Source: an optimization exercise on an open RTL-to-GDS flow (aim: small area, a short achievable clock period and few clock cycles). Production flows keep margins and buffers that such runs may drop.
Only simulation tests tie the RTL to the original design; equivalence was not proved.
Not every run is shown, and edits may drop behaviour that the tests do not exercise.

`config.mk`:
```
export PLATFORM = sky130hd
export DESIGN_NAME = kf_top
export DESIGN_NICKNAME = kf_top
export VERILOG_FILES = /design/flow/design.v
export SDC_FILE = /design/flow/constraint.sdc
export NUM_CORES = 4
export LEC_CHECK = 0
export CAP_MARGIN = 20
export CORE_MARGIN = 2
export CORE_UTILIZATION = 40
export PLACE_DENSITY = 0.6
export SLEW_MARGIN = 20
```
`constraint.sdc`:
```
create_clock -name core_clock -period 10.0 [get_ports {clk}]
set_input_delay 2.0000 -clock core_clock [delete_from_list [all_inputs] [get_ports {clk}]]
set_output_delay 2.0000 -clock core_clock [all_outputs]
set_load 0.01 [all_outputs]
```
`design.v`:
```
`timescale 1ns/1ps
module reg_we #(parameter W=24)(
  input clk, input we, input [W-1:0] d, output reg [W-1:0] q
);
  always @(posedge clk) if (we) q <= d;
endmodule
module data_bank
#(parameter W=24, parameter DEPTH=40, parameter ADDRW=6, parameter FORWARD=1)
(
  input clk,
  input we, input [ADDRW-1:0] waddr, input [W-1:0] wdata,
  input [ADDRW-1:0] raddr_a, input [ADDRW-1:0] raddr_b,
  output reg [W-1:0] rdata_a, output reg [W-1:0] rdata_b
);
  reg [W-1:0] mem [0:DEPTH-1];
  always @(posedge clk) if (we) mem[waddr] <= wdata;
  always @* begin
    rdata_a = mem[raddr_a];
    if (FORWARD && we && (raddr_a == waddr)) rdata_a = wdata;
  end
  always @* begin
    rdata_b = mem[raddr_b];
    if (FORWARD && we && (raddr_b == waddr)) rdata_b = wdata;
  end
endmodule
module mem_reg
#(parameter W=24, parameter DEPTH=40, parameter ADDRW=6, parameter FORWARD=1)
(
  input clk,
  input db_we, input [ADDRW-1:0] db_waddr, input [W-1:0] db_wdata,
  input [ADDRW-1:0] db_raddr_a, input [ADDRW-1:0] db_raddr_b,
  output [W-1:0] db_rdata_a, output [W-1:0] db_rdata_b,
  input rq_we, input [W-1:0] rq_d, output [W-1:0] rq_q,
  input rd_we, input [W-1:0] rd_d, output [W-1:0] rd_q
);
  data_bank #(.W(W), .DEPTH(DEPTH), .ADDRW(ADDRW), .FORWARD(FORWARD)) Data_Bank (
    .clk(clk), .we(db_we), .waddr(db_waddr), .wdata(db_wdata),
    .raddr_a(db_raddr_a), .raddr_b(db_raddr_b),
    .rdata_a(db_rdata_a), .rdata_b(db_rdata_b)
  );
  reg_we #(.W(W)) RQ (.clk(clk), .we(rq_we), .d(rq_d), .q(rq_q));
  reg_we #(.W(W)) RD (.clk(clk), .we(rd_we), .d(rd_d), .q(rd_q));
endmodule
`timescale 1ns/1ps
module router_b
#(parameter W=24)
(
  input  [W-1:0] A_data,    
  input  [W-1:0] B_data,    
  input  [W-1:0] RQ,        
  input  [W-1:0] RD,        
  input  [1:0]   sel_R,     
  input  [1:0]   sel_S,     
  input          inv_R,     
  input          inv_S,     
  input  [1:0]   sel_I,     
  output [W-1:0] R,
  output [W-1:0] S,
  output [W-1:0] I,
  output         msb_R,
  output         msb_S
);
  reg [W-1:0] R_mux;
  always @* begin
    case (sel_R)
      2'b00: R_mux = A_data;
      2'b01: R_mux = RQ;
      2'b10: R_mux = {W{1'b0}};
      default: R_mux = {W{1'b1}};  
    endcase
  end
  reg [W-1:0] S_mux;
  always @* begin
    case (sel_S)
      2'b00: S_mux = B_data;
      2'b01: S_mux = RD;
      2'b10: S_mux = {W{1'b0}};
      default: S_mux = {W{1'b1}};  
    endcase
  end
  assign R = inv_R ? ~R_mux : R_mux;
  assign S = inv_S ? ~S_mux : S_mux;
  reg [W-1:0] I_r;
  always @* begin
    case (sel_I)
      2'b00: I_r = {W{1'b0}};                
      2'b01: I_r = {{(W-1){1'b0}}, 1'b1};    
      2'b10: I_r = {W{1'b1}};                
      default: I_r = {W{1'b0}};
    endcase
  end
  assign I = I_r;
  assign msb_R = R[W-1];
  assign msb_S = S[W-1];
endmodule
`timescale 1ns/1ps
module recip_unit
#(parameter W=24, parameter FRAC=14)
(
  input              clk,
  input              rst_n,       
  input              start,       
  input  [W-2:0]     den_mag,     
  output reg [W-2:0] q_mag,       
  output reg         rdy          
);
  localparam CNTW = 8;            
  reg [CNTW-1:0]    cnt;
  reg               run;
  reg [2*FRAC+W:0]  rem;          
  wire [2*FRAC+W:0] rem_sub = rem - {{(2*FRAC+1){1'b0}}, den_mag, {(W-1){1'b0}}};  
  always @(posedge clk) begin
    if (!rst_n) begin
      run   <= 1'b0;
      rdy   <= 1'b0;
    end else if (start && !run) begin
      rem   <= {{(W-2){1'b0}}, 1'b1, {(2*FRAC+1){1'b0}}};  
      q_mag <= {(W-1){1'b0}};
      cnt   <= (W-1);   
      run   <= 1'b1;
      rdy   <= 1'b0;
    end else if (run) begin
      rem <= {rem[2*FRAC+W-1:0], 1'b0};
      if (rem_sub[2*FRAC+W]) begin
        q_mag <= {q_mag[W-3:0], 1'b0};
      end else begin
        rem   <= {rem_sub[2*FRAC+W-1:0], 1'b0};
        q_mag <= {q_mag[W-3:0], 1'b1};
      end
      if (cnt == 1) begin
        run <= 1'b0;
        rdy <= 1'b1;
      end else begin
        cnt <= cnt - 1;
        rdy <= 1'b0;
      end
    end else begin
      rdy <= 1'b0;
    end
  end
endmodule
module au
#(parameter W=24, parameter FRAC=14)
(
  input               clk,
  input               rst_n,         
  input               start,         
  input  [W-1:0]      R_in,
  input  [W-1:0]      S_in,
  input  [W-1:0]      Iimm_in,       
  input  [1:0]        op_sel,        
  input  [1:0]        mul_y_sel,     
  output reg [W-1:0]  result,        
  output reg          done,          
  output              busy           
);
  localparam [W-2:0] MAG_MAX = {(W-1){1'b1}};
  function [W:0] sm_to_tc;  
    input [W-1:0] sm;
    reg   [W-2:0] mag;
    begin
      mag     = sm[W-2:0];
      sm_to_tc = sm[W-1] ? -{{1'b0}, mag} : {{1'b0}, mag};
    end
  endfunction
  function [W-1:0] tc_to_sm_sat;
    input signed [W:0] val;
    reg         sign;
    reg [W-2:0] mag;
    reg signed [W:0] absval;
    begin
      sign  = (val < 0);
      absval = sign ? -val : val;
      if (absval[W-1:0] > MAG_MAX) mag = MAG_MAX;
      else                         mag = absval[W-1:0];
      tc_to_sm_sat = {sign, mag};
    end
  endfunction
  wire signed [W:0] R_tc = sm_to_tc(R_in);
  wire signed [W:0] S_tc = sm_to_tc(S_in);
  wire signed [W:0] add_tc = R_tc + S_tc;
  wire signed [W:0] sub_tc = R_tc - S_tc;
  wire [W-1:0]      add_sm = tc_to_sm_sat(add_tc);
  wire [W-1:0]      sub_sm = tc_to_sm_sat(sub_tc);
  reg [W-1:0] R_lat, S_lat, Iimm_lat;
  reg [1:0]   op_lat, muly_lat;
  wire signed [W:0] R_lat_tc, S_lat_tc, add_lat_tc, sub_lat_tc;
  wire [W-1:0] add_lat_sm, sub_lat_sm;
  wire [W-2:0] R_mag   = R_lat[W-2:0];
  wire [W-2:0] S_mag   = S_lat[W-2:0];
  reg  [W-1:0] Y_sel;         
  wire [W-2:0] Y_mag   = Y_sel[W-2:0];
  wire         Y_sign  = Y_sel[W-1];
  wire         sign_mul_sel = R_lat[W-1] ^ Y_sign;
  wire [2*(W-1)-1:0] prod_full = R_mag * Y_mag;
  wire [W-2:0]       prod_scaled  = prod_full[2*(W-1)-1:FRAC];
  wire [W-2:0] mul_mag_sat = (prod_scaled > MAG_MAX) ? MAG_MAX : prod_scaled;
  wire [W-1:0] mul_sm      = {sign_mul_sel, mul_mag_sat};
  wire [W-2:0] recip_q_mag;
  wire         recip_rdy;
  reg          recip_start;
  reg          recip_start_reg;   
  recip_unit #(.W(W), .FRAC(FRAC)) Mult_Inv (
    .clk   (clk),
    .rst_n (rst_n),
    .start (recip_start_reg),
    .den_mag(S_mag == { (W-1){1'b0} } ? {{(W-2){1'b1}},1'b0} : S_mag),  
    .q_mag (recip_q_mag),
    .rdy   (recip_rdy)
  );
  localparam ST_IDLE   = 2'd0;
  localparam ST_SIMPLE = 2'd1;  
  localparam ST_WAITR  = 2'd2;  
  localparam ST_MULINV = 2'd3;  
  reg [1:0] state, next_state;
  assign R_lat_tc = sm_to_tc(R_lat);
  assign S_lat_tc = sm_to_tc(S_lat);
  assign add_lat_tc = R_lat_tc + S_lat_tc;
  assign sub_lat_tc = R_lat_tc - S_lat_tc;
  assign add_lat_sm = tc_to_sm_sat(add_lat_tc);
  assign sub_lat_sm = tc_to_sm_sat(sub_lat_tc);
  assign busy = (state == ST_WAITR);
  always @* begin
    next_state   = state;
    recip_start  = 1'b0;
    case (state)
      ST_IDLE: begin
        if (start) begin
          if (op_sel == 2'b11 || (op_sel==2'b10 && mul_y_sel==2'b10)) begin
            next_state  = ST_WAITR;
            recip_start = 1'b1;
          end else begin
            next_state  = ST_SIMPLE;
          end
        end
      end
      ST_SIMPLE: begin
        next_state = ST_IDLE;
      end
      ST_WAITR: begin
        if (recip_rdy) begin
          next_state = ST_MULINV;  
        end
      end
      ST_MULINV: begin
        next_state = ST_IDLE;
      end
    endcase
  end
  always @(posedge clk) begin
    if (state == ST_IDLE && start) begin
      R_lat    <= R_in;
      S_lat    <= S_in;
      Iimm_lat <= Iimm_in;
      op_lat   <= op_sel;
      muly_lat <= mul_y_sel;
    end
  end
  always @* begin
    case (state)
      ST_SIMPLE: begin
        case (op_lat==2'b10 ? muly_lat : 2'b00)  
          2'b01: Y_sel = Iimm_lat;
          2'b10: Y_sel = {S_lat[W-1], recip_q_mag};  
          default: Y_sel = S_lat;
        endcase
      end
      ST_MULINV: begin
        Y_sel = {S_lat[W-1], recip_q_mag};  
      end
      default: begin
        Y_sel = S_in;
      end
    endcase
  end
  always @(posedge clk) begin
    case (state)
      ST_SIMPLE: begin
        case (op_lat)
          2'b00: result <= add_lat_sm;     
          2'b01: result <= sub_lat_sm;     
          2'b10: result <= mul_sm;         
          default: result <= {1'b0, {(W-1){1'b0}}};
        endcase
      end
      ST_MULINV: begin
        result <= mul_sm;              
      end
    endcase
  end
  always @(posedge clk) begin
    if (!rst_n) begin
      state           <= ST_IDLE;
      done            <= 1'b0;
      recip_start_reg <= 1'b0;
    end else begin
      state <= next_state;
      done <= (state == ST_SIMPLE || state == ST_MULINV);
      recip_start_reg <= recip_start;
    end
  end
endmodule
`timescale 1ns/1ps
module rom_256x16 (
  input      [7:0]   addr,
  output reg [15:0]  dout
);
  always @* begin
    case (addr)
      8'd0: dout = 16'b00010_00000_00_00_01;  
      8'd1: dout = 16'b00011_00000_00_00_01;  
      8'd2: dout = 16'b00100_00000_00_00_01;  
      8'd3: dout = 16'b00000_00000_00_00_01;  
      8'd4: dout = 16'b00001_00000_00_00_01;  
      8'd5: dout = 16'b00101_00000_00_00_01;  
      8'd6: dout = 16'b00010_00000_00_00_11;  
      8'd7: dout = 16'b00000_01000_00_10_10;  
      8'd8: dout = 16'b00000_00000_01_00_00;  
      8'd9: dout = 16'b01000_00000_00_00_01;  
      8'd10: dout = 16'b00001_01000_00_10_10;  
      8'd11: dout = 16'b00000_00000_01_00_00;  
      8'd12: dout = 16'b01110_00000_00_00_01;  
      8'd13: dout = 16'b00110_01000_00_10_10;  
      8'd14: dout = 16'b00000_00000_01_00_00;  
      8'd15: dout = 16'b01110_00000_00_00_01;  
      8'd16: dout = 16'b00110_00000_00_00_11;  
      8'd17: dout = 16'b00011_01000_00_00_10;  
      8'd18: dout = 16'b00000_00000_01_00_00;  
      8'd19: dout = 16'b01110_00000_00_00_01;  
      8'd20: dout = 16'b00110_00000_00_00_11;  
      8'd21: dout = 16'b00100_01000_00_00_10;  
      8'd22: dout = 16'b00000_00000_01_00_00;  
      8'd23: dout = 16'b01111_00000_00_00_01;  
      8'd24: dout = 16'b00111_01000_00_11_10;  
      8'd25: dout = 16'b00000_00000_01_00_00;  
      8'd26: dout = 16'b01001_00000_00_00_01;  
      8'd27: dout = 16'b00101_00000_00_00_11;  
      8'd28: dout = 16'b00000_01000_00_01_10;  
      8'd29: dout = 16'b00000_00000_01_00_00;  
      8'd30: dout = 16'b01111_00000_00_00_01;  
      8'd31: dout = 16'b00001_00000_00_00_11;  
      8'd32: dout = 16'b00111_01000_00_10_10;  
      8'd33: dout = 16'b00000_00000_01_00_00;  
      8'd34: dout = 16'b01111_00000_00_00_01;  
      8'd35: dout = 16'b00000_00000_00_00_11;  
      8'd36: dout = 16'b00111_01000_00_00_10;  
      8'd37: dout = 16'b00000_00000_01_00_00;  
      8'd38: dout = 16'b01000_00000_00_00_01;  
      8'd39: dout = 16'b00000_00000_10_00_00;  
      default: dout = 16'b00000_00000_10_00_00;  
    endcase
  end
endmodule
module sequencer (
  input             clk,
  input             rst_n,       
  input             start,       
  input             continue_i,  
  output     [4:0]  ctl_a,
  output     [4:0]  ctl_b,
  output     [1:0]  ctl_c,
  output     [1:0]  ctl_d,
  output     [1:0]  ctl_e,
  output reg        ready,       
  output     [7:0]  pc_dbg       
);
  reg running;
  reg [7:0] pc;
  wire [15:0] instr;
  rom_256x16 ROM (
    .addr(pc),
    .dout(instr)
  );
  assign ctl_a = instr[15:11];
  assign ctl_b = instr[10:6];
  assign ctl_c = instr[5:4];
  assign ctl_d = instr[3:2];
  assign ctl_e = instr[1:0];
  assign pc_dbg = pc;
  always @(posedge clk) begin
    if (!rst_n) begin
      ready <= 1'b1;
      pc    <= 8'd0;
    end else if (ready) begin
      if (start) begin
        ready <= 1'b0;
        pc    <= 8'd0;
      end
    end else begin
      case (ctl_c)
        2'b00: begin
          pc <= pc + 8'd1;
        end
        2'b01: begin
          if (continue_i) begin
            pc <= pc + 8'd1;
          end
        end
        2'b10: begin
          ready <= 1'b1;
        end
        2'b11: begin
          pc <= pc + 8'd1;
        end
      endcase
    end
  end
endmodule
`timescale 1ns/1ps
module kf_top
#(parameter W=24, parameter FRAC=14, parameter NR=40, parameter ADDRW=6)
(
  input              clk,
  input              rst_n,
  input              start,            
  input  [W-1:0]     data_in,          
  output             ready,            
  output [W-1:0]     result_out,       
  output reg         au_done           
);
  wire [4:0]  ctl_a;       
  wire [4:0]  ctl_b;       
  wire [1:0]  ctl_c;       
  wire [1:0]  ctl_d;       
  wire [1:0]  ctl_e;       
  wire        continue_i;  
  sequencer Sequencer (
    .clk        (clk),
    .rst_n      (rst_n),
    .start      (start),
    .continue_i (continue_i),
    .ready      (ready),
    .ctl_a      (ctl_a),
    .ctl_b      (ctl_b),
    .ctl_c      (ctl_c),
    .ctl_d      (ctl_d),
    .ctl_e      (ctl_e),
    .pc_dbg     ()              
  );
  wire [1:0]  sel_data   = ctl_a[4:3];
  wire [ADDRW-1:0] addr_a = {{(ADDRW-3){1'b0}}, ctl_a[2:0]};
  wire [1:0]  sel_R      = ctl_b[4:3];
  wire [1:0]  sel_S      = ctl_b[2:1];
  wire        addr_mode  = ctl_b[0];
  wire [ADDRW-1:0] addr_b = addr_mode ? 
                            (addr_a + 1'b1) : 
                            addr_a;
  wire        inv_R      = 1'b0;   
  wire        inv_S      = 1'b0;
  wire [1:0]  sel_I      = 2'b00;  
  wire [1:0]  op_sel     = ctl_d[1:0];
  wire [1:0]  mul_y_sel  = 2'b00;  
  wire        rq_we      = (ctl_e == 2'b11);
  wire        rd_we      = (sel_data == 2'b10) && ctl_e[0] && !rq_we;
  wire        au_start   = ctl_e[1] && !rq_we && !rd_we;
  wire        write_en   = ctl_e[0] && !rq_we && !rd_we;
  wire [W-1:0]     ra_data;
  wire             ra_we;
  wire [W-1:0]     au_result;
  assign ra_data = (sel_data == 2'b00) ? data_in :
                   (sel_data == 2'b01) ? au_result :
                   {W{1'b0}};   
  assign ra_we = write_en;
  wire [W-1:0] db_rdata_a, db_rdata_b;
  wire [W-1:0] rq_q, rd_q;
  mem_reg #(.W(W), .DEPTH(NR), .ADDRW(ADDRW), .FORWARD(1)) Memory_Registers (
    .clk        (clk),
    .db_we      (ra_we && !rq_we && !rd_we),   
    .db_waddr   (addr_a),      
    .db_wdata   (ra_data),
    .db_raddr_a (addr_a),      
    .db_raddr_b (addr_b),      
    .db_rdata_a (db_rdata_a),
    .db_rdata_b (db_rdata_b),
    .rq_we      (rq_we),
    .rq_d       (db_rdata_a),   
    .rq_q       (rq_q),
    .rd_we      (rd_we),
    .rd_d       (db_rdata_a),   
    .rd_q       (rd_q)
  );
  wire [W-1:0] R_bus, S_bus, I_bus;
  router_b #(.W(W)) Router_B (
    .A_data (db_rdata_a),
    .B_data (db_rdata_b),
    .RQ     (rq_q),
    .RD     (rd_q),
    .sel_R  (sel_R),
    .sel_S  (sel_S),
    .inv_R  (inv_R),
    .inv_S  (inv_S),
    .sel_I  (sel_I),
    .R      (R_bus),
    .S      (S_bus),
    .I      (I_bus),
    .msb_R  (),   
    .msb_S  ()
  );
  wire au_busy;
  wire au_op_done;
  au #(.W(W), .FRAC(FRAC)) AU (
    .clk       (clk),
    .rst_n     (rst_n),
    .start     (au_start),
    .R_in      (R_bus),
    .S_in      (S_bus),
    .Iimm_in   (I_bus),
    .op_sel    (op_sel),
    .mul_y_sel (mul_y_sel),
    .result    (au_result),
    .done      (au_op_done),
    .busy      (au_busy)
  );
  assign continue_i = au_op_done;
  always @(posedge clk) begin
    if (!rst_n) au_done <= 1'b0;
    else        au_done <= !ready && (ctl_c == 2'b10);
  end
  assign result_out = au_result;
endmodule
```
`run.sh`:
```
#!/bin/bash
# synth_recipe.tcl (not shown) runs the flow's synth.tcl, then flattens the netlist and writes it again
# the make line also repeats each setting of config.mk as NAME=value (left out here)
make -C /OpenROAD-flow-scripts/flow DESIGN_CONFIG=/design/flow/config.mk WORK_HOME=/design/flow/orfs CLKGATE_MAP_FILE= SYNTH_SCRIPT=/design/flow/synth_recipe.tcl finish
```
### Metal 2, run 1

(2 px per um)
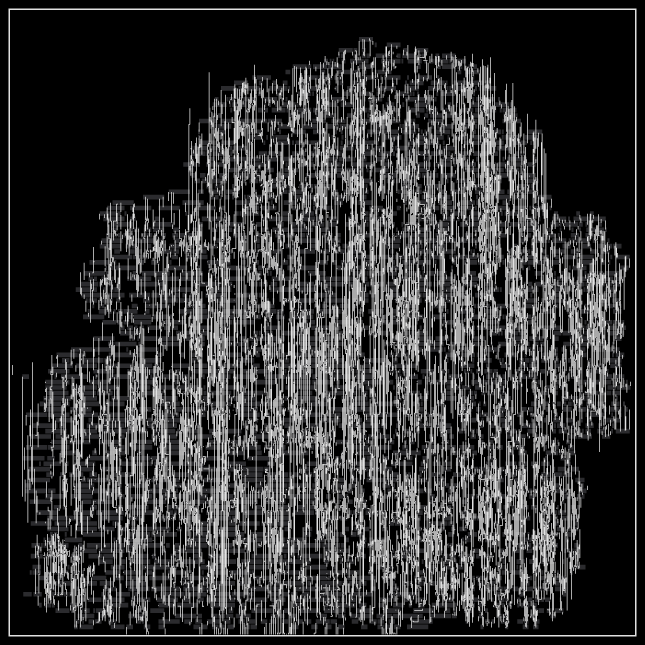
The layer carries 56.8 mm of wire. The layer holds 48% of the routed length. 3956 nets have wire on it. The wires run mostly vertical.

### Cell outlines without signal wires, run 1

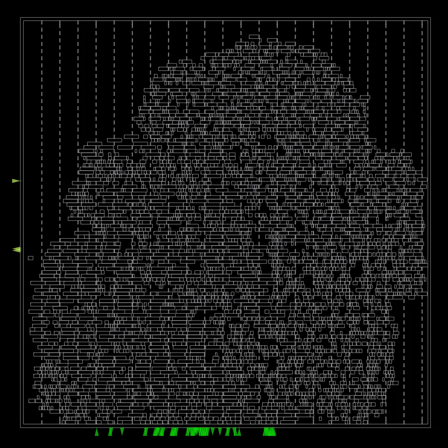
Core Util, Final: 0.455
sequential share of cell area: 0.257
FILL cells: 9060
number of tapcells: 1265
row count: 113

==> flow_summary.json, run 1 <==
{
  "dr_wl_met2_um": 56800,
  "floorplan.initialDensity": 0.402,
  "htree_levels": 2,
  "synth-compound-area-share": 0.114,
  "fmax_mhz": 104,
  "drtAntennaViolNets": 0,
  "layout_common_cells": "544 x inv_1, 416 x nand2_1, 406 x fa_1, 350 x edfxtp_1, 244 x buf_4",
  "start_kind": "input port",
  "drt_iter0_markers": 2423,
  "area_delta_synth_final_pct": 13.1,
  "status": "no timing/DRC/antenna violations",
  "synthCells": 3920,
  "fp.dieH_um": 313,
  "die_w_um": 313,
  "crit_arrival_ns": 9.94,
  "place_area_um2": 41600,
  "synthAdderAreaFrac": 0.281,
  "max_cap_violations": 0,
  "setup_viol": 0,
  "rsz0062_at_grt": "no",
  "synth_top_family_by_area": "adder cells",
  "synth-simple-area-share": 0.153,
  "dominant-cell-class": "multi-input gates",
  "fin_ws_ns": 0.373,
  "grt_pass1_wl_um": 182000,
  "slew_headroom": 0.242,
  "finalInstanceArea_um2": 43100,
  "die_area_um2": 97700,
  "ios": 53,
  "grtUsageTotal": 0.244,
  "top_usage_layer": "met2",
  "routabilityCongestion": 0.945,
  "root_buffer": "clkbuf_16",
  "cts_hold_buf": 0,
  "min_path_cells": 2,
  "synthArstFlopShare": 0,
  "multi_input_comb_area_um2": 24400,
  "comb.multi_input.count": 2787,
  "core_um2": 94700,
  "dp_slack_ns": -0.723,
  "wire_per_inst_um": 22.2,
  "end_kind": "flop",
  "ys_seq_area_frac": 0.290,
  "buffer_area_frac": 0.0618,
  "nNonClkInverters": 547,
  "cts_buffers": 42,
  "cp-startpoint": "data_in[13]",
  "multi_input_area_share": 0.566,
  "postCtsSetupRepairBufs": 0,
  "ys_warn_count": 8,
  "clk_pin_slew_ns": 0.06,
  "grt-ovfl-total": 0,
  "hpwlAfterDp_um": 92700,
  "synth-edff-count": 350,
  "cts_tree": "built",
  "slowest_stage": "a21oi_1",
  "crit_family": "adder cells",
  "final-clk-cell-share": 0.0312,
  "finalHoldWorstSlack_ns": 0.477,
  "synth.area.mux_share": 0.0402,
  "reg2reg_to": "AU.result[22]",
  "largest_reg_flops": 192,
  "period_needed_ns": 9.63,
  "hold_class": "flop to flop",
  "synth.largest_area_cell": "edfxtp_1",
  "whs_endpoint": "AU.state[0]",
  "crit_path_end": "AU.result[22]",
  "ys_seq_elements": 377
}
Testbench counts for the RTL of run 1, summed over its fixed seeds: cycles 24,000.
### Metal 3, run 1

(1.5 px per um)
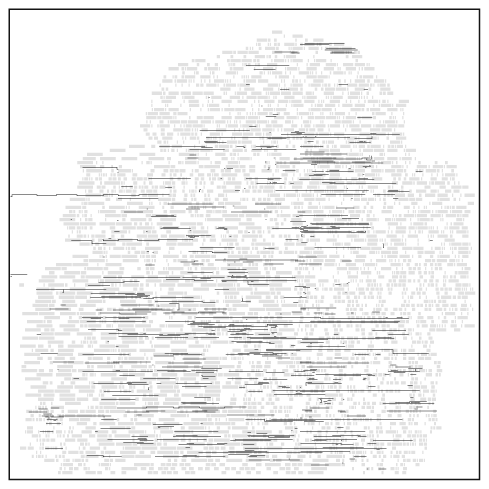
The layer carries 7580 um of wire. The wires run mostly horizontal. 342 nets have wire on it. The longest straight run is 137 um.

### Metal 1, run 1

(1.5 px per um)
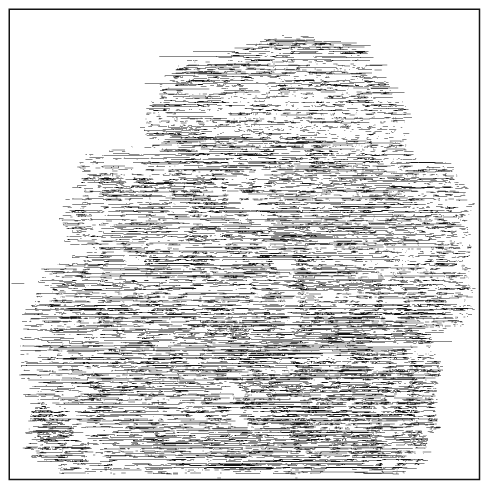

--- run 2 (changed files replaced; the others as in run 1) ---
==> design.v <==
`timescale 1ns/1ps
module kf_top
#(parameter W=24, parameter FRAC=14, parameter NR=40, parameter ADDRW=6)
(
  input              clk,
  input              rst_n,
  input              start,
  input  [W-1:0]     data_in,
  output reg         ready,
  output [W-1:0]     result_out,
  output reg         au_done
);
  localparam S_IDLE = 4'd0, S_LOAD = 4'd1, S_M1 = 4'd2, S_M2 = 4'd3,
             S_OP1  = 4'd4, S_OP2  = 4'd5, S_DIV = 4'd6, S_M3F = 4'd7,
             S_M4   = 4'd8, S_OP4  = 4'd9;
  reg [3:0]  st;
  reg [2:0]  lc;           
  reg [2:0]  mcnt;         
  reg        mfirst;       
  reg        px;           
  reg        xmv;          
  reg        innd;         
  reg        dvalid;       
  reg        dhi;          
  reg        dfirst;       
  reg        dsmall;        
  reg [3:0]  dcnt;         
  reg        accs;         
  reg        m3first;      
  reg [23:0] PHI, Q, R, X, Y, AR;
  reg [36:0] ACC;
  reg [23:0] REM;
  reg [3:0]  DG;
  assign result_out = X;
  function [2:0] top_digit;   
    input [22:0] v;
    begin
      if      (|v[22:20]) top_digit = 3'd5;
      else if (|v[19:16]) top_digit = 3'd4;
      else if (|v[15:12]) top_digit = 3'd3;
      else if (|v[11:8])  top_digit = 3'd2;
      else if (|v[7:4])   top_digit = 3'd1;
      else                top_digit = 3'd0;
    end
  endfunction
  wire [23:0] phi_pad = {1'b0, PHI[22:0]};
  reg  [3:0]  bdig;
  always @* begin
    case (mcnt)
      3'd0: bdig = phi_pad[3:0];
      3'd1: bdig = phi_pad[7:4];
      3'd2: bdig = phi_pad[11:8];
      3'd3: bdig = phi_pad[15:12];
      3'd4: bdig = phi_pad[19:16];
      default: bdig = phi_pad[23:20];
    endcase
  end
  wire        m3_step = dvalid;                  
  wire [3:0]  dig     = m3_step ? DG : bdig;
  wire [26:0] pp      = AR[22:0] * dig;
  wire        mz      = m3_step ? m3first : mfirst;
  wire [36:0] acc_in  = mz ? 37'd0 : ACC;
  wire [36:0] msum    = {acc_in[32:0], 4'b0} + {10'd0, pp};
  wire [22:0] mprod   = msum[36:14];
  reg  [23:0] sa_in, sb_in;
  reg         sub_op;
  always @* begin
    sub_op = 1'b0;
    case (st)
      S_OP1:   begin sa_in = {accs, ACC[36:14]}; sb_in = Q; end
      S_OP2:   begin sa_in = R;                  sb_in = Q; end
      S_OP4:   begin sa_in = {accs, ACC[36:14]}; sb_in = X; end
      default: begin sa_in = Y;                  sb_in = X; sub_op = 1'b1; end
    endcase
  end
  wire        sa  = sa_in[23];
  wire        sb  = sb_in[23] ^ sub_op;
  wire [22:0] ma  = sa_in[22:0];
  wire [22:0] mb  = sb_in[22:0];
  wire        esub = sa ^ sb;
  wire [23:0] s_add = {1'b0, ma} + {1'b0, mb};
  wire [23:0] s_ab  = {1'b0, ma} - {1'b0, mb};
  wire [22:0] s_ba  = mb - ma;
  reg  [23:0] smres;
  always @* begin
    if (!esub)
      smres = {sa & (|ma | |mb), s_add[23] ? 23'h7FFFFF : s_add[22:0]};
    else if (!s_ab[23])
      smres = {sa & (ma != mb), s_ab[22:0]};
    else
      smres = {~sa, s_ba};
  end
  wire [22:0] dmag = R[22:0];
  wire [24:0] t1  = {1'b0, REM} - {2'b0, dmag};
  wire        b1  = ~t1[24];
  wire [23:0] r1  = b1 ? {t1[22:0], 1'b0} : {REM[22:0], 1'b0};
  wire [24:0] t2  = {1'b0, r1} - {2'b0, dmag};
  wire        b2  = ~t2[24];
  wire [23:0] r2  = b2 ? {t2[22:0], 1'b0} : {r1[22:0], 1'b0};
  wire        qb1 = dsmall ? ~dfirst : b1;
  wire        qb0 = dsmall | b2;
  wire [22:0] den_m  = (smres[22:0] == 23'd0) ? 23'h7FFFFE : smres[22:0];
  wire        den_sm = (den_m[22:6] == 17'd0) && (!den_m[5] || den_m[4:0] == 5'd0);
  reg  [3:0]  dm;
  always @* begin
    if      (|den_m[22:21]) dm = 4'd10;
    else if (|den_m[20:19]) dm = 4'd9;
    else if (|den_m[18:17]) dm = 4'd8;
    else if (|den_m[16:15]) dm = 4'd7;
    else if (|den_m[14:13]) dm = 4'd6;
    else if (|den_m[12:11]) dm = 4'd5;
    else if (|den_m[10:9])  dm = 4'd4;
    else if (|den_m[8:7])   dm = 4'd3;
    else                    dm = 4'd2;
  end
  reg [23:0] rinit;
  always @* begin
    rinit = 24'd0;
    rinit[{dm, 1'b1}] = 1'b1;
  end
  wire [24:0] d2   = {1'b0, R[22:0], 1'b0};
  wire [24:0] pm4  = {Q[22:0], 2'b0};
  wire [2:0]  kest = (pm4 < {2'b0, R[22:0]}) ? 3'd2 :
                     ({2'b0, Q[22:0]} < d2)  ? 3'd3 : 3'd5;
  wire mfree1 = ~px | (mcnt == 3'd0);
  wire mfree2 = ~px | (mcnt <= 3'd1);
  wire dgo    = dhi ? mfree2 : mfree1;
  wire mstep = (st == S_M1) | (st == S_M2) | (st == S_M4) | px;
  always @(posedge clk) begin
    if (!rst_n) begin
      st <= S_IDLE; ready <= 1'b1; au_done <= 1'b0;
      px <= 1'b0; dvalid <= 1'b0; lc <= 3'd0; mfirst <= 1'b0; m3first <= 1'b0;
      xmv <= 1'b0; innd <= 1'b0;
    end else begin
      au_done <= 1'b0;
      if (mstep && !m3_step) begin
        ACC    <= msum;
        mcnt   <= mcnt - 3'd1;
        mfirst <= 1'b0;
      end
      if (m3_step) begin
        ACC     <= msum;
        m3first <= 1'b0;
        dvalid  <= 1'b0;
      end
      if (px && mcnt == 3'd0) begin
        px  <= 1'b0;
        X   <= {X[23] ^ PHI[23], mprod};
        if (st != S_OP1) AR <= Q;      
        xmv <= 1'b1;
      end
      case (st)
        S_IDLE: if (start) begin
          st <= S_LOAD; lc <= 3'd1; ready <= 1'b0;
        end
        S_LOAD: begin
          lc <= lc + 3'd1;
          case (lc)
            3'd1: PHI <= data_in;
            3'd2: Q   <= data_in;
            3'd3: R   <= data_in;
            3'd4: X   <= data_in;
            default: begin
              AR <= data_in; st <= S_M1;
              mcnt <= top_digit(PHI[22:0]); mfirst <= 1'b1;
              xmv <= 1'b0; innd <= 1'b0;
            end
          endcase
        end
        S_M1: begin
          if (mfirst) Y <= data_in;
          if (mcnt == 3'd0) begin
            AR <= {AR[23] ^ PHI[23], mprod};
            st <= S_M2; mcnt <= top_digit(PHI[22:0]); mfirst <= 1'b1;
          end
        end
        S_M2: if (mcnt == 3'd0) begin
          accs <= AR[23] ^ PHI[23];
          AR   <= X;
          st   <= S_OP1; mcnt <= top_digit(PHI[22:0]); mfirst <= 1'b1; px <= 1'b1;
        end
        S_OP1: begin
          Q  <= smres;
          st <= S_OP2;
        end
        S_OP2: begin
          if (xmv) AR <= Q;            
          R      <= {smres[23], den_m};
          REM    <= rinit;
          dcnt   <= 4'd13 - dm;
          dhi    <= ~dm[0];
          DG     <= 4'd0;
          dfirst <= 1'b1;
          dsmall  <= den_sm;
          m3first <= 1'b1;
          st     <= S_DIV;
        end
        S_DIV: begin
          if (xmv && !innd) begin
            Y    <= smres;
            innd <= 1'b1;
          end
          if (dgo) begin
            REM    <= r2;
            dfirst <= 1'b0;
            dhi    <= ~dhi;
            if (dhi) DG[3:2] <= {qb1, qb0};
            else begin DG[1:0] <= {qb1, qb0}; dvalid <= 1'b1; end
            dcnt <= dcnt - 4'd1;
            if (dcnt == 4'd0) st <= S_M3F;
          end
        end
        S_M3F: begin
          PHI  <= {AR[23] ^ R[23], mprod};
          AR   <= Y;
          mcnt <= kest; mfirst <= 1'b1;
          st   <= S_M4;
        end
        S_M4: if (mcnt == 3'd0) begin
          accs <= AR[23] ^ PHI[23];
          st   <= S_OP4;
        end
        S_OP4: begin
          X <= smres;
          ready <= 1'b1; au_done <= 1'b1;
          st <= S_IDLE;
        end
        default: st <= S_IDLE;
      endcase
    end
  end
endmodule
==> config.mk <==
export PLATFORM = sky130hd
export DESIGN_NAME = kf_top
export DESIGN_NICKNAME = kf_top
export VERILOG_FILES = /design/flow/design.v
export SDC_FILE = /design/flow/constraint.sdc
export NUM_CORES = 4
export LEC_CHECK = 0
export CAP_MARGIN = 20
export CORE_MARGIN = 2
export CORE_UTILIZATION = 40
export PLACE_DENSITY = 0.6
export SETUP_SLACK_MARGIN = 5
export SLEW_MARGIN = 20
### Metal 1, run 2

(2 px per um)
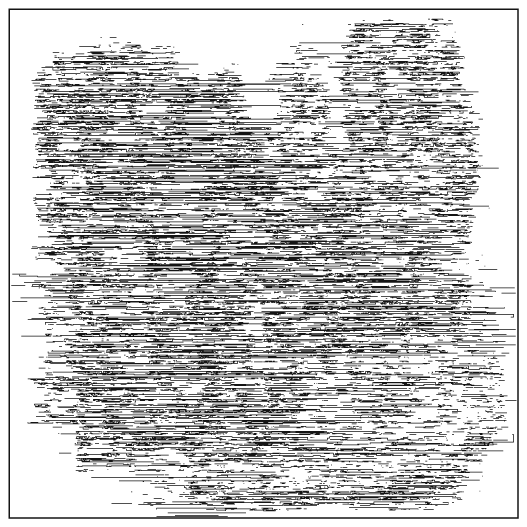
The longest straight run is 86.7 um. The wires run mostly horizontal. 3340 nets have wire on it. The layer holds 39% of the routed length. The layer carries 45.5 mm of wire.

### Metal 3, run 2

(2 px per um)
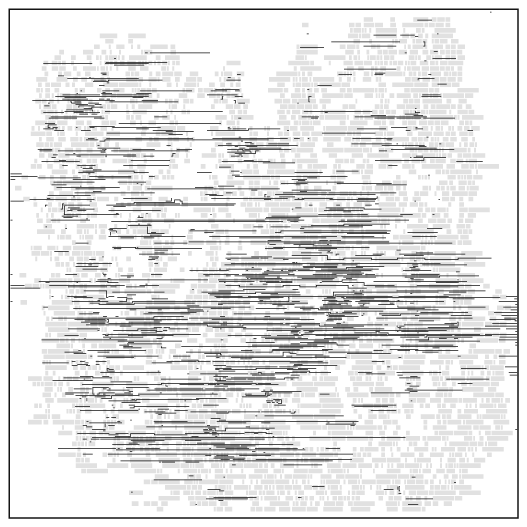
global routing usage on met3: 0.0791
Total Wirelength: 116000 um
Vias: 26562

### Cell outlines without signal wires, run 2

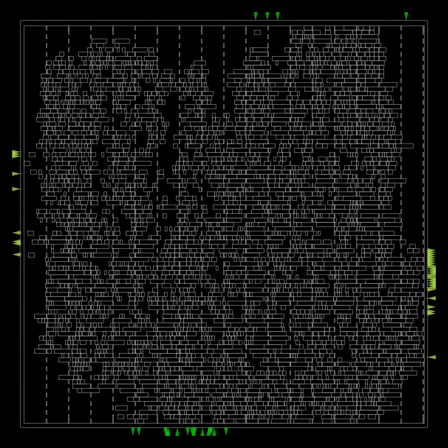
Core Util, Final: 0.536
sequential share of cell area: 0.208
Seq Cell Count: 234
Non-Filler Instances: 4111
Core ar.: 61700 um^2

==> run 2 against run 1 <==
Compared with the run above:
- still clean on timing, DRC and antenna
- fmax grew 43%
- cell count is 23% lower
- critical endpoint is now AR[14]
- critical path type is now flop to flop
- critical path depth fell by 7
- hold slack hardly changed
==> flow_summary.json, run 2 <==
{
  "cts_buffers": 31,
  "ys_warn_count": 1,
  "antenna_found_initial": 4,
  "root_buffer": "clkbuf_16",
  "floorplan.initialDensity": 0.404,
  "viasPerCell": 6.46,
  "die_area_um2": 64300,
  "die_w_um": 254,
  "grt-ovfl-total": 0,
  "grt_pass1_wl_um": 167000,
  "synth-edff-count": 219,
  "hold_viol": 0,
  "whs_endpoint": "ready",
  "routabilityCongestion": 1.03,
  "synthArstFlopShare": 0,
  "top_register": "ACC",
  "slowest_stage": "fa_1",
  "r2r_setup_slack_ns": 3.29,
  "syn_area_per_cell_um2": 8.45,
  "final-clk-cell-share": 0.0306,
  "top_usage_layer": "met2",
  "dp_slack_ns": 2.43,
  "final_common_cell": "nand2_1",
  "rsz0062_at_grt": "yes",
  "crit-reg2reg-launch": "mcnt[0]",
  "min_path_cells": 2,
  "multi_input_comb_area_um2": 19400,
  "clock_latency_ns": 0.63,
  "synth_top_family_by_area": "compound AO/OA/AOI/OAI gates",
  "fin_ws_ns": 3.29,
  "period_needed_ns": 6.71,
  "synth.area.top_cells": "edfxtp_1 26%, ha_1 10%, fa_1 5.3%",
  "comb.multi_input.count": 2338,
  "finalHoldWorstSlack_ns": 0.476,
  "rr_worst_depth": 27,
  "nNonClkInverters": 229,
  "crit_path_end": "AR[14]",
  "grtUsageTotal": 0.351,
  "fmax_mhz": 149,
  "clock_sinks": 234,
  "cts_hold_buf": 0,
  "grt_max_degree": 55,
  "synth-compound-area-share": 0.250,
  "setup_viol": 0,
  "synth.area.mux_share": 0.0406,
  "synth_nets": 3243,
  "dominant-cell-class": "multi-input gates",
  "cpMostUsedCell": "fa_1",
  "drt_iter0_markers": 3369,
  "synthCells": 2949,
  "fin_crit_sh": 0.671,
  "met3_wirelength_um": 13500,
  "synth_top_area_frac": 0.264,
  "cts_tree": "built",
  "hold_class": "flop to flop",
  "nNonClkBuffers": 415,
  "cts_buffer_depth": 3,
  "place_area_um2": 26800,
  "clk_pin_slew_ns": 0.06,
  "ctsResizeCount": 383,
  "ys_types": 107,
  "layout.nets": 3543,
  "drive_gt1_frac": 0.279,
  "drtAntennaViolNets": 0,
  "fp.dieH_um": 254,
  "htree_levels": 1,
  "holdCritStartpoint": "ready",
  "reg2reg_to": "AR[14]",
  "portBuffers": 52,
  "finalInstanceArea_um2": 33100,
  "fillers": 5565,
  "netlist_top_cells_count": "327 x nand2_1, 256 x o21ai_0, 227 x inv_1",
  "max_cap_violations": 0,
  "start_kind": "flop",
  "use_met1": 0.472,
  "ios": 53,
  "slew_headroom": 0.308,
  "dr.pass1.iters": 7,
  "max_stage_delay_ns": 0.51,
  "finClkSkew_ns": 0.0420,
  "critPathBufInv": 4,
  "synth_xor_area_frac": 0.0330,
  "routed.top_layer": "met5",
  "crit_required_ns": 10.44,
  "layout_common_cells": "301 x nand2_1, 267 x buf_4, 219 x edfxtp_1, 207 x inv_1, 185 x o21ai_0",
  "first_global_vias": 25067,
  "ys_seq_elements": 234,
  "cp.depth": 27,
  "ys_seq_area_frac": 0.276,
  "clock_buffers": 39,
  "postCtsSetupRepairBufs": 212,
  "drv_slew": 0,
  "crit_family": "compound AO/OA/AOI/OAI gates",
  "crit_fanout": 6,
  "row_count": 91,
  "crit_arrival_ns": 7.15,
  "cp-startpoint": "mcnt[0]",
  "area_delta_synth_final_pct": 32.8,
  "grt_use_met2": 0.534,
  "antenna_cells": 1,
  "synth.most_common_cell": "nand2_1",
  "tightest_slew_ns": 1.03,
  "synthAdderAreaFrac": 0.154,
  "buffer_area_frac": 0.116,
  "status": "no timing/DRC/antenna violations",
  "wire_per_inst_um": 28.3,
  "path_class": "flop to flop",
  "placed_cells": 3749,
  "end_kind": "flop",
  "taps": 837,
  "synth_ff_type": "edfxtp_1",
  "drt-met1-wl_um": 45500,
  "largest_reg_flops": 37,
  "seq_area_um2": 6890,
  "synth.largest_area_cell": "edfxtp_1",
  "synth-simple-area-share": 0.187,
  "hpwlAfterDp_um": 84500,
  "dr_wl_met2_um": 49800,
  "tns_ns": 0,
  "syn_area_um2": 24900,
  "drc": 0,
  "multi_input_area_share": 0.587
}
Testbench counts for the RTL of run 2, summed over its fixed seeds: cycles 9,492.
==> inputs of run 3 (changes only) <==
--- a/config.mk
+++ b/config.mk
@@ -5,6 +5,7 @@
 export SDC_FILE = /design/flow/constraint.sdc
 export NUM_CORES = 4
 export LEC_CHECK = 0
+export ABC_CLOCK_PERIOD_IN_PS = 4000
 export CAP_MARGIN = 20
 export CORE_MARGIN = 2
 export CORE_UTILIZATION = 40
### M4 wires, run 3

(2 px per um)
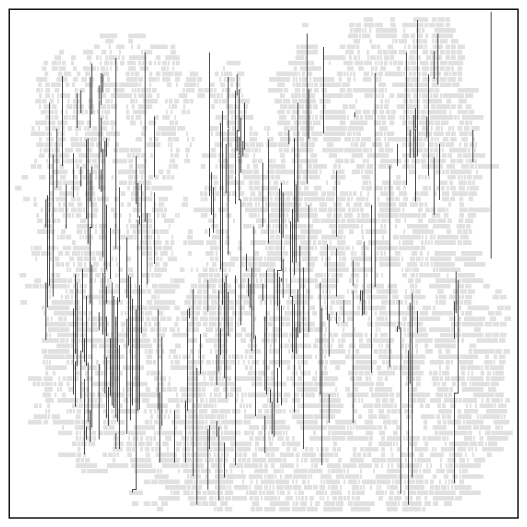
The wires run mostly vertical. The layer carries 7410 um of wire. The layer holds 6.4% of the routed length. The longest straight run is 123 um. 156 nets have wire on it.

==> run 3 against run 2 <==
Compared with the run above:
- still clean
- synthesized cell count did not move
- core utilization did not move
- wire length did not move
- first-iteration DRC count is the same
- non-clock buffer count did not move
- critical endpoint unchanged
==> flow_summary.json, run 3 <==
{
  "status": "no timing/DRC/antenna violations",
  "area_delta_synth_final_pct": 32.8,
  "grt_use_met2": 0.534,
  "setup_viol": 0,
  "hold_viol": 0,
  "synth-edff-count": 219,
  "ys_seq_elements": 234,
  "nNonClkInverters": 229,
  "r2r_setup_slack_ns": 3.29,
  "crit_path_end": "AR[14]",
  "cpMostUsedCell": "fa_1",
  "final-clk-cell-share": 0.0306,
  "synth.area.mux_share": 0.0406,
  "sh_seq_area": 0.208,
  "path_class": "flop to flop",
  "routed.top_layer": "met5",
  "cts_buffer_depth": 3,
  "clock_buffers": 39,
  "tightest_slew_ns": 1.03,
  "drc": 0,
  "fin_ws_ns": 3.29,
  "drive_gt1_frac": 0.279,
  "netlist_top_cells_count": "327 x nand2_1, 256 x o21ai_0, 227 x inv_1",
  "tns_ns": 0,
  "ys_warn_count": 1,
  "dominant-cell-class": "multi-input gates",
  "rr_worst_depth": 27,
  "seq_area_um2": 6890,
  "synth_top_area_frac": 0.264,
  "holdCritStartpoint": "ready",
  "num_vias": 26562,
  "finClkSkew_ns": 0.0420,
  "ys_types": 107,
  "crit_required_ns": 10.44,
  "synth.area.top_cells": "edfxtp_1 26%, ha_1 10%, fa_1 5.3%",
  "largest_reg_flops": 37,
  "die_area_um2": 64300,
  "root_buffer": "clkbuf_16",
  "max_cap_violations": 0,
  "clock_sinks": 234,
  "crit_fanout": 6,
  "drt_iter0_markers": 3369,
  "core_um2": 61700,
  "antenna_found_initial": 4,
  "routabilityCongestion": 1.03,
  "drtAntennaViolNets": 0,
  "synthAdderAreaFrac": 0.154,
  "finalHoldWorstSlack_ns": 0.476,
  "nFlopsAndLatches": 234,
  "synthCells": 2949,
  "synth_ff_type": "edfxtp_1",
  "syn_area_um2": 24900,
  "grt_pass1_wl_um": 167000,
  "htree_levels": 1,
  "end_kind": "flop",
  "fin_crit_sh": 0.671,
  "ys_seq_area_frac": 0.276,
  "cp.depth": 27,
  "cts_tree": "built",
  "final_common_cell": "nand2_1",
  "fmax_mhz": 149,
  "grtUsageTotal": 0.351,
  "synth.largest_area_cell": "edfxtp_1",
  "buffer_area_frac": 0.116,
  "clock_latency_ns": 0.63,
  "wire_per_inst_um": 28.3,
  "row_count": 91,
  "synth-compound-area-share": 0.250,
  "period_needed_ns": 6.71,
  "first_global_vias": 25067,
  "cp-startpoint": "mcnt[0]"
}
### Metal 2, run 3

(2 px per um)
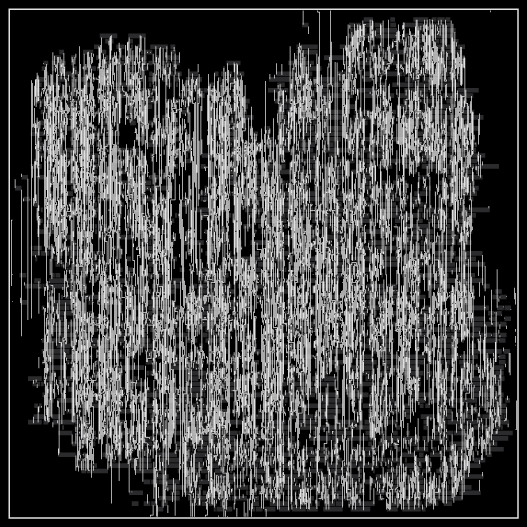
The layer carries 49.8 mm of wire. The layer holds 43% of the routed length. The longest straight run is 119 um. 3055 nets have wire on it. The wires run mostly vertical.

==> inputs of run 4 (changes only) <==
--- a/config.mk
+++ b/config.mk
@@ -5,10 +5,8 @@
 export SDC_FILE = /design/flow/constraint.sdc
 export NUM_CORES = 4
 export LEC_CHECK = 0
-export ABC_CLOCK_PERIOD_IN_PS = 4000
 export CAP_MARGIN = 20
 export CORE_MARGIN = 2
 export CORE_UTILIZATION = 40
 export PLACE_DENSITY = 0.6
-export SETUP_SLACK_MARGIN = 5
 export SLEW_MARGIN = 20
### M4 wires, run 4

(2 px per um)
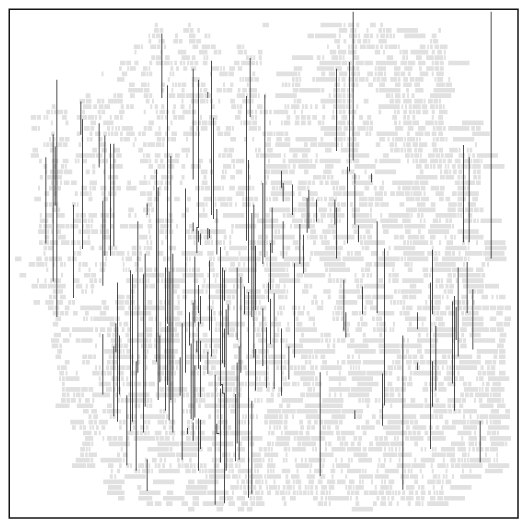
The wires run mostly vertical. The longest straight run is 123 um.

### Metal 2, run 4

(2 px per um)
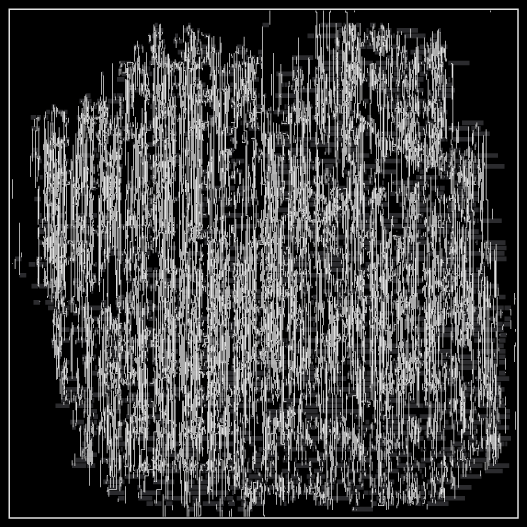
The layer holds 43% of the routed length. The layer carries 47.1 mm of wire. 2718 nets have wire on it. The wires run mostly vertical.

==> run 4 against run 3 <==
Compared with the run above:
- setup slack got worse by 3.0 ns
- synthesized cell count stayed put
- clock-buffer cell count increased by 6
- largest cell class unchanged
- critical path type unchanged
- die area stayed put
- sequential share of layout area is 4.3 points higher
- wire length fell by 6.2%
- fmax shrank 31%
- synthesized area stayed put
- critical path depth decreased by 8
- via count is 6.9% lower
- clock skew shrank 0.0060 ns
==> flow_summary.json, run 4 <==
{
  "nNonClkBuffers": 113,
  "grt_use_met2": 0.513,
  "slew_headroom": 0.140,
  "drt-met1-wl_um": 44500,
  "synth.area.top_cells": "edfxtp_1 26%, ha_1 10%, fa_1 5.3%",
  "dominant-cell-class": "multi-input gates",
  "status": "no timing/DRC/antenna violations",
  "r2r_setup_slack_ns": 0.34,
  "layoutNonFillerInstCount": 3815,
  "synthCells": 2949,
  "rsz0062_at_grt": "no",
  "clk_pin_slew_ns": 0.06,
  "hpwlAfterDp_um": 85000,
  "buffer_area_frac": 0.0357,
  "core_um2": 61700,
  "synth_ff_type": "edfxtp_1",
  "wirelength_um": 109000,
  "start_kind": "flop",
  "whs_endpoint": "ready",
  "synthArstFlopShare": 0,
  "clock_sinks": 234,
  "cts_tree": "built",
  "area_delta_synth_final_pct": 10.0,
  "ys_seq_elements": 234,
  "synth-simple-area-share": 0.187,
  "multi_input_comb_area_um2": 16700,
  "floorplan.initialDensity": 0.404,
  "cts_buffer_depth": 3,
  "synth-compound-area-share": 0.250,
  "cts_hold_buf": 0,
  "grtUsageTotal": 0.335,
  "die_w_um": 254,
  "num_vias": 24742,
  "clock_buffers": 45,
  "ctsResizeCount": 0,
  "dp_slack_ns": 0.829,
  "cts_buffers": 31,
  "drt_iter0_markers": 3128,
  "period_needed_ns": 9.66,
  "hold_viol": 0,
  "max_stage_delay_ns": 1.24,
  "end_kind": "flop",
  "synth_top_area_frac": 0.264,
  "dr.pass1.iters": 7,
  "finalInstanceArea_um2": 27400,
  "layout.nets": 3239,
  "synth_top_family_by_area": "compound AO/OA/AOI/OAI gates",
  "max_cap_violations": 0,
  "holdCritStartpoint": "ready",
  "grt_pass1_wl_um": 160000,
  "nNonClkInverters": 229,
  "crit_arrival_ns": 10.04,
  "postCtsSetupRepairBufs": 0,
  "crit_path_end": "R[8]"
}
### Metal 3, run 4

(2 px per um)
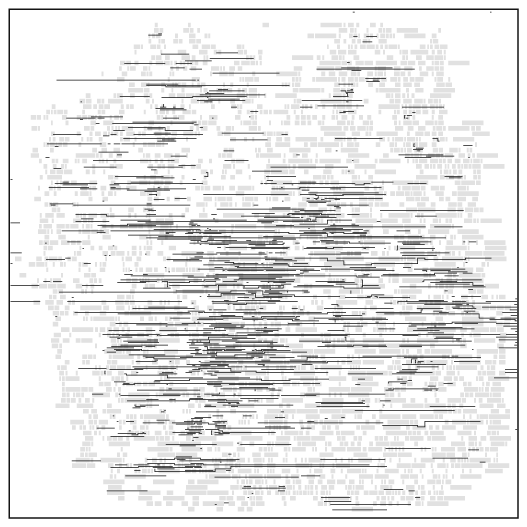
The layer carries 11700 um of wire. The longest straight run is 162 um.

### Cell outlines without signal wires, run 4

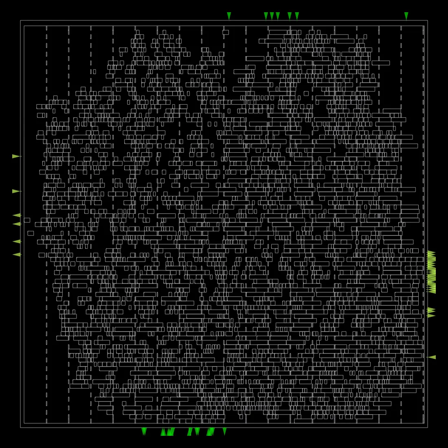

--- run 5 (changed files replaced; the others as in run 4) ---
==> design.v <==
`timescale 1ns/1ps
module kf_top
#(parameter W=24, parameter FRAC=14, parameter NR=40, parameter ADDRW=6)
(
  input              clk,
  input              rst_n,
  input              start,
  input  [W-1:0]     data_in,
  output reg         ready,
  output [W-1:0]     result_out,
  output reg         au_done
);
  reg sLOAD, sM1, sM2, sOP1, sOP2, sDI, sDIV, sM3F, sM4, sOP4;
  reg [2:0]  lc;           
  reg [2:0]  mcnt;         
  reg        mfirst;       
  reg        px;           
  reg        xmv;          
  reg        innd;         
  reg        dvalid;       
  reg        dhi;          
  reg        dfirst;       
  reg        dsm;          
  reg [3:0]  dcnt;         
  reg        accs;         
  reg [23:0] PHI, Q, R, X, Y, AR;
  reg [36:0] ACC;
  reg [23:0] REM;
  reg [3:0]  DG;
  reg [1:0]  DGH;
  assign result_out = X;
  function [2:0] top_digit;   
    input [22:0] v;
    begin
      if      (|v[22:20]) top_digit = 3'd5;
      else if (|v[19:16]) top_digit = 3'd4;
      else if (|v[15:12]) top_digit = 3'd3;
      else if (|v[11:8])  top_digit = 3'd2;
      else if (|v[7:4])   top_digit = 3'd1;
      else                top_digit = 3'd0;
    end
  endfunction
  function [3:0] digit;
    input [22:0] v;
    input [2:0]  i;
    begin
      case (i)
        3'd0: digit = v[3:0];
        3'd1: digit = v[7:4];
        3'd2: digit = v[11:8];
        3'd3: digit = v[15:12];
        3'd4: digit = v[19:16];
        default: digit = {1'b0, v[22:20]};
      endcase
    end
  endfunction
  wire [26:0] pp     = AR[22:0] * DG;
  wire [36:0] acc_in = mfirst ? 37'd0 : ACC;
  wire [36:0] msum   = {acc_in[32:0], 4'b0} + {10'd0, pp};
  wire [22:0] mprod  = msum[36:14];
  wire        mB     = sM1 | sM2 | sM4 | px;        
  wire        mstep  = mB | dvalid | sM3F;
  wire        mlastB = mB & (mcnt == 3'd0);
  wire [2:0]  ptop   = top_digit(PHI[22:0]);
  wire        a_prod = sOP1 | sOP4;
  wire        b_q    = sOP1 | sOP2;
  wire        sub_op = sDIV;
  wire [23:0] sa_in  = a_prod ? {accs, ACC[36:14]} : (sOP2 ? R : Y);
  wire [23:0] sb_in  = b_q ? Q : X;
  wire [23:0] smres;
  smadd SMA (.a(sa_in), .b({sb_in[23] ^ sub_op, sb_in[22:0]}), .y(smres));
  wire [22:0] smag = smres[22:0];
  wire [22:0] dmag = R[22:0];
  wire [25:0] u2  = {1'b0, REM, 1'b0};
  wire [25:0] dd  = {3'b0, dmag};
  wire [25:0] t1  = {2'b0, REM} - dd;                  
  wire [25:0] ta  = u2 - dd;                           
  wire [25:0] tb  = u2 + ~dd + ~{dd[24:0], 1'b0} + 26'd2;    
  wire        b1  = ~t1[25];
  wire        b2  = b1 ? ~tb[25] : ~ta[25];
  reg  [22:0] rv;
  always @* begin
    case ({b1, b2})
      2'b00: rv = u2[22:0];
      2'b01: rv = ta[22:0];
      2'b10: rv = {t1[21:0], 1'b0};
      default: rv = tb[22:0];
    endcase
  end
  wire [23:0] r2  = {rv, 1'b0};
  wire        qb1 = dsm ? ~dfirst : b1;
  wire        qb0 = dsm | b2;
  wire        den_z  = ~|R[22:0];
  wire [22:0] den_m  = den_z ? 23'h7FFFFE : R[22:0];
  wire        den_sm = ~den_z && (R[22:6] == 17'd0) && (!R[5] || R[4:0] == 5'd0);
  reg  [3:0]  dm;
  always @* begin
    if      (|R[22:21]) dm = 4'd10;
    else if (|R[20:19]) dm = 4'd9;
    else if (|R[18:17]) dm = 4'd8;
    else if (|R[16:15]) dm = 4'd7;
    else if (|R[14:13]) dm = 4'd6;
    else if (|R[12:11]) dm = 4'd5;
    else if (|R[10:9])  dm = 4'd4;
    else if (|R[8:7])   dm = 4'd3;
    else if (den_z)     dm = 4'd10;
    else                dm = 4'd2;
  end
  reg [23:0] rinit;
  always @* begin
    rinit = 24'd0;
    rinit[{dm, 1'b1}] = 1'b1;
  end
  wire        klow = {1'b0, Q[22:0]} < {R[22:0], 1'b0};
  wire mfree1 = ~px | (mcnt == 3'd0);
  wire mfree2 = ~px | (mcnt <= 3'd1);
  wire dgo    = sDIV & (dhi ? mfree2 : mfree1);
  always @(posedge clk) begin
    if (!rst_n) begin
      ready <= 1'b1; au_done <= 1'b0;
      sLOAD <= 1'b0; sM1 <= 1'b0; sM2 <= 1'b0; sOP1 <= 1'b0; sOP2 <= 1'b0; sDI <= 1'b0;
      sDIV <= 1'b0; sM3F <= 1'b0; sM4 <= 1'b0; sOP4 <= 1'b0;
      px <= 1'b0; dvalid <= 1'b0; lc <= 3'd0; mfirst <= 1'b0;
      xmv <= 1'b0; innd <= 1'b0; mcnt <= 3'd0;
    end else begin
      au_done <= 1'b0;
      if (mstep) begin
        ACC    <= msum;
        mfirst <= mlastB | sM3F;
      end
      if (mB && mcnt != 3'd0) begin
        mcnt <= mcnt - 3'd1;
        DG   <= digit(PHI[22:0], mcnt - 3'd1);
      end
      if (dvalid) dvalid <= 1'b0;
      if (px && mcnt == 3'd0) begin
        px  <= 1'b0;
        X   <= {X[23] ^ PHI[23], mprod};
        if (!sOP1) AR <= Q;            
        xmv <= 1'b1;
      end
      if (ready) begin
        if (start) begin
          ready <= 1'b0; sLOAD <= 1'b1; lc <= 3'd1;
        end
      end
      if (sLOAD) begin
        lc <= lc + 3'd1;
        case (lc)
          3'd1: PHI <= data_in;
          3'd2: Q   <= data_in;
          3'd3: R   <= data_in;
          3'd4: X   <= data_in;
          default: begin
            AR <= data_in;
            sLOAD <= 1'b0; sM1 <= 1'b1;
            mcnt <= ptop; DG <= digit(PHI[22:0], ptop); mfirst <= 1'b1;
            xmv <= 1'b0; innd <= 1'b0;
          end
        endcase
      end
      if (sM1) begin
        if (mfirst) Y <= data_in;
        if (mcnt == 3'd0) begin
          AR <= {AR[23] ^ PHI[23], mprod};
          sM1 <= 1'b0; sM2 <= 1'b1;
          mcnt <= ptop; DG <= digit(PHI[22:0], ptop);
        end
      end
      if (sM2 && mcnt == 3'd0) begin
        accs <= AR[23] ^ PHI[23];
        AR   <= X;
        sM2 <= 1'b0; sOP1 <= 1'b1;
        mcnt <= ptop; DG <= digit(PHI[22:0], ptop); px <= 1'b1;
      end
      if (sOP1) begin
        Q <= smres;
        sOP1 <= 1'b0; sOP2 <= 1'b1;
      end
      if (sOP2) begin
        if (xmv) AR <= Q;              
        R    <= smres;
        sOP2 <= 1'b0; sDI <= 1'b1;
      end
      if (sDI) begin
        R[22:0] <= den_m;
        REM    <= rinit;
        dcnt   <= 4'd13 - dm;
        dhi    <= ~dm[0];
        DGH    <= 2'd0;
        dfirst <= 1'b1;
        dsm    <= den_sm;
        sDI <= 1'b0; sDIV <= 1'b1;
      end
      if (sDIV) begin
        if (xmv && !innd) begin
          Y    <= smres;
          innd <= 1'b1;
        end
        if (dgo) begin
          REM    <= r2;
          dfirst <= 1'b0;
          dhi    <= ~dhi;
          if (dhi) DGH <= {qb1, qb0};
          else begin DG <= {DGH, qb1, qb0}; dvalid <= 1'b1; end
          dcnt <= dcnt - 4'd1;
          if (dcnt == 4'd0) begin sDIV <= 1'b0; sM3F <= 1'b1; end
        end
      end
      if (sM3F) begin
        PHI  <= {AR[23] ^ R[23], mprod};
        AR   <= Y;
        mcnt <= klow ? 3'd3 : 3'd5;
        DG   <= klow ? msum[29:26] : {1'b0, msum[36:34]};
        sM3F <= 1'b0; sM4 <= 1'b1;
      end
      if (sM4 && mcnt == 3'd0) begin
        accs <= AR[23] ^ PHI[23];
        sM4 <= 1'b0; sOP4 <= 1'b1;
      end
      if (sOP4) begin
        X <= smres;
        ready <= 1'b1; au_done <= 1'b1;
        sOP4 <= 1'b0;
      end
    end
  end
endmodule
module smadd(input [23:0] a, input [23:0] b, output [23:0] y);
  wire        sa   = a[23];
  wire        esub = a[23] ^ b[23];
  wire [22:0] ma   = a[22:0];
  wire [22:0] yb   = b[22:0] ^ {23{esub}};
  wire [22:0] g0   = ma & yb;
  wire [22:0] p0   = ma ^ yb;
  wire [22:0] g [0:5];
  wire [22:0] p [0:5];
  assign g[0] = g0; assign p[0] = p0;
  genvar l, i;
  generate
    for (l = 0; l < 5; l = l + 1) begin : lv
      for (i = 0; i < 23; i = i + 1) begin : bt
        if ((i >> l) & 1) begin : cmb
          localparam integer j = ((i >> l) << l) - 1;
          assign g[l+1][i] = g[l][i] | (p[l][i] & g[l][j]);
          assign p[l+1][i] = p[l][i] & p[l][j];
        end else begin : pas
          assign g[l+1][i] = g[l][i];
          assign p[l+1][i] = p[l][i];
        end
      end
    end
  endgenerate
  wire [22:0] G = g[5];
  wire [22:0] P = p[5];
  wire [22:0] c0 = {G[21:0], 1'b0};
  wire [22:0] c1 = {G[21:0] | P[21:0], 1'b1};
  wire [22:0] s0 = p0 ^ c0;
  wire [22:0] s1 = p0 ^ c1;
  wire        gt = G[22];              
  wire        eq = P[22];              
  reg  [23:0] r;
  always @* begin
    if (!esub)
      r = {sa & (|ma | |b[22:0]), gt ? 23'h7FFFFF : s0};
    else if (gt | eq)
      r = {sa & gt, s1};
    else
      r = {~sa, ~s0};
  end
  assign y = r;
endmodule
==> config.mk <==
export PLATFORM = sky130hd
export DESIGN_NAME = kf_top
export DESIGN_NICKNAME = kf_top
export VERILOG_FILES = /design/flow/design.v
export SDC_FILE = /design/flow/constraint.sdc
export NUM_CORES = 4
export LEC_CHECK = 0
export CAP_MARGIN = 20
export CORE_MARGIN = 2
export CORE_UTILIZATION = 40
export PLACE_DENSITY = 0.6
export SETUP_SLACK_MARGIN = 5
export SLEW_MARGIN = 20
### Cell outlines without signal wires, run 5

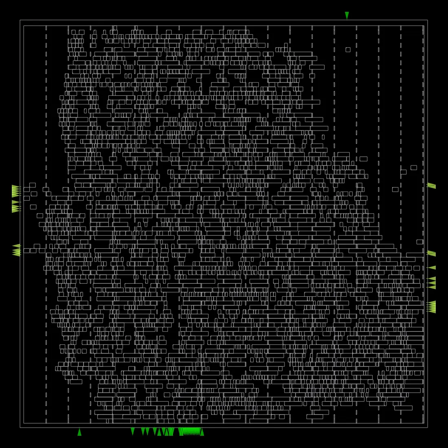
sequential share of cell area: 0.243
FILL cells: 5881
Core Util, Final: 0.469

### M4 wires, run 5

(2 px per um)
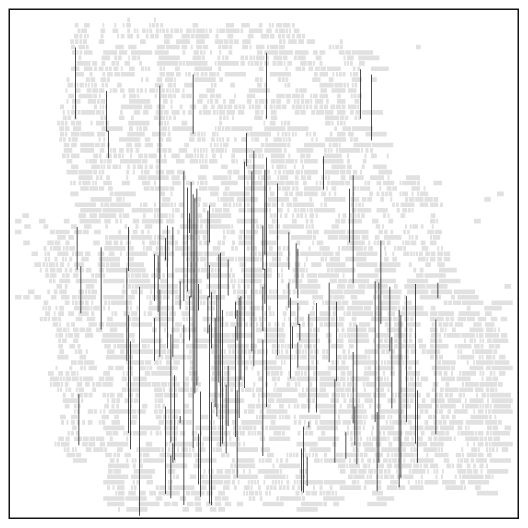
The wires run mostly vertical. The layer holds 5.0% of the routed length.

### Metal 1, run 5

(2 px per um)
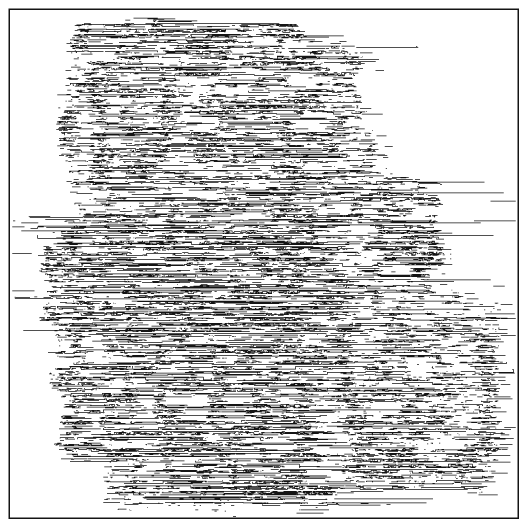
The layer holds 41% of the routed length. 3072 nets have wire on it. The longest straight run is 106 um. The layer carries 39.9 mm of wire. The wires run mostly horizontal.

==> run 5 against run 4 <==
Compared with the run above:
- cell area increased by 5.6%
- still clean on timing, DRC and antenna
- highest routed layer is now met4
- wire length decreased by 12%
- critical endpoint is now X[20]
- die area is 0.12% higher
- register-to-register slack gained 4.5 ns
- hold slack lost 0.039 ns
- critical path depth grew 1
- clock-buffer cell count shrank 10
- global-route usage is 4.3 points lower
- via count decreased by 5.4%
- critical path type unchanged
- fmax is 88% higher
==> flow_summary.json, run 5 <==
{
  "status": "no timing/DRC/antenna violations",
  "fmax_mhz": 194,
  "row_count": 91,
  "r2r_setup_slack_ns": 4.85,
  "period_needed_ns": 5.15,
  "ys_warn_count": 2,
  "crit_required_ns": 10.37,
  "crit_arrival_ns": 5.53,
  "grt.met3_usage": 0.0530,
  "dr_wl_met2_um": 41100,
  "synth_top_family_by_area": "compound AO/OA/AOI/OAI gates",
  "max_cap_violations": 0,
  "top_usage_layer": "met2",
  "portBuffers": 52,
  "crit-reg2reg-launch": "DG[2]",
  "grt_pass1_wl_um": 142000,
  "grtUsageTotal": 0.291,
  "drt-met1-wl_um": 39900,
  "end_kind": "flop",
  "drt_iter0_markers": 3038,
  "clock_sinks": 242,
  "crit_family": "adder cells",
  "synth.largest_area_cell": "edfxtp_1",
  "clock_buffers": 35,
  "grt_use_met2": 0.439,
  "slew_headroom": 0.307,
  "taps": 837,
  "holdCritStartpoint": "innd",
  "layoutNonFillerInstCount": 3795,
  "dr.pass1.iters": 9,
  "nFlopsAndLatches": 242,
  "ys_seq_elements": 242,
  "root_buffer": "clkbuf_16",
  "syn_area_um2": 25000,
  "largest_reg_flops": 37,
  "finClkSkew_ns": 0.0484,
  "slowest_stage": "fa_2",
  "finalHoldWorstSlack_ns": 0.451,
  "drtAntennaViolNets": 0,
  "hold_viol": 0,
  "cts_hold_buf": 0,
  "placed_cells": 3677,
  "reg2reg_to": "X[20]",
  "whs_endpoint": "innd",
  "grt-ovfl-total": 0,
  "synth.area.mux_share": 0.0671,
  "htree_levels": 1,
  "synth-edff-count": 219,
  "nNonClkBuffers": 149,
  "seq_area_um2": 7050,
  "final_common_cell": "nand2_1",
  "synthAdderAreaFrac": 0.167,
  "cp.depth": 20,
  "synth_ff_type": "edfxtp_1",
  "nNonClkInverters": 188,
  "top_register": "ACC",
  "syn_area_per_cell_um2": 8.63,
  "synth.most_common_cell": "a21oi_1",
  "floorplan.initialDensity": 0.404,
  "synth_xor_area_frac": 0.0504,
  "clk_pin_slew_ns": 0.06,
  "num_vias": 23400,
  "max_stage_delay_ns": 0.53,
  "hold_class": "flop to flop",
  "dominant-cell-class": "multi-input gates",
  "antenna_found_initial": 0,
  "fin_ws_ns": 4.85,
  "routed.top_layer": "met4",
  "area_delta_synth_final_pct": 16.0,
  "min_path_cells": 2,
  "crit_fanout": 5,
  "tightest_slew_ns": 1.04,
  "die_area_um2": 64400,
  "met3_wirelength_um": 10300,
  "tns_ns": 0,
  "multi_input_comb_area_um2": 17600,
  "clock_latency_ns": 0.62,
  "grt_max_degree": 64,
  "layout_common_cells": "281 x nand2_1, 271 x a21oi_1, 233 x nor2_1, 219 x edfxtp_1, 180 x inv_1",
  "synth_nets": 3198,
  "cts_tree": "built",
  "critPathBufInv": 5,
  "dp_slack_ns": 3.62,
  "synth.area.top_cells": "edfxtp_1 26%, ha_1 9.3%, fa_1 7.4%",
  "hpwlAfterDp_um": 68800,
  "synth-compound-area-share": 0.210,
  "synthArstFlopShare": 0,
  "wirelength_um": 96100
}
Testbench counts for the RTL of run 5, summed over its fixed seeds: cycles 9,625.
### Metal 3, run 5

(2 px per um)
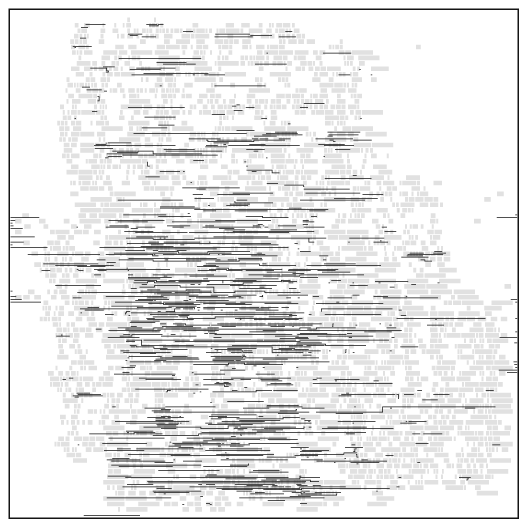

==> run 6: a larger rewrite; changed files in full <==
removed: run.sh
==> design.v <==
`timescale 1ns/1ps
module kf_top
#(parameter W=24, parameter FRAC=14, parameter NR=40, parameter ADDRW=6)
(
  input              clk,
  input              rst_n,
  input              start,
  input  [W-1:0]     data_in,
  output reg         ready,
  output [W-1:0]     result_out,
  output reg         au_done
);
  reg sLOAD, sM1, sM2, sOP1, sOP2, sDI, sDIV, sM3, sM4, sOP4;
  reg [2:0]  lc;           
  reg [1:0]  mcnt;         
  reg        mfirst;       
  reg        px;           
  reg        dfirst;       
  reg        dsm;          
  reg [3:0]  dcnt;         
  reg        accs;         
  reg [23:0] PHI, Q, R, X, Y, AR;
  reg [36:0] ACC;
  reg [23:0] REM;
  reg [11:0] BSEL;         
  assign result_out = X;
  function [1:0] top_chunk;
    input [22:0] v;
    begin
      if      (|v[22:15]) top_chunk = 2'd2;
      else if (|v[14:7])  top_chunk = 2'd1;
      else                top_chunk = 2'd0;
    end
  endfunction
  function [11:0] booth;
    input [8:0] c;
    integer k;
    begin
      for (k = 0; k < 4; k = k + 1) begin
        booth[3*k]   = c[2*k+1] ^ c[2*k];                                   
        booth[3*k+1] = (c[2*k+2] & ~c[2*k+1] & ~c[2*k]) |
                       (~c[2*k+2] & c[2*k+1] & c[2*k]);                     
        booth[3*k+2] = c[2*k+2] & ~(c[2*k+1] & c[2*k]);                     
      end
    end
  endfunction
  function [8:0] chunk;
    input [22:0] v;
    input [1:0]  i;
    begin
      case (i)
        2'd0:    chunk = {v[7:0], 1'b0};
        2'd1:    chunk = v[15:7];
        default: chunk = {1'b0, v[22:15]};
      endcase
    end
  endfunction
  wire [23:0] am  = {1'b0, AR[22:0]};
  wire [23:0] am2 = {AR[22:0], 1'b0};
  wire [23:0] row [0:3];
  wire [3:0]  ng;
  genvar gk;
  generate
    for (gk = 0; gk < 4; gk = gk + 1) begin : brow
      assign ng[gk]  = BSEL[3*gk+2];
      assign row[gk] = (({24{BSEL[3*gk]}} & am) | ({24{BSEL[3*gk+1]}} & am2)) ^ {24{ng[gk]}};
    end
  endgenerate
  wire [36:0] acc_sh = mfirst ? 37'd0 : {ACC[28:0], 8'd0};
  wire [36:0] op0 = {12'd0, ~ng[0], row[0]};
  wire [36:0] op1 = {10'd0, ~ng[1], row[1], 2'd0};
  wire [36:0] op2 = {8'd0,  ~ng[2], row[2], 4'd0};
  wire [36:0] op3 = {6'd0,  ~ng[3], row[3], 6'd0};
  wire [36:0] opn = {30'd0, ng[3], 1'b0, ng[2], 1'b0, ng[1], 1'b0, ng[0]};
  localparam [36:0] SEXT = 37'h1FAB000000;    
  wire [36:0] msum  = acc_sh + op0 + op1 + op2 + op3 + opn + SEXT;
  wire [22:0] mprod = msum[36:14];
  wire        mB     = sM1 | sM2 | sM3 | sM4 | px;
  wire        mlast  = mB & (mcnt == 2'd0);
  wire [1:0]  ptop   = top_chunk(PHI[22:0]);
  wire [1:0]  qtop   = top_chunk(Q[22:0]);
  wire        klow = {1'b0, Q[22:0]} < {R[22:0], 1'b0};
  wire        bsel_q  = sDIV | (sM3 & (mcnt != 2'd0));       
  wire        mstart  = (sLOAD & (lc == 3'd5)) | ((sM1 | sM2) & (mcnt == 2'd0));
  wire [1:0]  cidx    = sDIV ? qtop : mstart ? ptop : mcnt - 2'd1;
  wire [8:0]  bchunk  = chunk(bsel_q ? Q[22:0] : PHI[22:0], cidx);
  wire [8:0]  kchunk  = klow ? mprod[15:7] : {1'b0, mprod[22:15]};
  wire [11:0] bnext   = booth(sM3 & (mcnt == 2'd0) ? kchunk : bchunk);
  wire        a_prod = sOP1 | sOP4;
  wire        b_q    = sOP1 | sOP2;
  wire        sub_op = sDIV;
  wire [23:0] sa_in  = a_prod ? {accs, ACC[36:14]} : (sOP2 ? R : Y);
  wire [23:0] sb_in  = b_q ? Q : X;
  wire [23:0] smres;
  smadd SMA (.a(sa_in), .b({sb_in[23] ^ sub_op, sb_in[22:0]}), .y(smres));
  wire [22:0] dmag = R[22:0];
  wire [25:0] u2  = {1'b0, REM, 1'b0};
  wire [25:0] dd  = {3'b0, dmag};
  wire [25:0] t1  = {2'b0, REM} - dd;                        
  wire [25:0] ta  = u2 - dd;                                 
  wire [25:0] tb  = u2 + ~dd + ~{dd[24:0], 1'b0} + 26'd2;    
  wire        b1  = ~t1[25];
  wire        b2  = b1 ? ~tb[25] : ~ta[25];
  reg  [22:0] rv;
  always @* begin
    case ({b1, b2})
      2'b00: rv = u2[22:0];
      2'b01: rv = ta[22:0];
      2'b10: rv = {t1[21:0], 1'b0};
      default: rv = tb[22:0];
    endcase
  end
  wire        qb1 = dsm ? ~dfirst : b1;
  wire        qb0 = dsm | b2;
  wire        den_z  = ~|R[22:0];
  wire [22:0] den_m  = den_z ? 23'h7FFFFE : R[22:0];
  wire        den_sm = ~den_z && (R[22:6] == 17'd0) && (!R[5] || R[4:0] == 5'd0);
  reg  [3:0]  dm;
  always @* begin
    if      (|R[22:21]) dm = 4'd10;
    else if (|R[20:19]) dm = 4'd9;
    else if (|R[18:17]) dm = 4'd8;
    else if (|R[16:15]) dm = 4'd7;
    else if (|R[14:13]) dm = 4'd6;
    else if (|R[12:11]) dm = 4'd5;
    else if (|R[10:9])  dm = 4'd4;
    else if (|R[8:7])   dm = 4'd3;
    else if (den_z)     dm = 4'd10;
    else                dm = 4'd2;
  end
  reg [23:0] rinit;
  always @* begin
    rinit = 24'd0;
    rinit[{dm, 1'b1}] = 1'b1;
  end
  always @(posedge clk) begin
    if (!rst_n) begin
      ready <= 1'b1; au_done <= 1'b0;
      sLOAD <= 1'b0; sM1 <= 1'b0; sM2 <= 1'b0; sOP1 <= 1'b0; sOP2 <= 1'b0;
      sDI <= 1'b0; sDIV <= 1'b0; sM3 <= 1'b0; sM4 <= 1'b0; sOP4 <= 1'b0;
      px <= 1'b0; lc <= 3'd0; mfirst <= 1'b0; mcnt <= 2'd0;
    end else begin
      au_done <= 1'b0;
      if (mB) begin
        ACC    <= msum;
        mfirst <= mlast;
        if (mcnt != 2'd0) begin
          mcnt <= mcnt - 2'd1;
          BSEL <= bnext;
        end
      end
      if (px && mcnt == 2'd0) begin
        px <= 1'b0;
        X  <= {X[23] ^ PHI[23], mprod};
      end
      if (ready && start) begin
        ready <= 1'b0; sLOAD <= 1'b1; lc <= 3'd1;
      end
      if (sLOAD) begin
        lc <= lc + 3'd1;
        case (lc)
          3'd1: PHI <= data_in;
          3'd2: Q   <= data_in;
          3'd3: R   <= data_in;
          3'd4: X   <= data_in;
          default: begin
            AR <= data_in;
            sLOAD <= 1'b0; sM1 <= 1'b1;
            mcnt <= ptop; BSEL <= bnext; mfirst <= 1'b1;
          end
        endcase
      end
      if (sM1) begin
        if (mfirst) Y <= data_in;
        if (mcnt == 2'd0) begin
          AR <= {AR[23] ^ PHI[23], mprod};
          sM1 <= 1'b0; sM2 <= 1'b1;
          mcnt <= ptop; BSEL <= bnext;
        end
      end
      if (sM2 && mcnt == 2'd0) begin
        accs <= AR[23] ^ PHI[23];
        AR   <= X;
        sM2 <= 1'b0; sOP1 <= 1'b1;
        mcnt <= ptop; BSEL <= bnext; px <= 1'b1;
      end
      if (sOP1) begin
        Q <= smres;
        sOP1 <= 1'b0; sOP2 <= 1'b1;
      end
      if (sOP2) begin
        R    <= smres;
        sOP2 <= 1'b0; sDI <= 1'b1;
      end
      if (sDI) begin
        R[22:0] <= den_m;
        REM    <= rinit;
        AR     <= 24'd0;
        dcnt   <= 4'd13 - dm;
        dfirst <= 1'b1;
        dsm    <= den_sm;
        sDI <= 1'b0; sDIV <= 1'b1;
      end
      if (sDIV) begin
        if (dfirst) Y <= smres;        
        REM    <= {rv, 1'b0};
        AR     <= {AR[21:0], qb1, qb0};
        dfirst <= 1'b0;
        dcnt   <= dcnt - 4'd1;
        if (dcnt == 4'd0) begin
          sDIV <= 1'b0; sM3 <= 1'b1;
          mcnt <= qtop; BSEL <= bnext; mfirst <= 1'b1;
        end
      end
      if (sM3 && mcnt == 2'd0) begin
        PHI  <= {Q[23] ^ R[23], mprod};
        AR   <= Y;
        mcnt <= klow ? 2'd1 : 2'd2;
        BSEL <= bnext;
        sM3 <= 1'b0; sM4 <= 1'b1;
      end
      if (sM4 && mcnt == 2'd0) begin
        accs <= AR[23] ^ PHI[23];
        sM4 <= 1'b0; sOP4 <= 1'b1;
      end
      if (sOP4) begin
        X <= smres;
        ready <= 1'b1; au_done <= 1'b1;
        sOP4 <= 1'b0;
      end
    end
  end
endmodule
module smadd(input [23:0] a, input [23:0] b, output [23:0] y);
  wire        sa   = a[23];
  wire        esub = a[23] ^ b[23];
  wire [22:0] ma   = a[22:0];
  wire [22:0] yb   = b[22:0] ^ {23{esub}};
  wire [22:0] g0   = ma & yb;
  wire [22:0] p0   = ma ^ yb;
  wire [22:0] g [0:5];
  wire [22:0] p [0:5];
  assign g[0] = g0; assign p[0] = p0;
  genvar l, i;
  generate
    for (l = 0; l < 5; l = l + 1) begin : lv
      for (i = 0; i < 23; i = i + 1) begin : bt
        if ((i >> l) & 1) begin : cmb
          localparam integer j = ((i >> l) << l) - 1;
          assign g[l+1][i] = g[l][i] | (p[l][i] & g[l][j]);
          assign p[l+1][i] = p[l][i] & p[l][j];
        end else begin : pas
          assign g[l+1][i] = g[l][i];
          assign p[l+1][i] = p[l][i];
        end
      end
    end
  endgenerate
  wire [22:0] G = g[5];
  wire [22:0] P = p[5];
  wire [22:0] c0 = {G[21:0], 1'b0};
  wire [22:0] c1 = {G[21:0] | P[21:0], 1'b1};
  wire [22:0] s0 = p0 ^ c0;
  wire [22:0] s1 = p0 ^ c1;
  wire        gt = G[22];              
  wire        eq = P[22];              
  reg  [23:0] r;
  always @* begin
    if (!esub)
      r = {sa & (|ma | |b[22:0]), gt ? 23'h7FFFFF : s0};
    else if (gt | eq)
      r = {sa & gt, s1};
    else
      r = {~sa, ~s0};
  end
  assign y = r;
endmodule
==> flow/run.sh <==
#!/bin/bash
set -euo pipefail
bash standard.sh SETUP_SLACK_MARGIN=6.5 finish > standard.log 2>&1
==> standard.sh <==
#!/bin/bash
# synth_recipe.tcl (not shown) runs the flow's synth.tcl, then flattens the netlist and writes it again
# the make line also repeats each setting of config.mk as NAME=value (left out here)
make -C /OpenROAD-flow-scripts/flow DESIGN_CONFIG=/design/flow/config.mk WORK_HOME=/design/flow/orfs CLKGATE_MAP_FILE= SYNTH_SCRIPT=/design/flow/synth_recipe.tcl "${@:-finish}"
### Metal 3, run 6

(2 px per um)
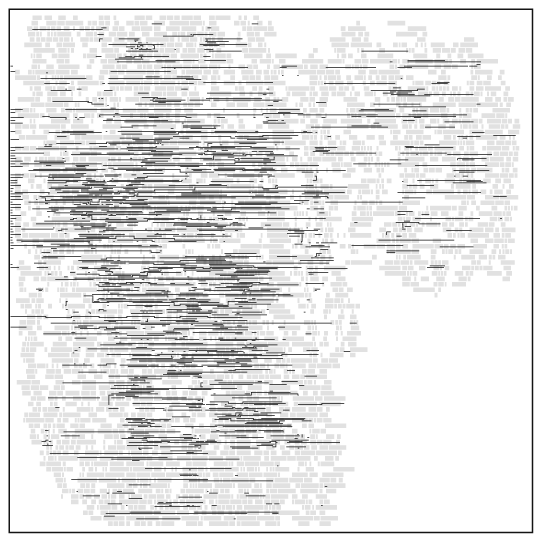
572 nets have wire on it. The wires run mostly horizontal.

### Cell outlines without signal wires, run 6

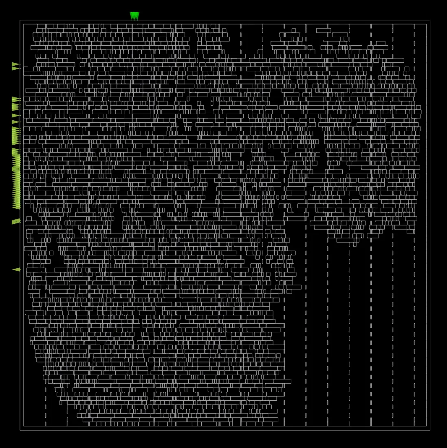
row count: 94
sequential share of cell area: 0.197
number of tapcells: 864

### M4 wires, run 6

(2 px per um)
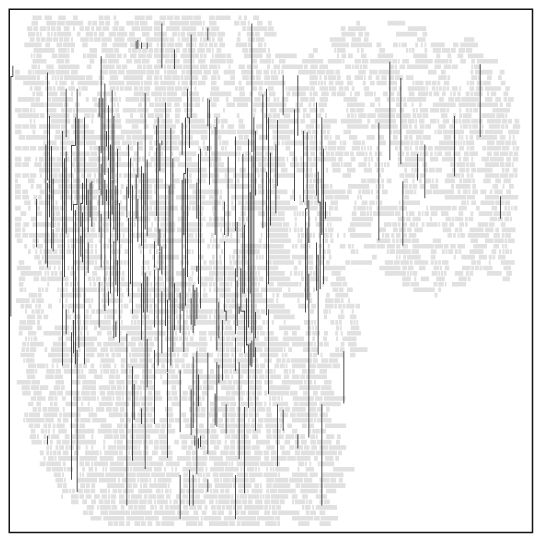
Total Wirelength: 117000 um
Vias: 27193

==> run 6 against run 5 <==
Compared with the run above:
- sequential cell count unchanged
- cell count up 12%
- wire length up 22%
- setup slack worse by 0.37 ns
- critical path depth up 1
- critical endpoint is now BSEL[10]
- highest routed layer unchanged
==> flow_summary.json, run 6 <==
{
  "dp_slack_ns": 3.41,
  "drt-met1-wl_um": 44300,
  "status": "no timing/DRC/antenna violations",
  "finalInstanceArea_um2": 36000,
  "seq_area_um2": 7090,
  "holdCritStartpoint": "sM4",
  "grt-ovfl-total": 0,
  "finClkSkew_ns": 0.0318,
  "wire_per_inst_um": 27.5,
  "comb.multi_input.count": 2404,
  "floorplan.initialDensity": 0.403,
  "ctsResizeCount": 494,
  "fmax_mhz": 181,
  "viasPerCell": 6.38,
  "hold_class": "flop to flop",
  "cts_hold_buf": 0,
  "met3_wirelength_um": 13700,
  "synth.area.top_cells": "edfxtp_1 25%, ha_1 11%, fa_1 7.1%",
  "cp.depth": 21,
  "cts_buffer_depth": 3,
  "ys_types": 93,
  "drc": 0,
  "synthAdderAreaFrac": 0.177,
  "synth-compound-area-share": 0.219,
  "area_delta_synth_final_pct": 36.5,
  "cts_buffers": 31,
  "multi_input_comb_area_um2": 21100,
  "slowest_stage": "or4b_1",
  "buffer_area_frac": 0.137,
  "tns_ns": 0,
  "crit_family": "adder cells",
  "htree_levels": 1,
  "layout_common_cells": "304 x nand2_1, 273 x buf_4, 223 x edfxtp_1, 177 x ha_1, 167 x inv_1",
  "synth_xor_area_frac": 0.0786,
  "grt.met3_usage": 0.0757,
  "layout.nets": 3720,
  "multi_input_area_share": 0.585,
  "max_stage_delay_ns": 0.51,
  "cpMostUsedCell": "fa_1",
  "grtUsageTotal": 0.330,
  "largest_reg_flops": 37,
  "clk_pin_slew_ns": 0.07,
  "synth.largest_area_cell": "edfxtp_1",
  "nNonClkInverters": 196,
  "drv_slew": 0,
  "first_global_vias": 25761,
  "die_w_um": 261,
  "critPathBufInv": 5,
  "max_cap_violations": 0,
  "syn_area_per_cell_um2": 8.76,
  "top_usage_layer": "met2",
  "syn_area_um2": 26400,
  "synth_top_family_by_area": "compound AO/OA/AOI/OAI gates",
  "grt_use_met2": 0.512
}
Testbench counts for the RTL of run 6, summed over its fixed seeds: cycles 8,176.
### Metal 1, run 6

(2 px per um)
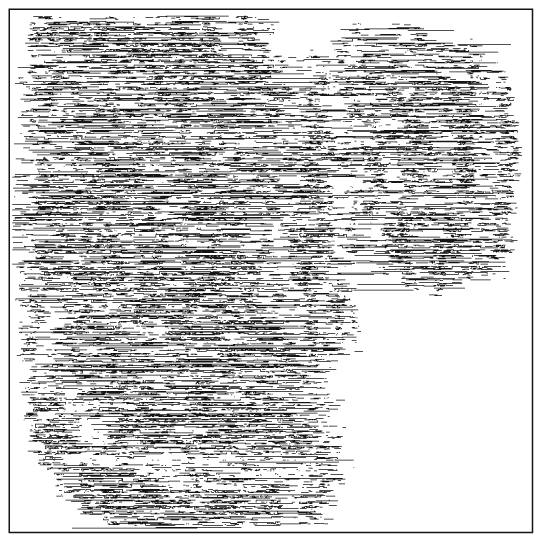

==> inputs of run 7 (changes only) <==
==> run.sh (new file) <==
#!/bin/bash
# synth_recipe.tcl (not shown) runs the flow's synth.tcl, then flattens the netlist and writes it again
# the make line also repeats each setting of config.mk as NAME=value (left out here)
make -C /OpenROAD-flow-scripts/flow DESIGN_CONFIG=/design/flow/config.mk WORK_HOME=/design/flow/orfs CLKGATE_MAP_FILE= SYNTH_SCRIPT=/design/flow/synth_recipe.tcl finish
removed: flow/run.sh
removed: standard.sh
### Metal 1, run 7

(2 px per um)
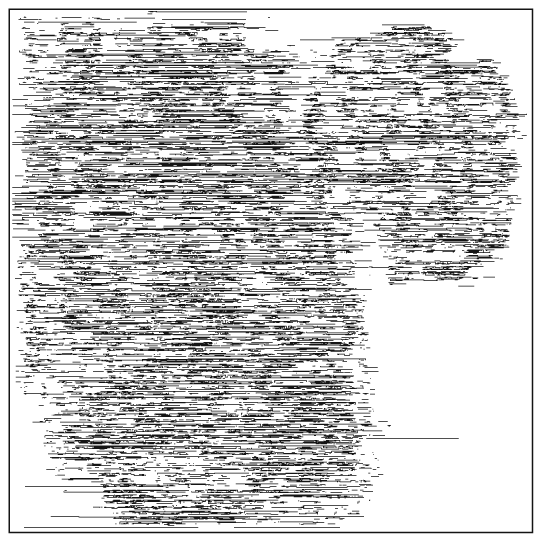
The layer holds 39% of the routed length. The longest straight run is 114 um.

### Metal 2, run 7

(2 px per um)
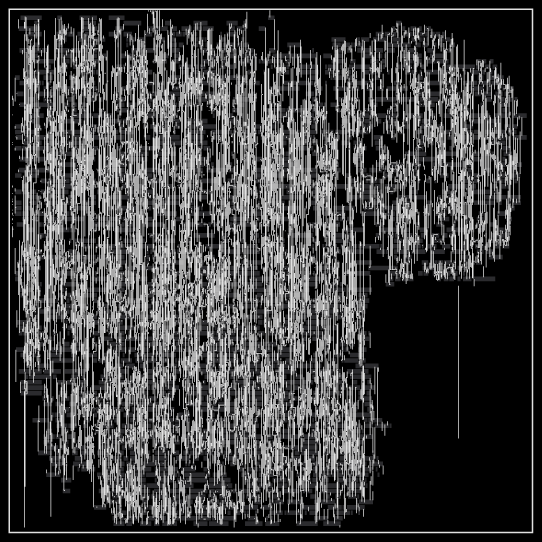
Total Wirelength: 113000 um
met2 Usage GRT: 0.495
Vias: 25786

==> run 7 against run 6 <==
Compared with the run above:
- still clean
- critical path depth grew 1
- fmax shrank 0.35%
- sequential share of layout area grew 2.2 points
- highest routed layer is now met5
- critical path type unchanged
- die area is the same
==> flow_summary.json, run 7 <==
{
  "status": "no timing/DRC/antenna violations",
  "cp.depth": 22,
  "area_delta_synth_final_pct": 23.0,
  "rr_worst_depth": 22,
  "comb.multi_input.count": 2401,
  "postCtsSetupRepairBufs": 165,
  "taps": 864,
  "final_core_util": 0.496,
  "clock_sinks": 242,
  "multi_input_comb_area_um2": 19600,
  "drive_gt1_frac": 0.196,
  "crit-reg2reg-launch": "BSEL[0]",
  "ys_types": 93,
  "synth_top_area_frac": 0.254,
  "synth.largest_area_cell": "edfxtp_1",
  "row_count": 94,
  "synthAdderAreaFrac": 0.177,
  "antenna_cells": 4,
  "crit_arrival_ns": 6.04,
  "max_stage_delay_ns": 0.51,
  "dominant-cell-class": "multi-input gates",
  "seq_area_um2": 7090,
  "period_needed_ns": 5.54,
  "setup_viol": 0,
  "grt_max_degree": 89,
  "final_common_cell": "nand2_1",
  "netlist_top_cells_count": "329 x nand2_1, 225 x ha_1, 223 x edfxtp_1",
  "synth-edff-count": 223,
  "layout.nets": 3511,
  "hpwlAfterDp_um": 78200,
  "ctsResizeCount": 278,
  "placed_cells": 3791,
  "fillers": 5991,
  "crit_fanout": 8,
  "synthArstFlopShare": 0,
  "cp-startpoint": "BSEL[0]",
  "top_usage_layer": "met2",
  "viasPerCell": 6.35,
  "synth_ff_type": "edfxtp_1",
  "reg2reg_to": "BSEL[10]",
  "layout_common_cells": "314 x nand2_1, 223 x edfxtp_1, 194 x ha_1, 182 x inv_1, 182 x a21oi_1",
  "place_area_um2": 27800,
  "drt_iter0_markers": 3160,
  "synth.area.top_cells": "edfxtp_1 25%, ha_1 11%, fa_1 7.1%",
  "whs_endpoint": "sOP1",
  "grt.met3_usage": 0.0794,
  "fp.dieH_um": 261,
  "top_register": "ACC",
  "ios": 53,
  "crit_path_end": "BSEL[10]",
  "root_buffer": "clkbuf_16",
  "cts_buffers": 31,
  "clock_buffers": 41,
  "drtAntennaViolNets": 0,
  "drc": 0,
  "ys_warn_count": 2,
  "nNonClkInverters": 196,
  "tns_ns": 0,
  "first_global_vias": 24961,
  "grt-ovfl-total": 0,
  "slew_headroom": 0.195,
  "use_met1": 0.416,
  "clk_pin_slew_ns": 0.07,
  "htree_levels": 1,
  "holdCritStartpoint": "sOP1",
  "end_kind": "flop",
  "crit_required_ns": 10.50,
  "finalHoldWorstSlack_ns": 0.490,
  "synth_xor_area_frac": 0.0786,
  "dr.pass1.iters": 7,
  "layoutNonFillerInstCount": 4059,
  "tightest_slew_ns": 1.21,
  "dr_wl_met2_um": 49600,
  "synth_top_family_by_area": "compound AO/OA/AOI/OAI gates",
  "met3_wirelength_um": 12700,
  "min_path_cells": 1,
  "die_area_um2": 68100,
  "dp_slack_ns": 3.10,
  "grtUsageTotal": 0.322,
  "critPathBufInv": 7,
  "fin_ws_ns": 4.46,
  "max_cap_violations": 0,
  "clock_latency_ns": 0.64,
  "multi_input_area_share": 0.604,
  "synth.area.mux_share": 0.0513,
  "core_um2": 65500,
  "syn_area_per_cell_um2": 8.76,
  "die_w_um": 261,
  "synth.most_common_cell": "nand2_1",
  "ys_seq_elements": 242,
  "hold_viol": 0,
  "drv_slew": 0,
  "nFlopsAndLatches": 242,
  "routed.top_layer": "met5",
  "syn_area_um2": 26400,
  "drt-met1-wl_um": 43500,
  "buffer_area_frac": 0.0892,
  "portBuffers": 52,
  "sh_seq_area": 0.218,
  "final-clk-cell-share": 0.0319,
  "antenna_found_initial": 4,
  "finClkSkew_ns": 0.0478,
  "synth_nets": 3358,
  "ys_seq_area_frac": 0.268,
  "path_class": "flop to flop",
  "r2r_setup_slack_ns": 4.46,
  "cts_buffer_depth": 3,
  "slowest_stage": "fa_1",
  "cts_hold_buf": 0,
  "wire_per_inst_um": 27.8,
  "cts_tree": "built",
  "rsz0062_at_grt": "yes",
  "synthCells": 3013,
  "synth-simple-area-share": 0.152,
  "crit_family": "adder cells",
  "largest_reg_flops": 37,
  "cpMostUsedCell": "fa_1"
}
### M4 wires, run 7

(2 px per um)
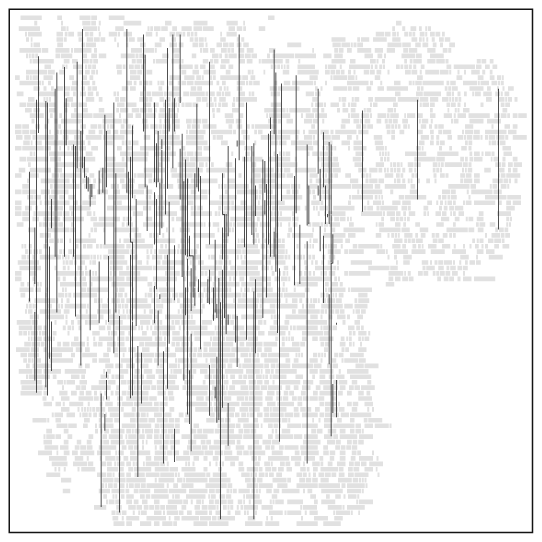
The layer holds 6.2% of the routed length. The longest straight run is 146 um.

### Metal 3, run 7

(2 px per um)
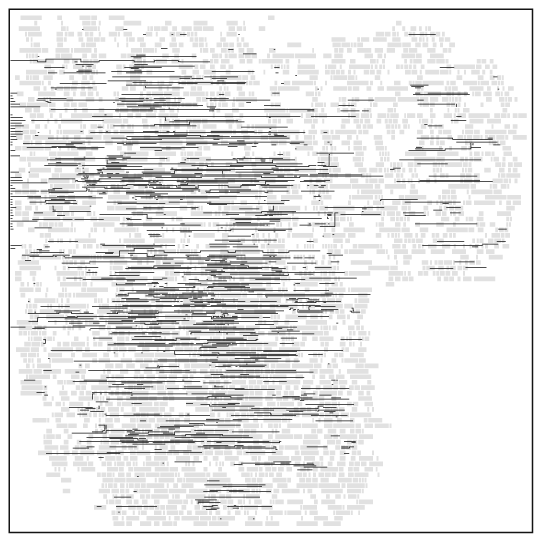

==> inputs of run 8 (changes only) <==
--- a/design.v
+++ b/design.v
@@ -16,7 +16,6 @@
   reg        mfirst;       
   reg        px;           
   reg        dfirst;       
-  reg        dsm;          
   reg [3:0]  dcnt;         
   reg        accs;         
   reg [23:0] PHI, Q, R, X, Y, AR;
@@ -79,13 +78,11 @@
   wire        mlast  = mB & (mcnt == 2'd0);
   wire [1:0]  ptop   = top_chunk(PHI[22:0]);
   wire [1:0]  qtop   = top_chunk(Q[22:0]);
-  wire        klow = {1'b0, Q[22:0]} < {R[22:0], 1'b0};
   wire        bsel_q  = sDIV | (sM3 & (mcnt != 2'd0));       
-  wire        mstart  = (sLOAD & (lc == 3'd5)) | ((sM1 | sM2) & (mcnt == 2'd0));
+  wire        mstart  = (sLOAD & (lc == 3'd5)) | ((sM1 | sM2 | sM3) & (mcnt == 2'd0));
   wire [1:0]  cidx    = sDIV ? qtop : mstart ? ptop : mcnt - 2'd1;
   wire [8:0]  bchunk  = chunk(bsel_q ? Q[22:0] : PHI[22:0], cidx);
-  wire [8:0]  kchunk  = klow ? mprod[15:7] : {1'b0, mprod[22:15]};
-  wire [11:0] bnext   = booth(sM3 & (mcnt == 2'd0) ? kchunk : bchunk);
+  wire [11:0] bnext   = booth(bchunk);
   wire        a_prod = sOP1 | sOP4;
   wire        b_q    = sOP1 | sOP2;
   wire        sub_op = sDIV;
@@ -93,7 +90,7 @@
   wire [23:0] sb_in  = b_q ? Q : X;
   wire [23:0] smres;
   smadd SMA (.a(sa_in), .b({sb_in[23] ^ sub_op, sb_in[22:0]}), .y(smres));
-  wire [22:0] dmag = R[22:0];
+  wire [22:0] dmag = dz ? 23'h7FFFFE : R[22:0];
   wire [25:0] u2  = {1'b0, REM, 1'b0};
   wire [25:0] dd  = {3'b0, dmag};
   wire [25:0] t1  = {2'b0, REM} - dd;                        
@@ -110,28 +107,40 @@
       default: rv = tb[22:0];
     endcase
   end
+  wire        dz  = ~|R[22:0];
+  wire        dsm = ~dz && (R[22:6] == 17'd0) && (!R[5] || R[4:0] == 5'd0);
   wire        qb1 = dsm ? ~dfirst : b1;
   wire        qb0 = dsm | b2;
-  wire        den_z  = ~|R[22:0];
-  wire [22:0] den_m  = den_z ? 23'h7FFFFE : R[22:0];
-  wire        den_sm = ~den_z && (R[22:6] == 17'd0) && (!R[5] || R[4:0] == 5'd0);
-  reg  [3:0]  dm;
-  always @* begin
-    if      (|R[22:21]) dm = 4'd10;
-    else if (|R[20:19]) dm = 4'd9;
-    else if (|R[18:17]) dm = 4'd8;
-    else if (|R[16:15]) dm = 4'd7;
-    else if (|R[14:13]) dm = 4'd6;
-    else if (|R[12:11]) dm = 4'd5;
-    else if (|R[10:9])  dm = 4'd4;
-    else if (|R[8:7])   dm = 4'd3;
-    else if (den_z)     dm = 4'd10;
-    else                dm = 4'd2;
-  end
-  reg [23:0] rinit;
-  always @* begin
-    rinit = 24'd0;
-    rinit[{dm, 1'b1}] = 1'b1;
+  wire [22:0] qr     = Q[22:0] | R[22:0];
+  wire        dfast  = (Q[23] == R[23]) && (|qr[22:6]);
+  wire        pxdone = !px || mcnt == 2'd0;
+  reg  [3:0]  fm;
+  always @* begin
+    if      (|qr[22:21]) fm = 4'd10;
+    else if (|qr[20:19]) fm = 4'd9;
+    else if (|qr[18:17]) fm = 4'd8;
+    else if (|qr[16:15]) fm = 4'd7;
+    else if (|qr[14:13]) fm = 4'd6;
+    else if (|qr[12:11]) fm = 4'd5;
+    else if (|qr[10:9])  fm = 4'd4;
+    else if (|qr[8:7])   fm = 4'd3;
+    else                 fm = 4'd2;
+  end
+  reg [23:0] finit;
+  always @* begin
+    finit = 24'd0;
+    finit[{fm, 1'b1}] = 1'b1;
+  end
+  always @(posedge clk) begin
+    ACC  <= msum;
+    BSEL <= bnext;
+    if (sOP2 | sDI) begin
+      REM  <= (sOP2 & dfast) ? finit : 24'd32;
+      dcnt <= (sOP2 & dfast) ? 4'd13 - fm : 4'd11;
+    end else begin
+      REM  <= {rv, 1'b0};
+      dcnt <= dcnt - 4'd1;
+    end
   end
   always @(posedge clk) begin
     if (!rst_n) begin
@@ -142,12 +151,8 @@
     end else begin
       au_done <= 1'b0;
       if (mB) begin
-        ACC    <= msum;
         mfirst <= mlast;
-        if (mcnt != 2'd0) begin
-          mcnt <= mcnt - 2'd1;
-          BSEL <= bnext;
-        end
+        if (mcnt != 2'd0) mcnt <= mcnt - 2'd1;
       end
       if (px && mcnt == 2'd0) begin
         px <= 1'b0;
@@ -166,7 +171,7 @@
           default: begin
             AR <= data_in;
             sLOAD <= 1'b0; sM1 <= 1'b1;
-            mcnt <= ptop; BSEL <= bnext; mfirst <= 1'b1;
+            mcnt <= ptop; mfirst <= 1'b1;
           end
         endcase
       end
@@ -175,14 +180,14 @@
         if (mcnt == 2'd0) begin
           AR <= {AR[23] ^ PHI[23], mprod};
           sM1 <= 1'b0; sM2 <= 1'b1;
-          mcnt <= ptop; BSEL <= bnext;
+          mcnt <= ptop;
         end
       end
       if (sM2 && mcnt == 2'd0) begin
         accs <= AR[23] ^ PHI[23];
         AR   <= X;
         sM2 <= 1'b0; sOP1 <= 1'b1;
-        mcnt <= ptop; BSEL <= bnext; px <= 1'b1;
+        mcnt <= ptop; px <= 1'b1;
       end
       if (sOP1) begin
         Q <= smres;
@@ -190,33 +195,30 @@
       end
       if (sOP2) begin
         R    <= smres;
-        sOP2 <= 1'b0; sDI <= 1'b1;
+        sOP2 <= 1'b0;
+        dfirst <= 1'b1;
+        if (pxdone) begin
+          AR   <= 24'd0;
+          sDIV <= 1'b1;
+        end else
+          sDI <= 1'b1;                 
       end
       if (sDI) begin
-        R[22:0] <= den_m;
-        REM    <= rinit;
         AR     <= 24'd0;
-        dcnt   <= 4'd13 - dm;
-        dfirst <= 1'b1;
-        dsm    <= den_sm;
         sDI <= 1'b0; sDIV <= 1'b1;
       end
       if (sDIV) begin
-        if (dfirst) Y <= smres;        
-        REM    <= {rv, 1'b0};
+        if (dfirst) PHI <= smres;      
         AR     <= {AR[21:0], qb1, qb0};
         dfirst <= 1'b0;
-        dcnt   <= dcnt - 4'd1;
         if (dcnt == 4'd0) begin
           sDIV <= 1'b0; sM3 <= 1'b1;
-          mcnt <= qtop; BSEL <= bnext; mfirst <= 1'b1;
+          mcnt <= qtop; mfirst <= 1'b1;
         end
       end
       if (sM3 && mcnt == 2'd0) begin
-        PHI  <= {Q[23] ^ R[23], mprod};
-        AR   <= Y;
-        mcnt <= klow ? 2'd1 : 2'd2;
-        BSEL <= bnext;
+        AR   <= {Q[23] ^ R[23], mprod};    
+        mcnt <= ptop;       
         sM3 <= 1'b0; sM4 <= 1'b1;
       end
       if (sM4 && mcnt == 2'd0) begin
### Metal 3, run 8

(2 px per um)
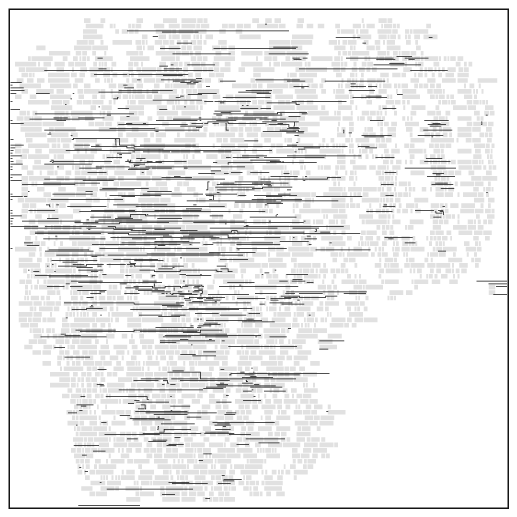
global routing usage on met3: 0.0481
Total Wirelength: 93000 um

### Metal 1, run 8

(2 px per um)
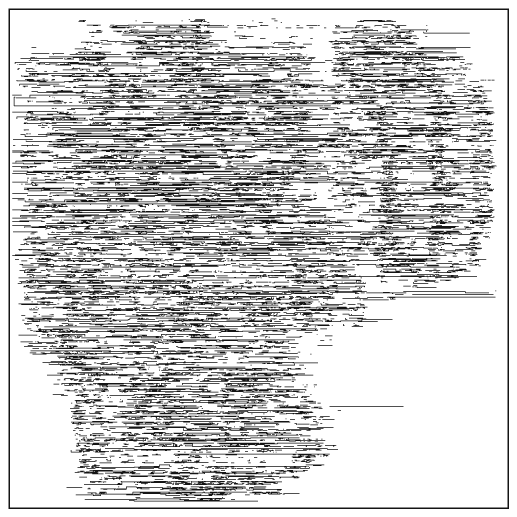
3024 nets have wire on it. The wires run mostly horizontal. The layer carries 38.0 mm of wire. The longest straight run is 92.9 um. The layer holds 41% of the routed length.

==> run 8 against run 7 <==
Compared with the run above:
- setup slack improved by 0.35 ns
- die area fell by 9.1%
- sequential cell count decreased by 1
- core utilization up 1.5 points
- clock skew down 0.025 ns
- via count shrank 12%
- fmax is 6.7% higher
- synthesized area decreased by 9.2%
- synthesized cell count is 10% lower
==> flow_summary.json, run 8 <==
{
  "cts_hold_buf": 0,
  "postCtsSetupRepairBufs": 133,
  "comb.multi_input.count": 2145,
  "dominant-cell-class": "multi-input gates",
  "synth.largest_area_cell": "edfxtp_1",
  "viasPerCell": 6.18,
  "synth_nets": 3023,
  "r2r_setup_slack_ns": 4.80,
  "finClkSkew_ns": 0.0224,
  "crit_arrival_ns": 5.52,
  "ios": 53,
  "use_met1": 0.377,
  "synth_ff_type": "edfxtp_1",
  "finalHoldWorstSlack_ns": 0.462,
  "final_core_util": 0.511,
  "syn_area_um2": 24000,
  "synth_top_area_frac": 0.183,
  "synth.most_common_cell": "a21oi_1",
  "min_path_cells": 1,
  "antenna_cells": 0,
  "floorplan.initialDensity": 0.405,
  "netlist_top_cells_count": "230 x a21oi_1, 221 x nand2_1, 202 x nor2_1",
  "slowest_stage": "fa_1",
  "synth-edff-count": 146,
  "synthArstFlopShare": 0,
  "setup_viol": 0,
  "largest_reg_flops": 37,
  "dr.pass1.iters": 5,
  "drive_gt1_frac": 0.232,
  "tns_ns": 0,
  "cp-startpoint": "AR[18]",
  "drtAntennaViolNets": 0,
  "dp_slack_ns": 3.32,
  "placed_cells": 3411,
  "drt-met1-wl_um": 38000,
  "multi_input_area_share": 0.607,
  "period_needed_ns": 5.20,
  "hpwlAfterDp_um": 63700,
  "fillers": 5356,
  "area_delta_synth_final_pct": 26.1,
  "grtUsageTotal": 0.283,
  "top_register": "ACC",
  "layout.nets": 3194,
  "htree_levels": 1,
  "holdCritStartpoint": "dcnt[0]",
  "crit-reg2reg-launch": "AR[18]",
  "ys_types": 89,
  "clock_buffers": 41,
  "crit_path_end": "X[21]",
  "clk_pin_slew_ns": 0.06,
  "top_usage_layer": "met2",
  "hold_viol": 0,
  "path_class": "flop to flop",
  "sh_seq_area": 0.209,
  "dr_wl_met2_um": 42500,
  "wire_per_inst_um": 25.3,
  "tightest_slew_ns": 1.09,
  "routed.top_layer": "met4",
  "end_kind": "flop",
  "fin_crit_sh": 0.520,
  "nFlopsAndLatches": 241,
  "max_cap_violations": 0,
  "die_w_um": 249,
  "root_buffer": "clkbuf_16",
  "cts_tree": "built",
  "whs_endpoint": "dcnt[0]",
  "drc": 0,
  "fp.dieH_um": 249,
  "start_kind": "flop",
  "cts_buffer_depth": 3,
  "fin_ws_ns": 4.80,
  "fmax_mhz": 192,
  "final_common_cell": "nand2_1",
  "cp.depth": 19,
  "synth-simple-area-share": 0.125,
  "critPathBufInv": 4,
  "synth.area.top_cells": "edfxtp_1 18%, ha_1 10%, dfxtp_1 7.9%",
  "status": "no timing/DRC/antenna violations",
  "hold_class": "flop to flop",
  "syn_area_per_cell_um2": 8.84,
  "synthCells": 2710,
  "cpMostUsedCell": "fa_1",
  "synth_xor_area_frac": 0.0892,
  "crit_fanout": 6,
  "grt_pass1_wl_um": 136000,
  "grt_use_met2": 0.453,
  "rsz0062_at_grt": "yes",
  "portBuffers": 52,
  "synth_top_family_by_area": "compound AO/OA/AOI/OAI gates",
  "crit_required_ns": 10.33,
  "reg2reg_to": "X[21]",
  "clock_latency_ns": 0.61,
  "grt-ovfl-total": 0,
  "row_count": 89,
  "ctsResizeCount": 223,
  "layoutNonFillerInstCount": 3677,
  "seq_area_um2": 6320,
  "drv_slew": 0,
  "first_global_vias": 21817,
  "synthAdderAreaFrac": 0.178,
  "place_area_um2": 25200,
  "nNonClkBuffers": 300,
  "ys_warn_count": 2,
  "crit_family": "adder cells",
  "taps": 773,
  "core_um2": 59100,
  "slew_headroom": 0.273,
  "nNonClkInverters": 164,
  "met3_wirelength_um": 8120,
  "buffer_area_frac": 0.0988,
  "rr_worst_depth": 19,
  "synth-compound-area-share": 0.210,
  "cts_buffers": 29,
  "antenna_found_initial": 0,
  "ys_seq_area_frac": 0.262,
  "final-clk-cell-share": 0.0321,
  "ys_seq_elements": 241,
  "grt_max_degree": 49,
  "clock_sinks": 241,
  "layout_common_cells": "214 x nand2_1, 202 x a21oi_1, 182 x buf_4, 178 x nor2_1, 169 x xnor2_1",
  "drt_iter0_markers": 2252
}
Testbench counts for the RTL of run 8, summed over its fixed seeds: cycles 8,234.
### M4 wires, run 8

(2 px per um)
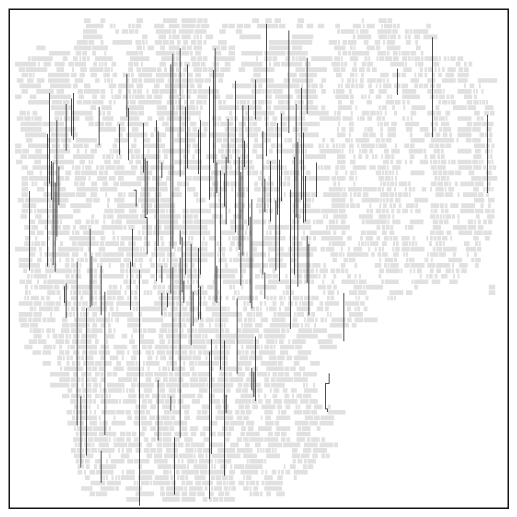
Vias: 22733

### Metal 2, run 8

(2 px per um)
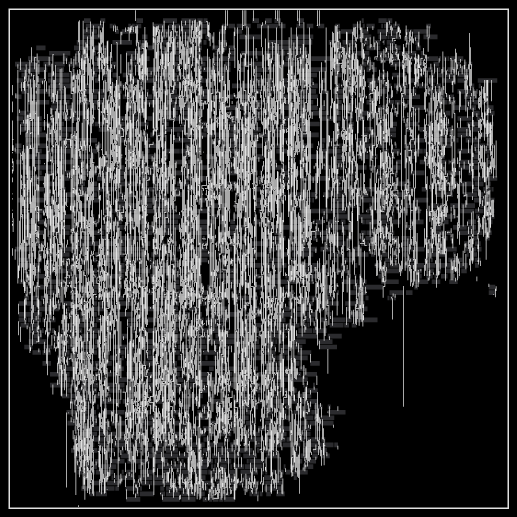

==> inputs of run 9 (changes only) <==
--- a/config.mk
+++ b/config.mk
@@ -5,6 +5,7 @@
 export SDC_FILE = /design/flow/constraint.sdc
 export NUM_CORES = 4
 export LEC_CHECK = 0
+export ABC_AREA = 1
 export CAP_MARGIN = 20
 export CORE_MARGIN = 2
 export CORE_UTILIZATION = 40
### Metal 2, run 9

(2 px per um)
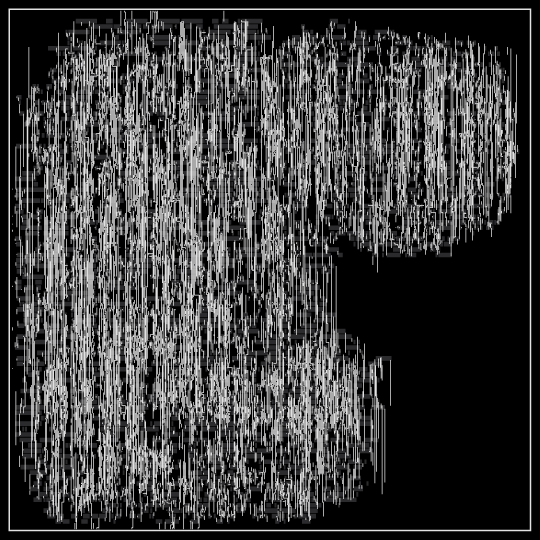
3353 nets have wire on it. The wires run mostly vertical. The layer carries 44.7 mm of wire. The layer holds 42% of the routed length. The longest straight run is 133 um.

### Metal 1, run 9

(2 px per um)
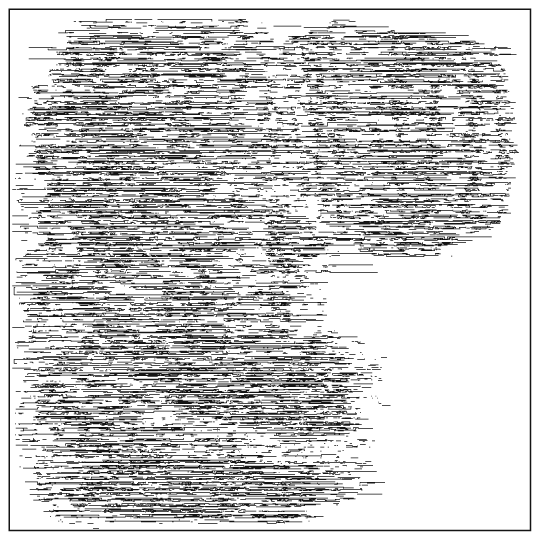
global-route met1 utilization: 0.412
Total Wirelength: 106000 um
Vias: 27145

### Cell outlines without signal wires, run 9

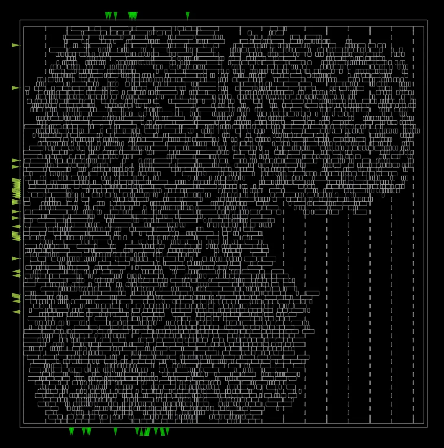
Core Util, Final: 0.461
Seq Cell Count: 241
number of tapcells: 855
row count: 93
Non-Filler Instances: 4765

==> run 9 against run 8 <==
Compared with the run above:
- fmax is 5.8% higher
- critical path depth stayed put
- synthesized cell count is 41% higher
- die area is 9.1% higher
- wire length is 14% higher
- core utilization is 5.0 points lower
- synthesized area is 9.3% higher
- cell count is 30% higher
- non-clock buffer count is 157 lower
- hold slack worse by 0.0059 ns
==> flow_summary.json, run 9 <==
{
  "max_stage_delay_ns": 0.52,
  "cts_buffers": 30,
  "grt.met3_usage": 0.0500,
  "end_kind": "flop",
  "synthCells": 3829,
  "ctsResizeCount": 87,
  "ys_types": 57,
  "comb.multi_input.count": 2908,
  "dominant-cell-class": "multi-input gates",
  "tightest_slew_ns": 1.17,
  "synth_nets": 4142,
  "reg2reg_to": "X[1]",
  "die_area_um2": 67500,
  "layout_common_cells": "945 x nand2_1, 508 x inv_1, 274 x nor2_1, 251 x nand3_1, 206 x o21ai_0",
  "netlist_top_cells_count": "967 x nand2_1, 528 x inv_1, 306 x nor2_1",
  "wire_per_inst_um": 22.2,
  "dr.pass1.iters": 6,
  "core_um2": 64600,
  "postCtsSetupRepairBufs": 20,
  "viasPerCell": 5.70,
  "synthArstFlopShare": 0,
  "met3_wirelength_um": 10400,
  "grt_max_degree": 68,
  "synth-simple-area-share": 0.277,
  "hpwlAfterDp_um": 79900,
  "grtUsageTotal": 0.303,
  "placed_cells": 4633,
  "clock_sinks": 241,
  "grt_use_met2": 0.453,
  "rsz0062_at_grt": "yes",
  "die_w_um": 260,
  "top_register": "ACC",
  "crit_fanout": 6,
  "grt_pass1_wl_um": 155000,
  "drv_slew": 0,
  "synth.area.mux_share": 0.00339,
  "period_needed_ns": 4.91,
  "clock_buffers": 40,
  "synth_top_family_by_area": "simple AND/OR/NAND/NOR gates",
  "syn_area_per_cell_um2": 6.84,
  "slew_headroom": 0.219,
  "crit-reg2reg-launch": "BSEL[3]",
  "synth_ff_type": "edfxtp_1",
  "routed.top_layer": "met4",
  "status": "no timing/DRC/antenna violations",
  "critPathBufInv": 5,
  "rr_worst_depth": 19,
  "drt-met1-wl_um": 43600,
  "synth-edff-count": 146,
  "nNonClkBuffers": 143,
  "antenna_found_initial": 1,
  "cp.depth": 19,
  "fin_crit_sh": 0.491,
  "floorplan.initialDensity": 0.405,
  "root_buffer": "clkbuf_16",
  "finClkSkew_ns": 0.0202,
  "multi_input_area_share": 0.602,
  "synth.area.top_cells": "edfxtp_1 17%, nand2_1 14%, ha_1 9.3%",
  "min_path_cells": 1,
  "cp-startpoint": "BSEL[3]",
  "final_common_cell": "nand2_1",
  "cts_hold_buf": 0,
  "dr_wl_met2_um": 44700,
  "start_kind": "flop",
  "grt-ovfl-total": 0,
  "routabilityCongestion": 1.04,
  "ios": 53,
  "clk_pin_slew_ns": 0.06,
  "hold_viol": 0,
  "ys_warn_count": 2,
  "slowest_stage": "fa_1",
  "syn_area_um2": 26200,
  "synth_top_area_frac": 0.167,
  "drc": 0,
  "synth.largest_area_cell": "edfxtp_1",
  "sh_seq_area": 0.212,
  "setup_viol": 0,
  "cts_tree": "built"
}

[what the ideal ports hide]
The flow's constraints put no driver on any port. The routed layouts listed below were extracted and timed again, unchanged, in two steps.
Step 1: set_driving_cell puts a clkbuf_16 on clk and a buf_2 on each other input, an assumption about the parent block.
Step 2, shift: input delay + t, output delay - t, t = (earliest + latest rising clock arrival at the registers) / 2. This alone moves slack from input paths to output paths.
Three values: ideal ports, drivers, drivers and shift; two values: the first two.
run | shift t [ns] | setup WS [ns] | worst register clock-pin slew, ns
run 1 | 0.629 | 0.373 / 0.396 / -0.233 | 0.07 / 0.07
run 2 | 0.672 | 3.290 / 3.290 / 3.290 | 0.07 / 0.07
run 3 | 0.672 | 3.290 / 3.290 / 3.290 | 0.07 / 0.07
run 4 | 0.652 | 0.339 / 0.339 / 0.339 | 0.07 / 0.07
run 5 | 0.662 | 4.848 / 4.848 / 4.848 | 0.07 / 0.07
run 6 | 0.672 | 4.476 / 4.476 / 4.476 | 0.07 / 0.07
run 7 | 0.683 | 4.457 / 4.457 / 4.457 | 0.08 / 0.08
run 8 | 0.655 | 4.804 / 4.804 / 4.804 | 0.07 / 0.07
run 9 | 0.655 | 5.087 / 5.087 / 5.087 | 0.07 / 0.07
Met with ideal ports but missed after step 2: setup timing in run 1. The setup slack of run 1, which loses most, moves by +0.023 ns with the drivers and by -0.606 ns with both steps.
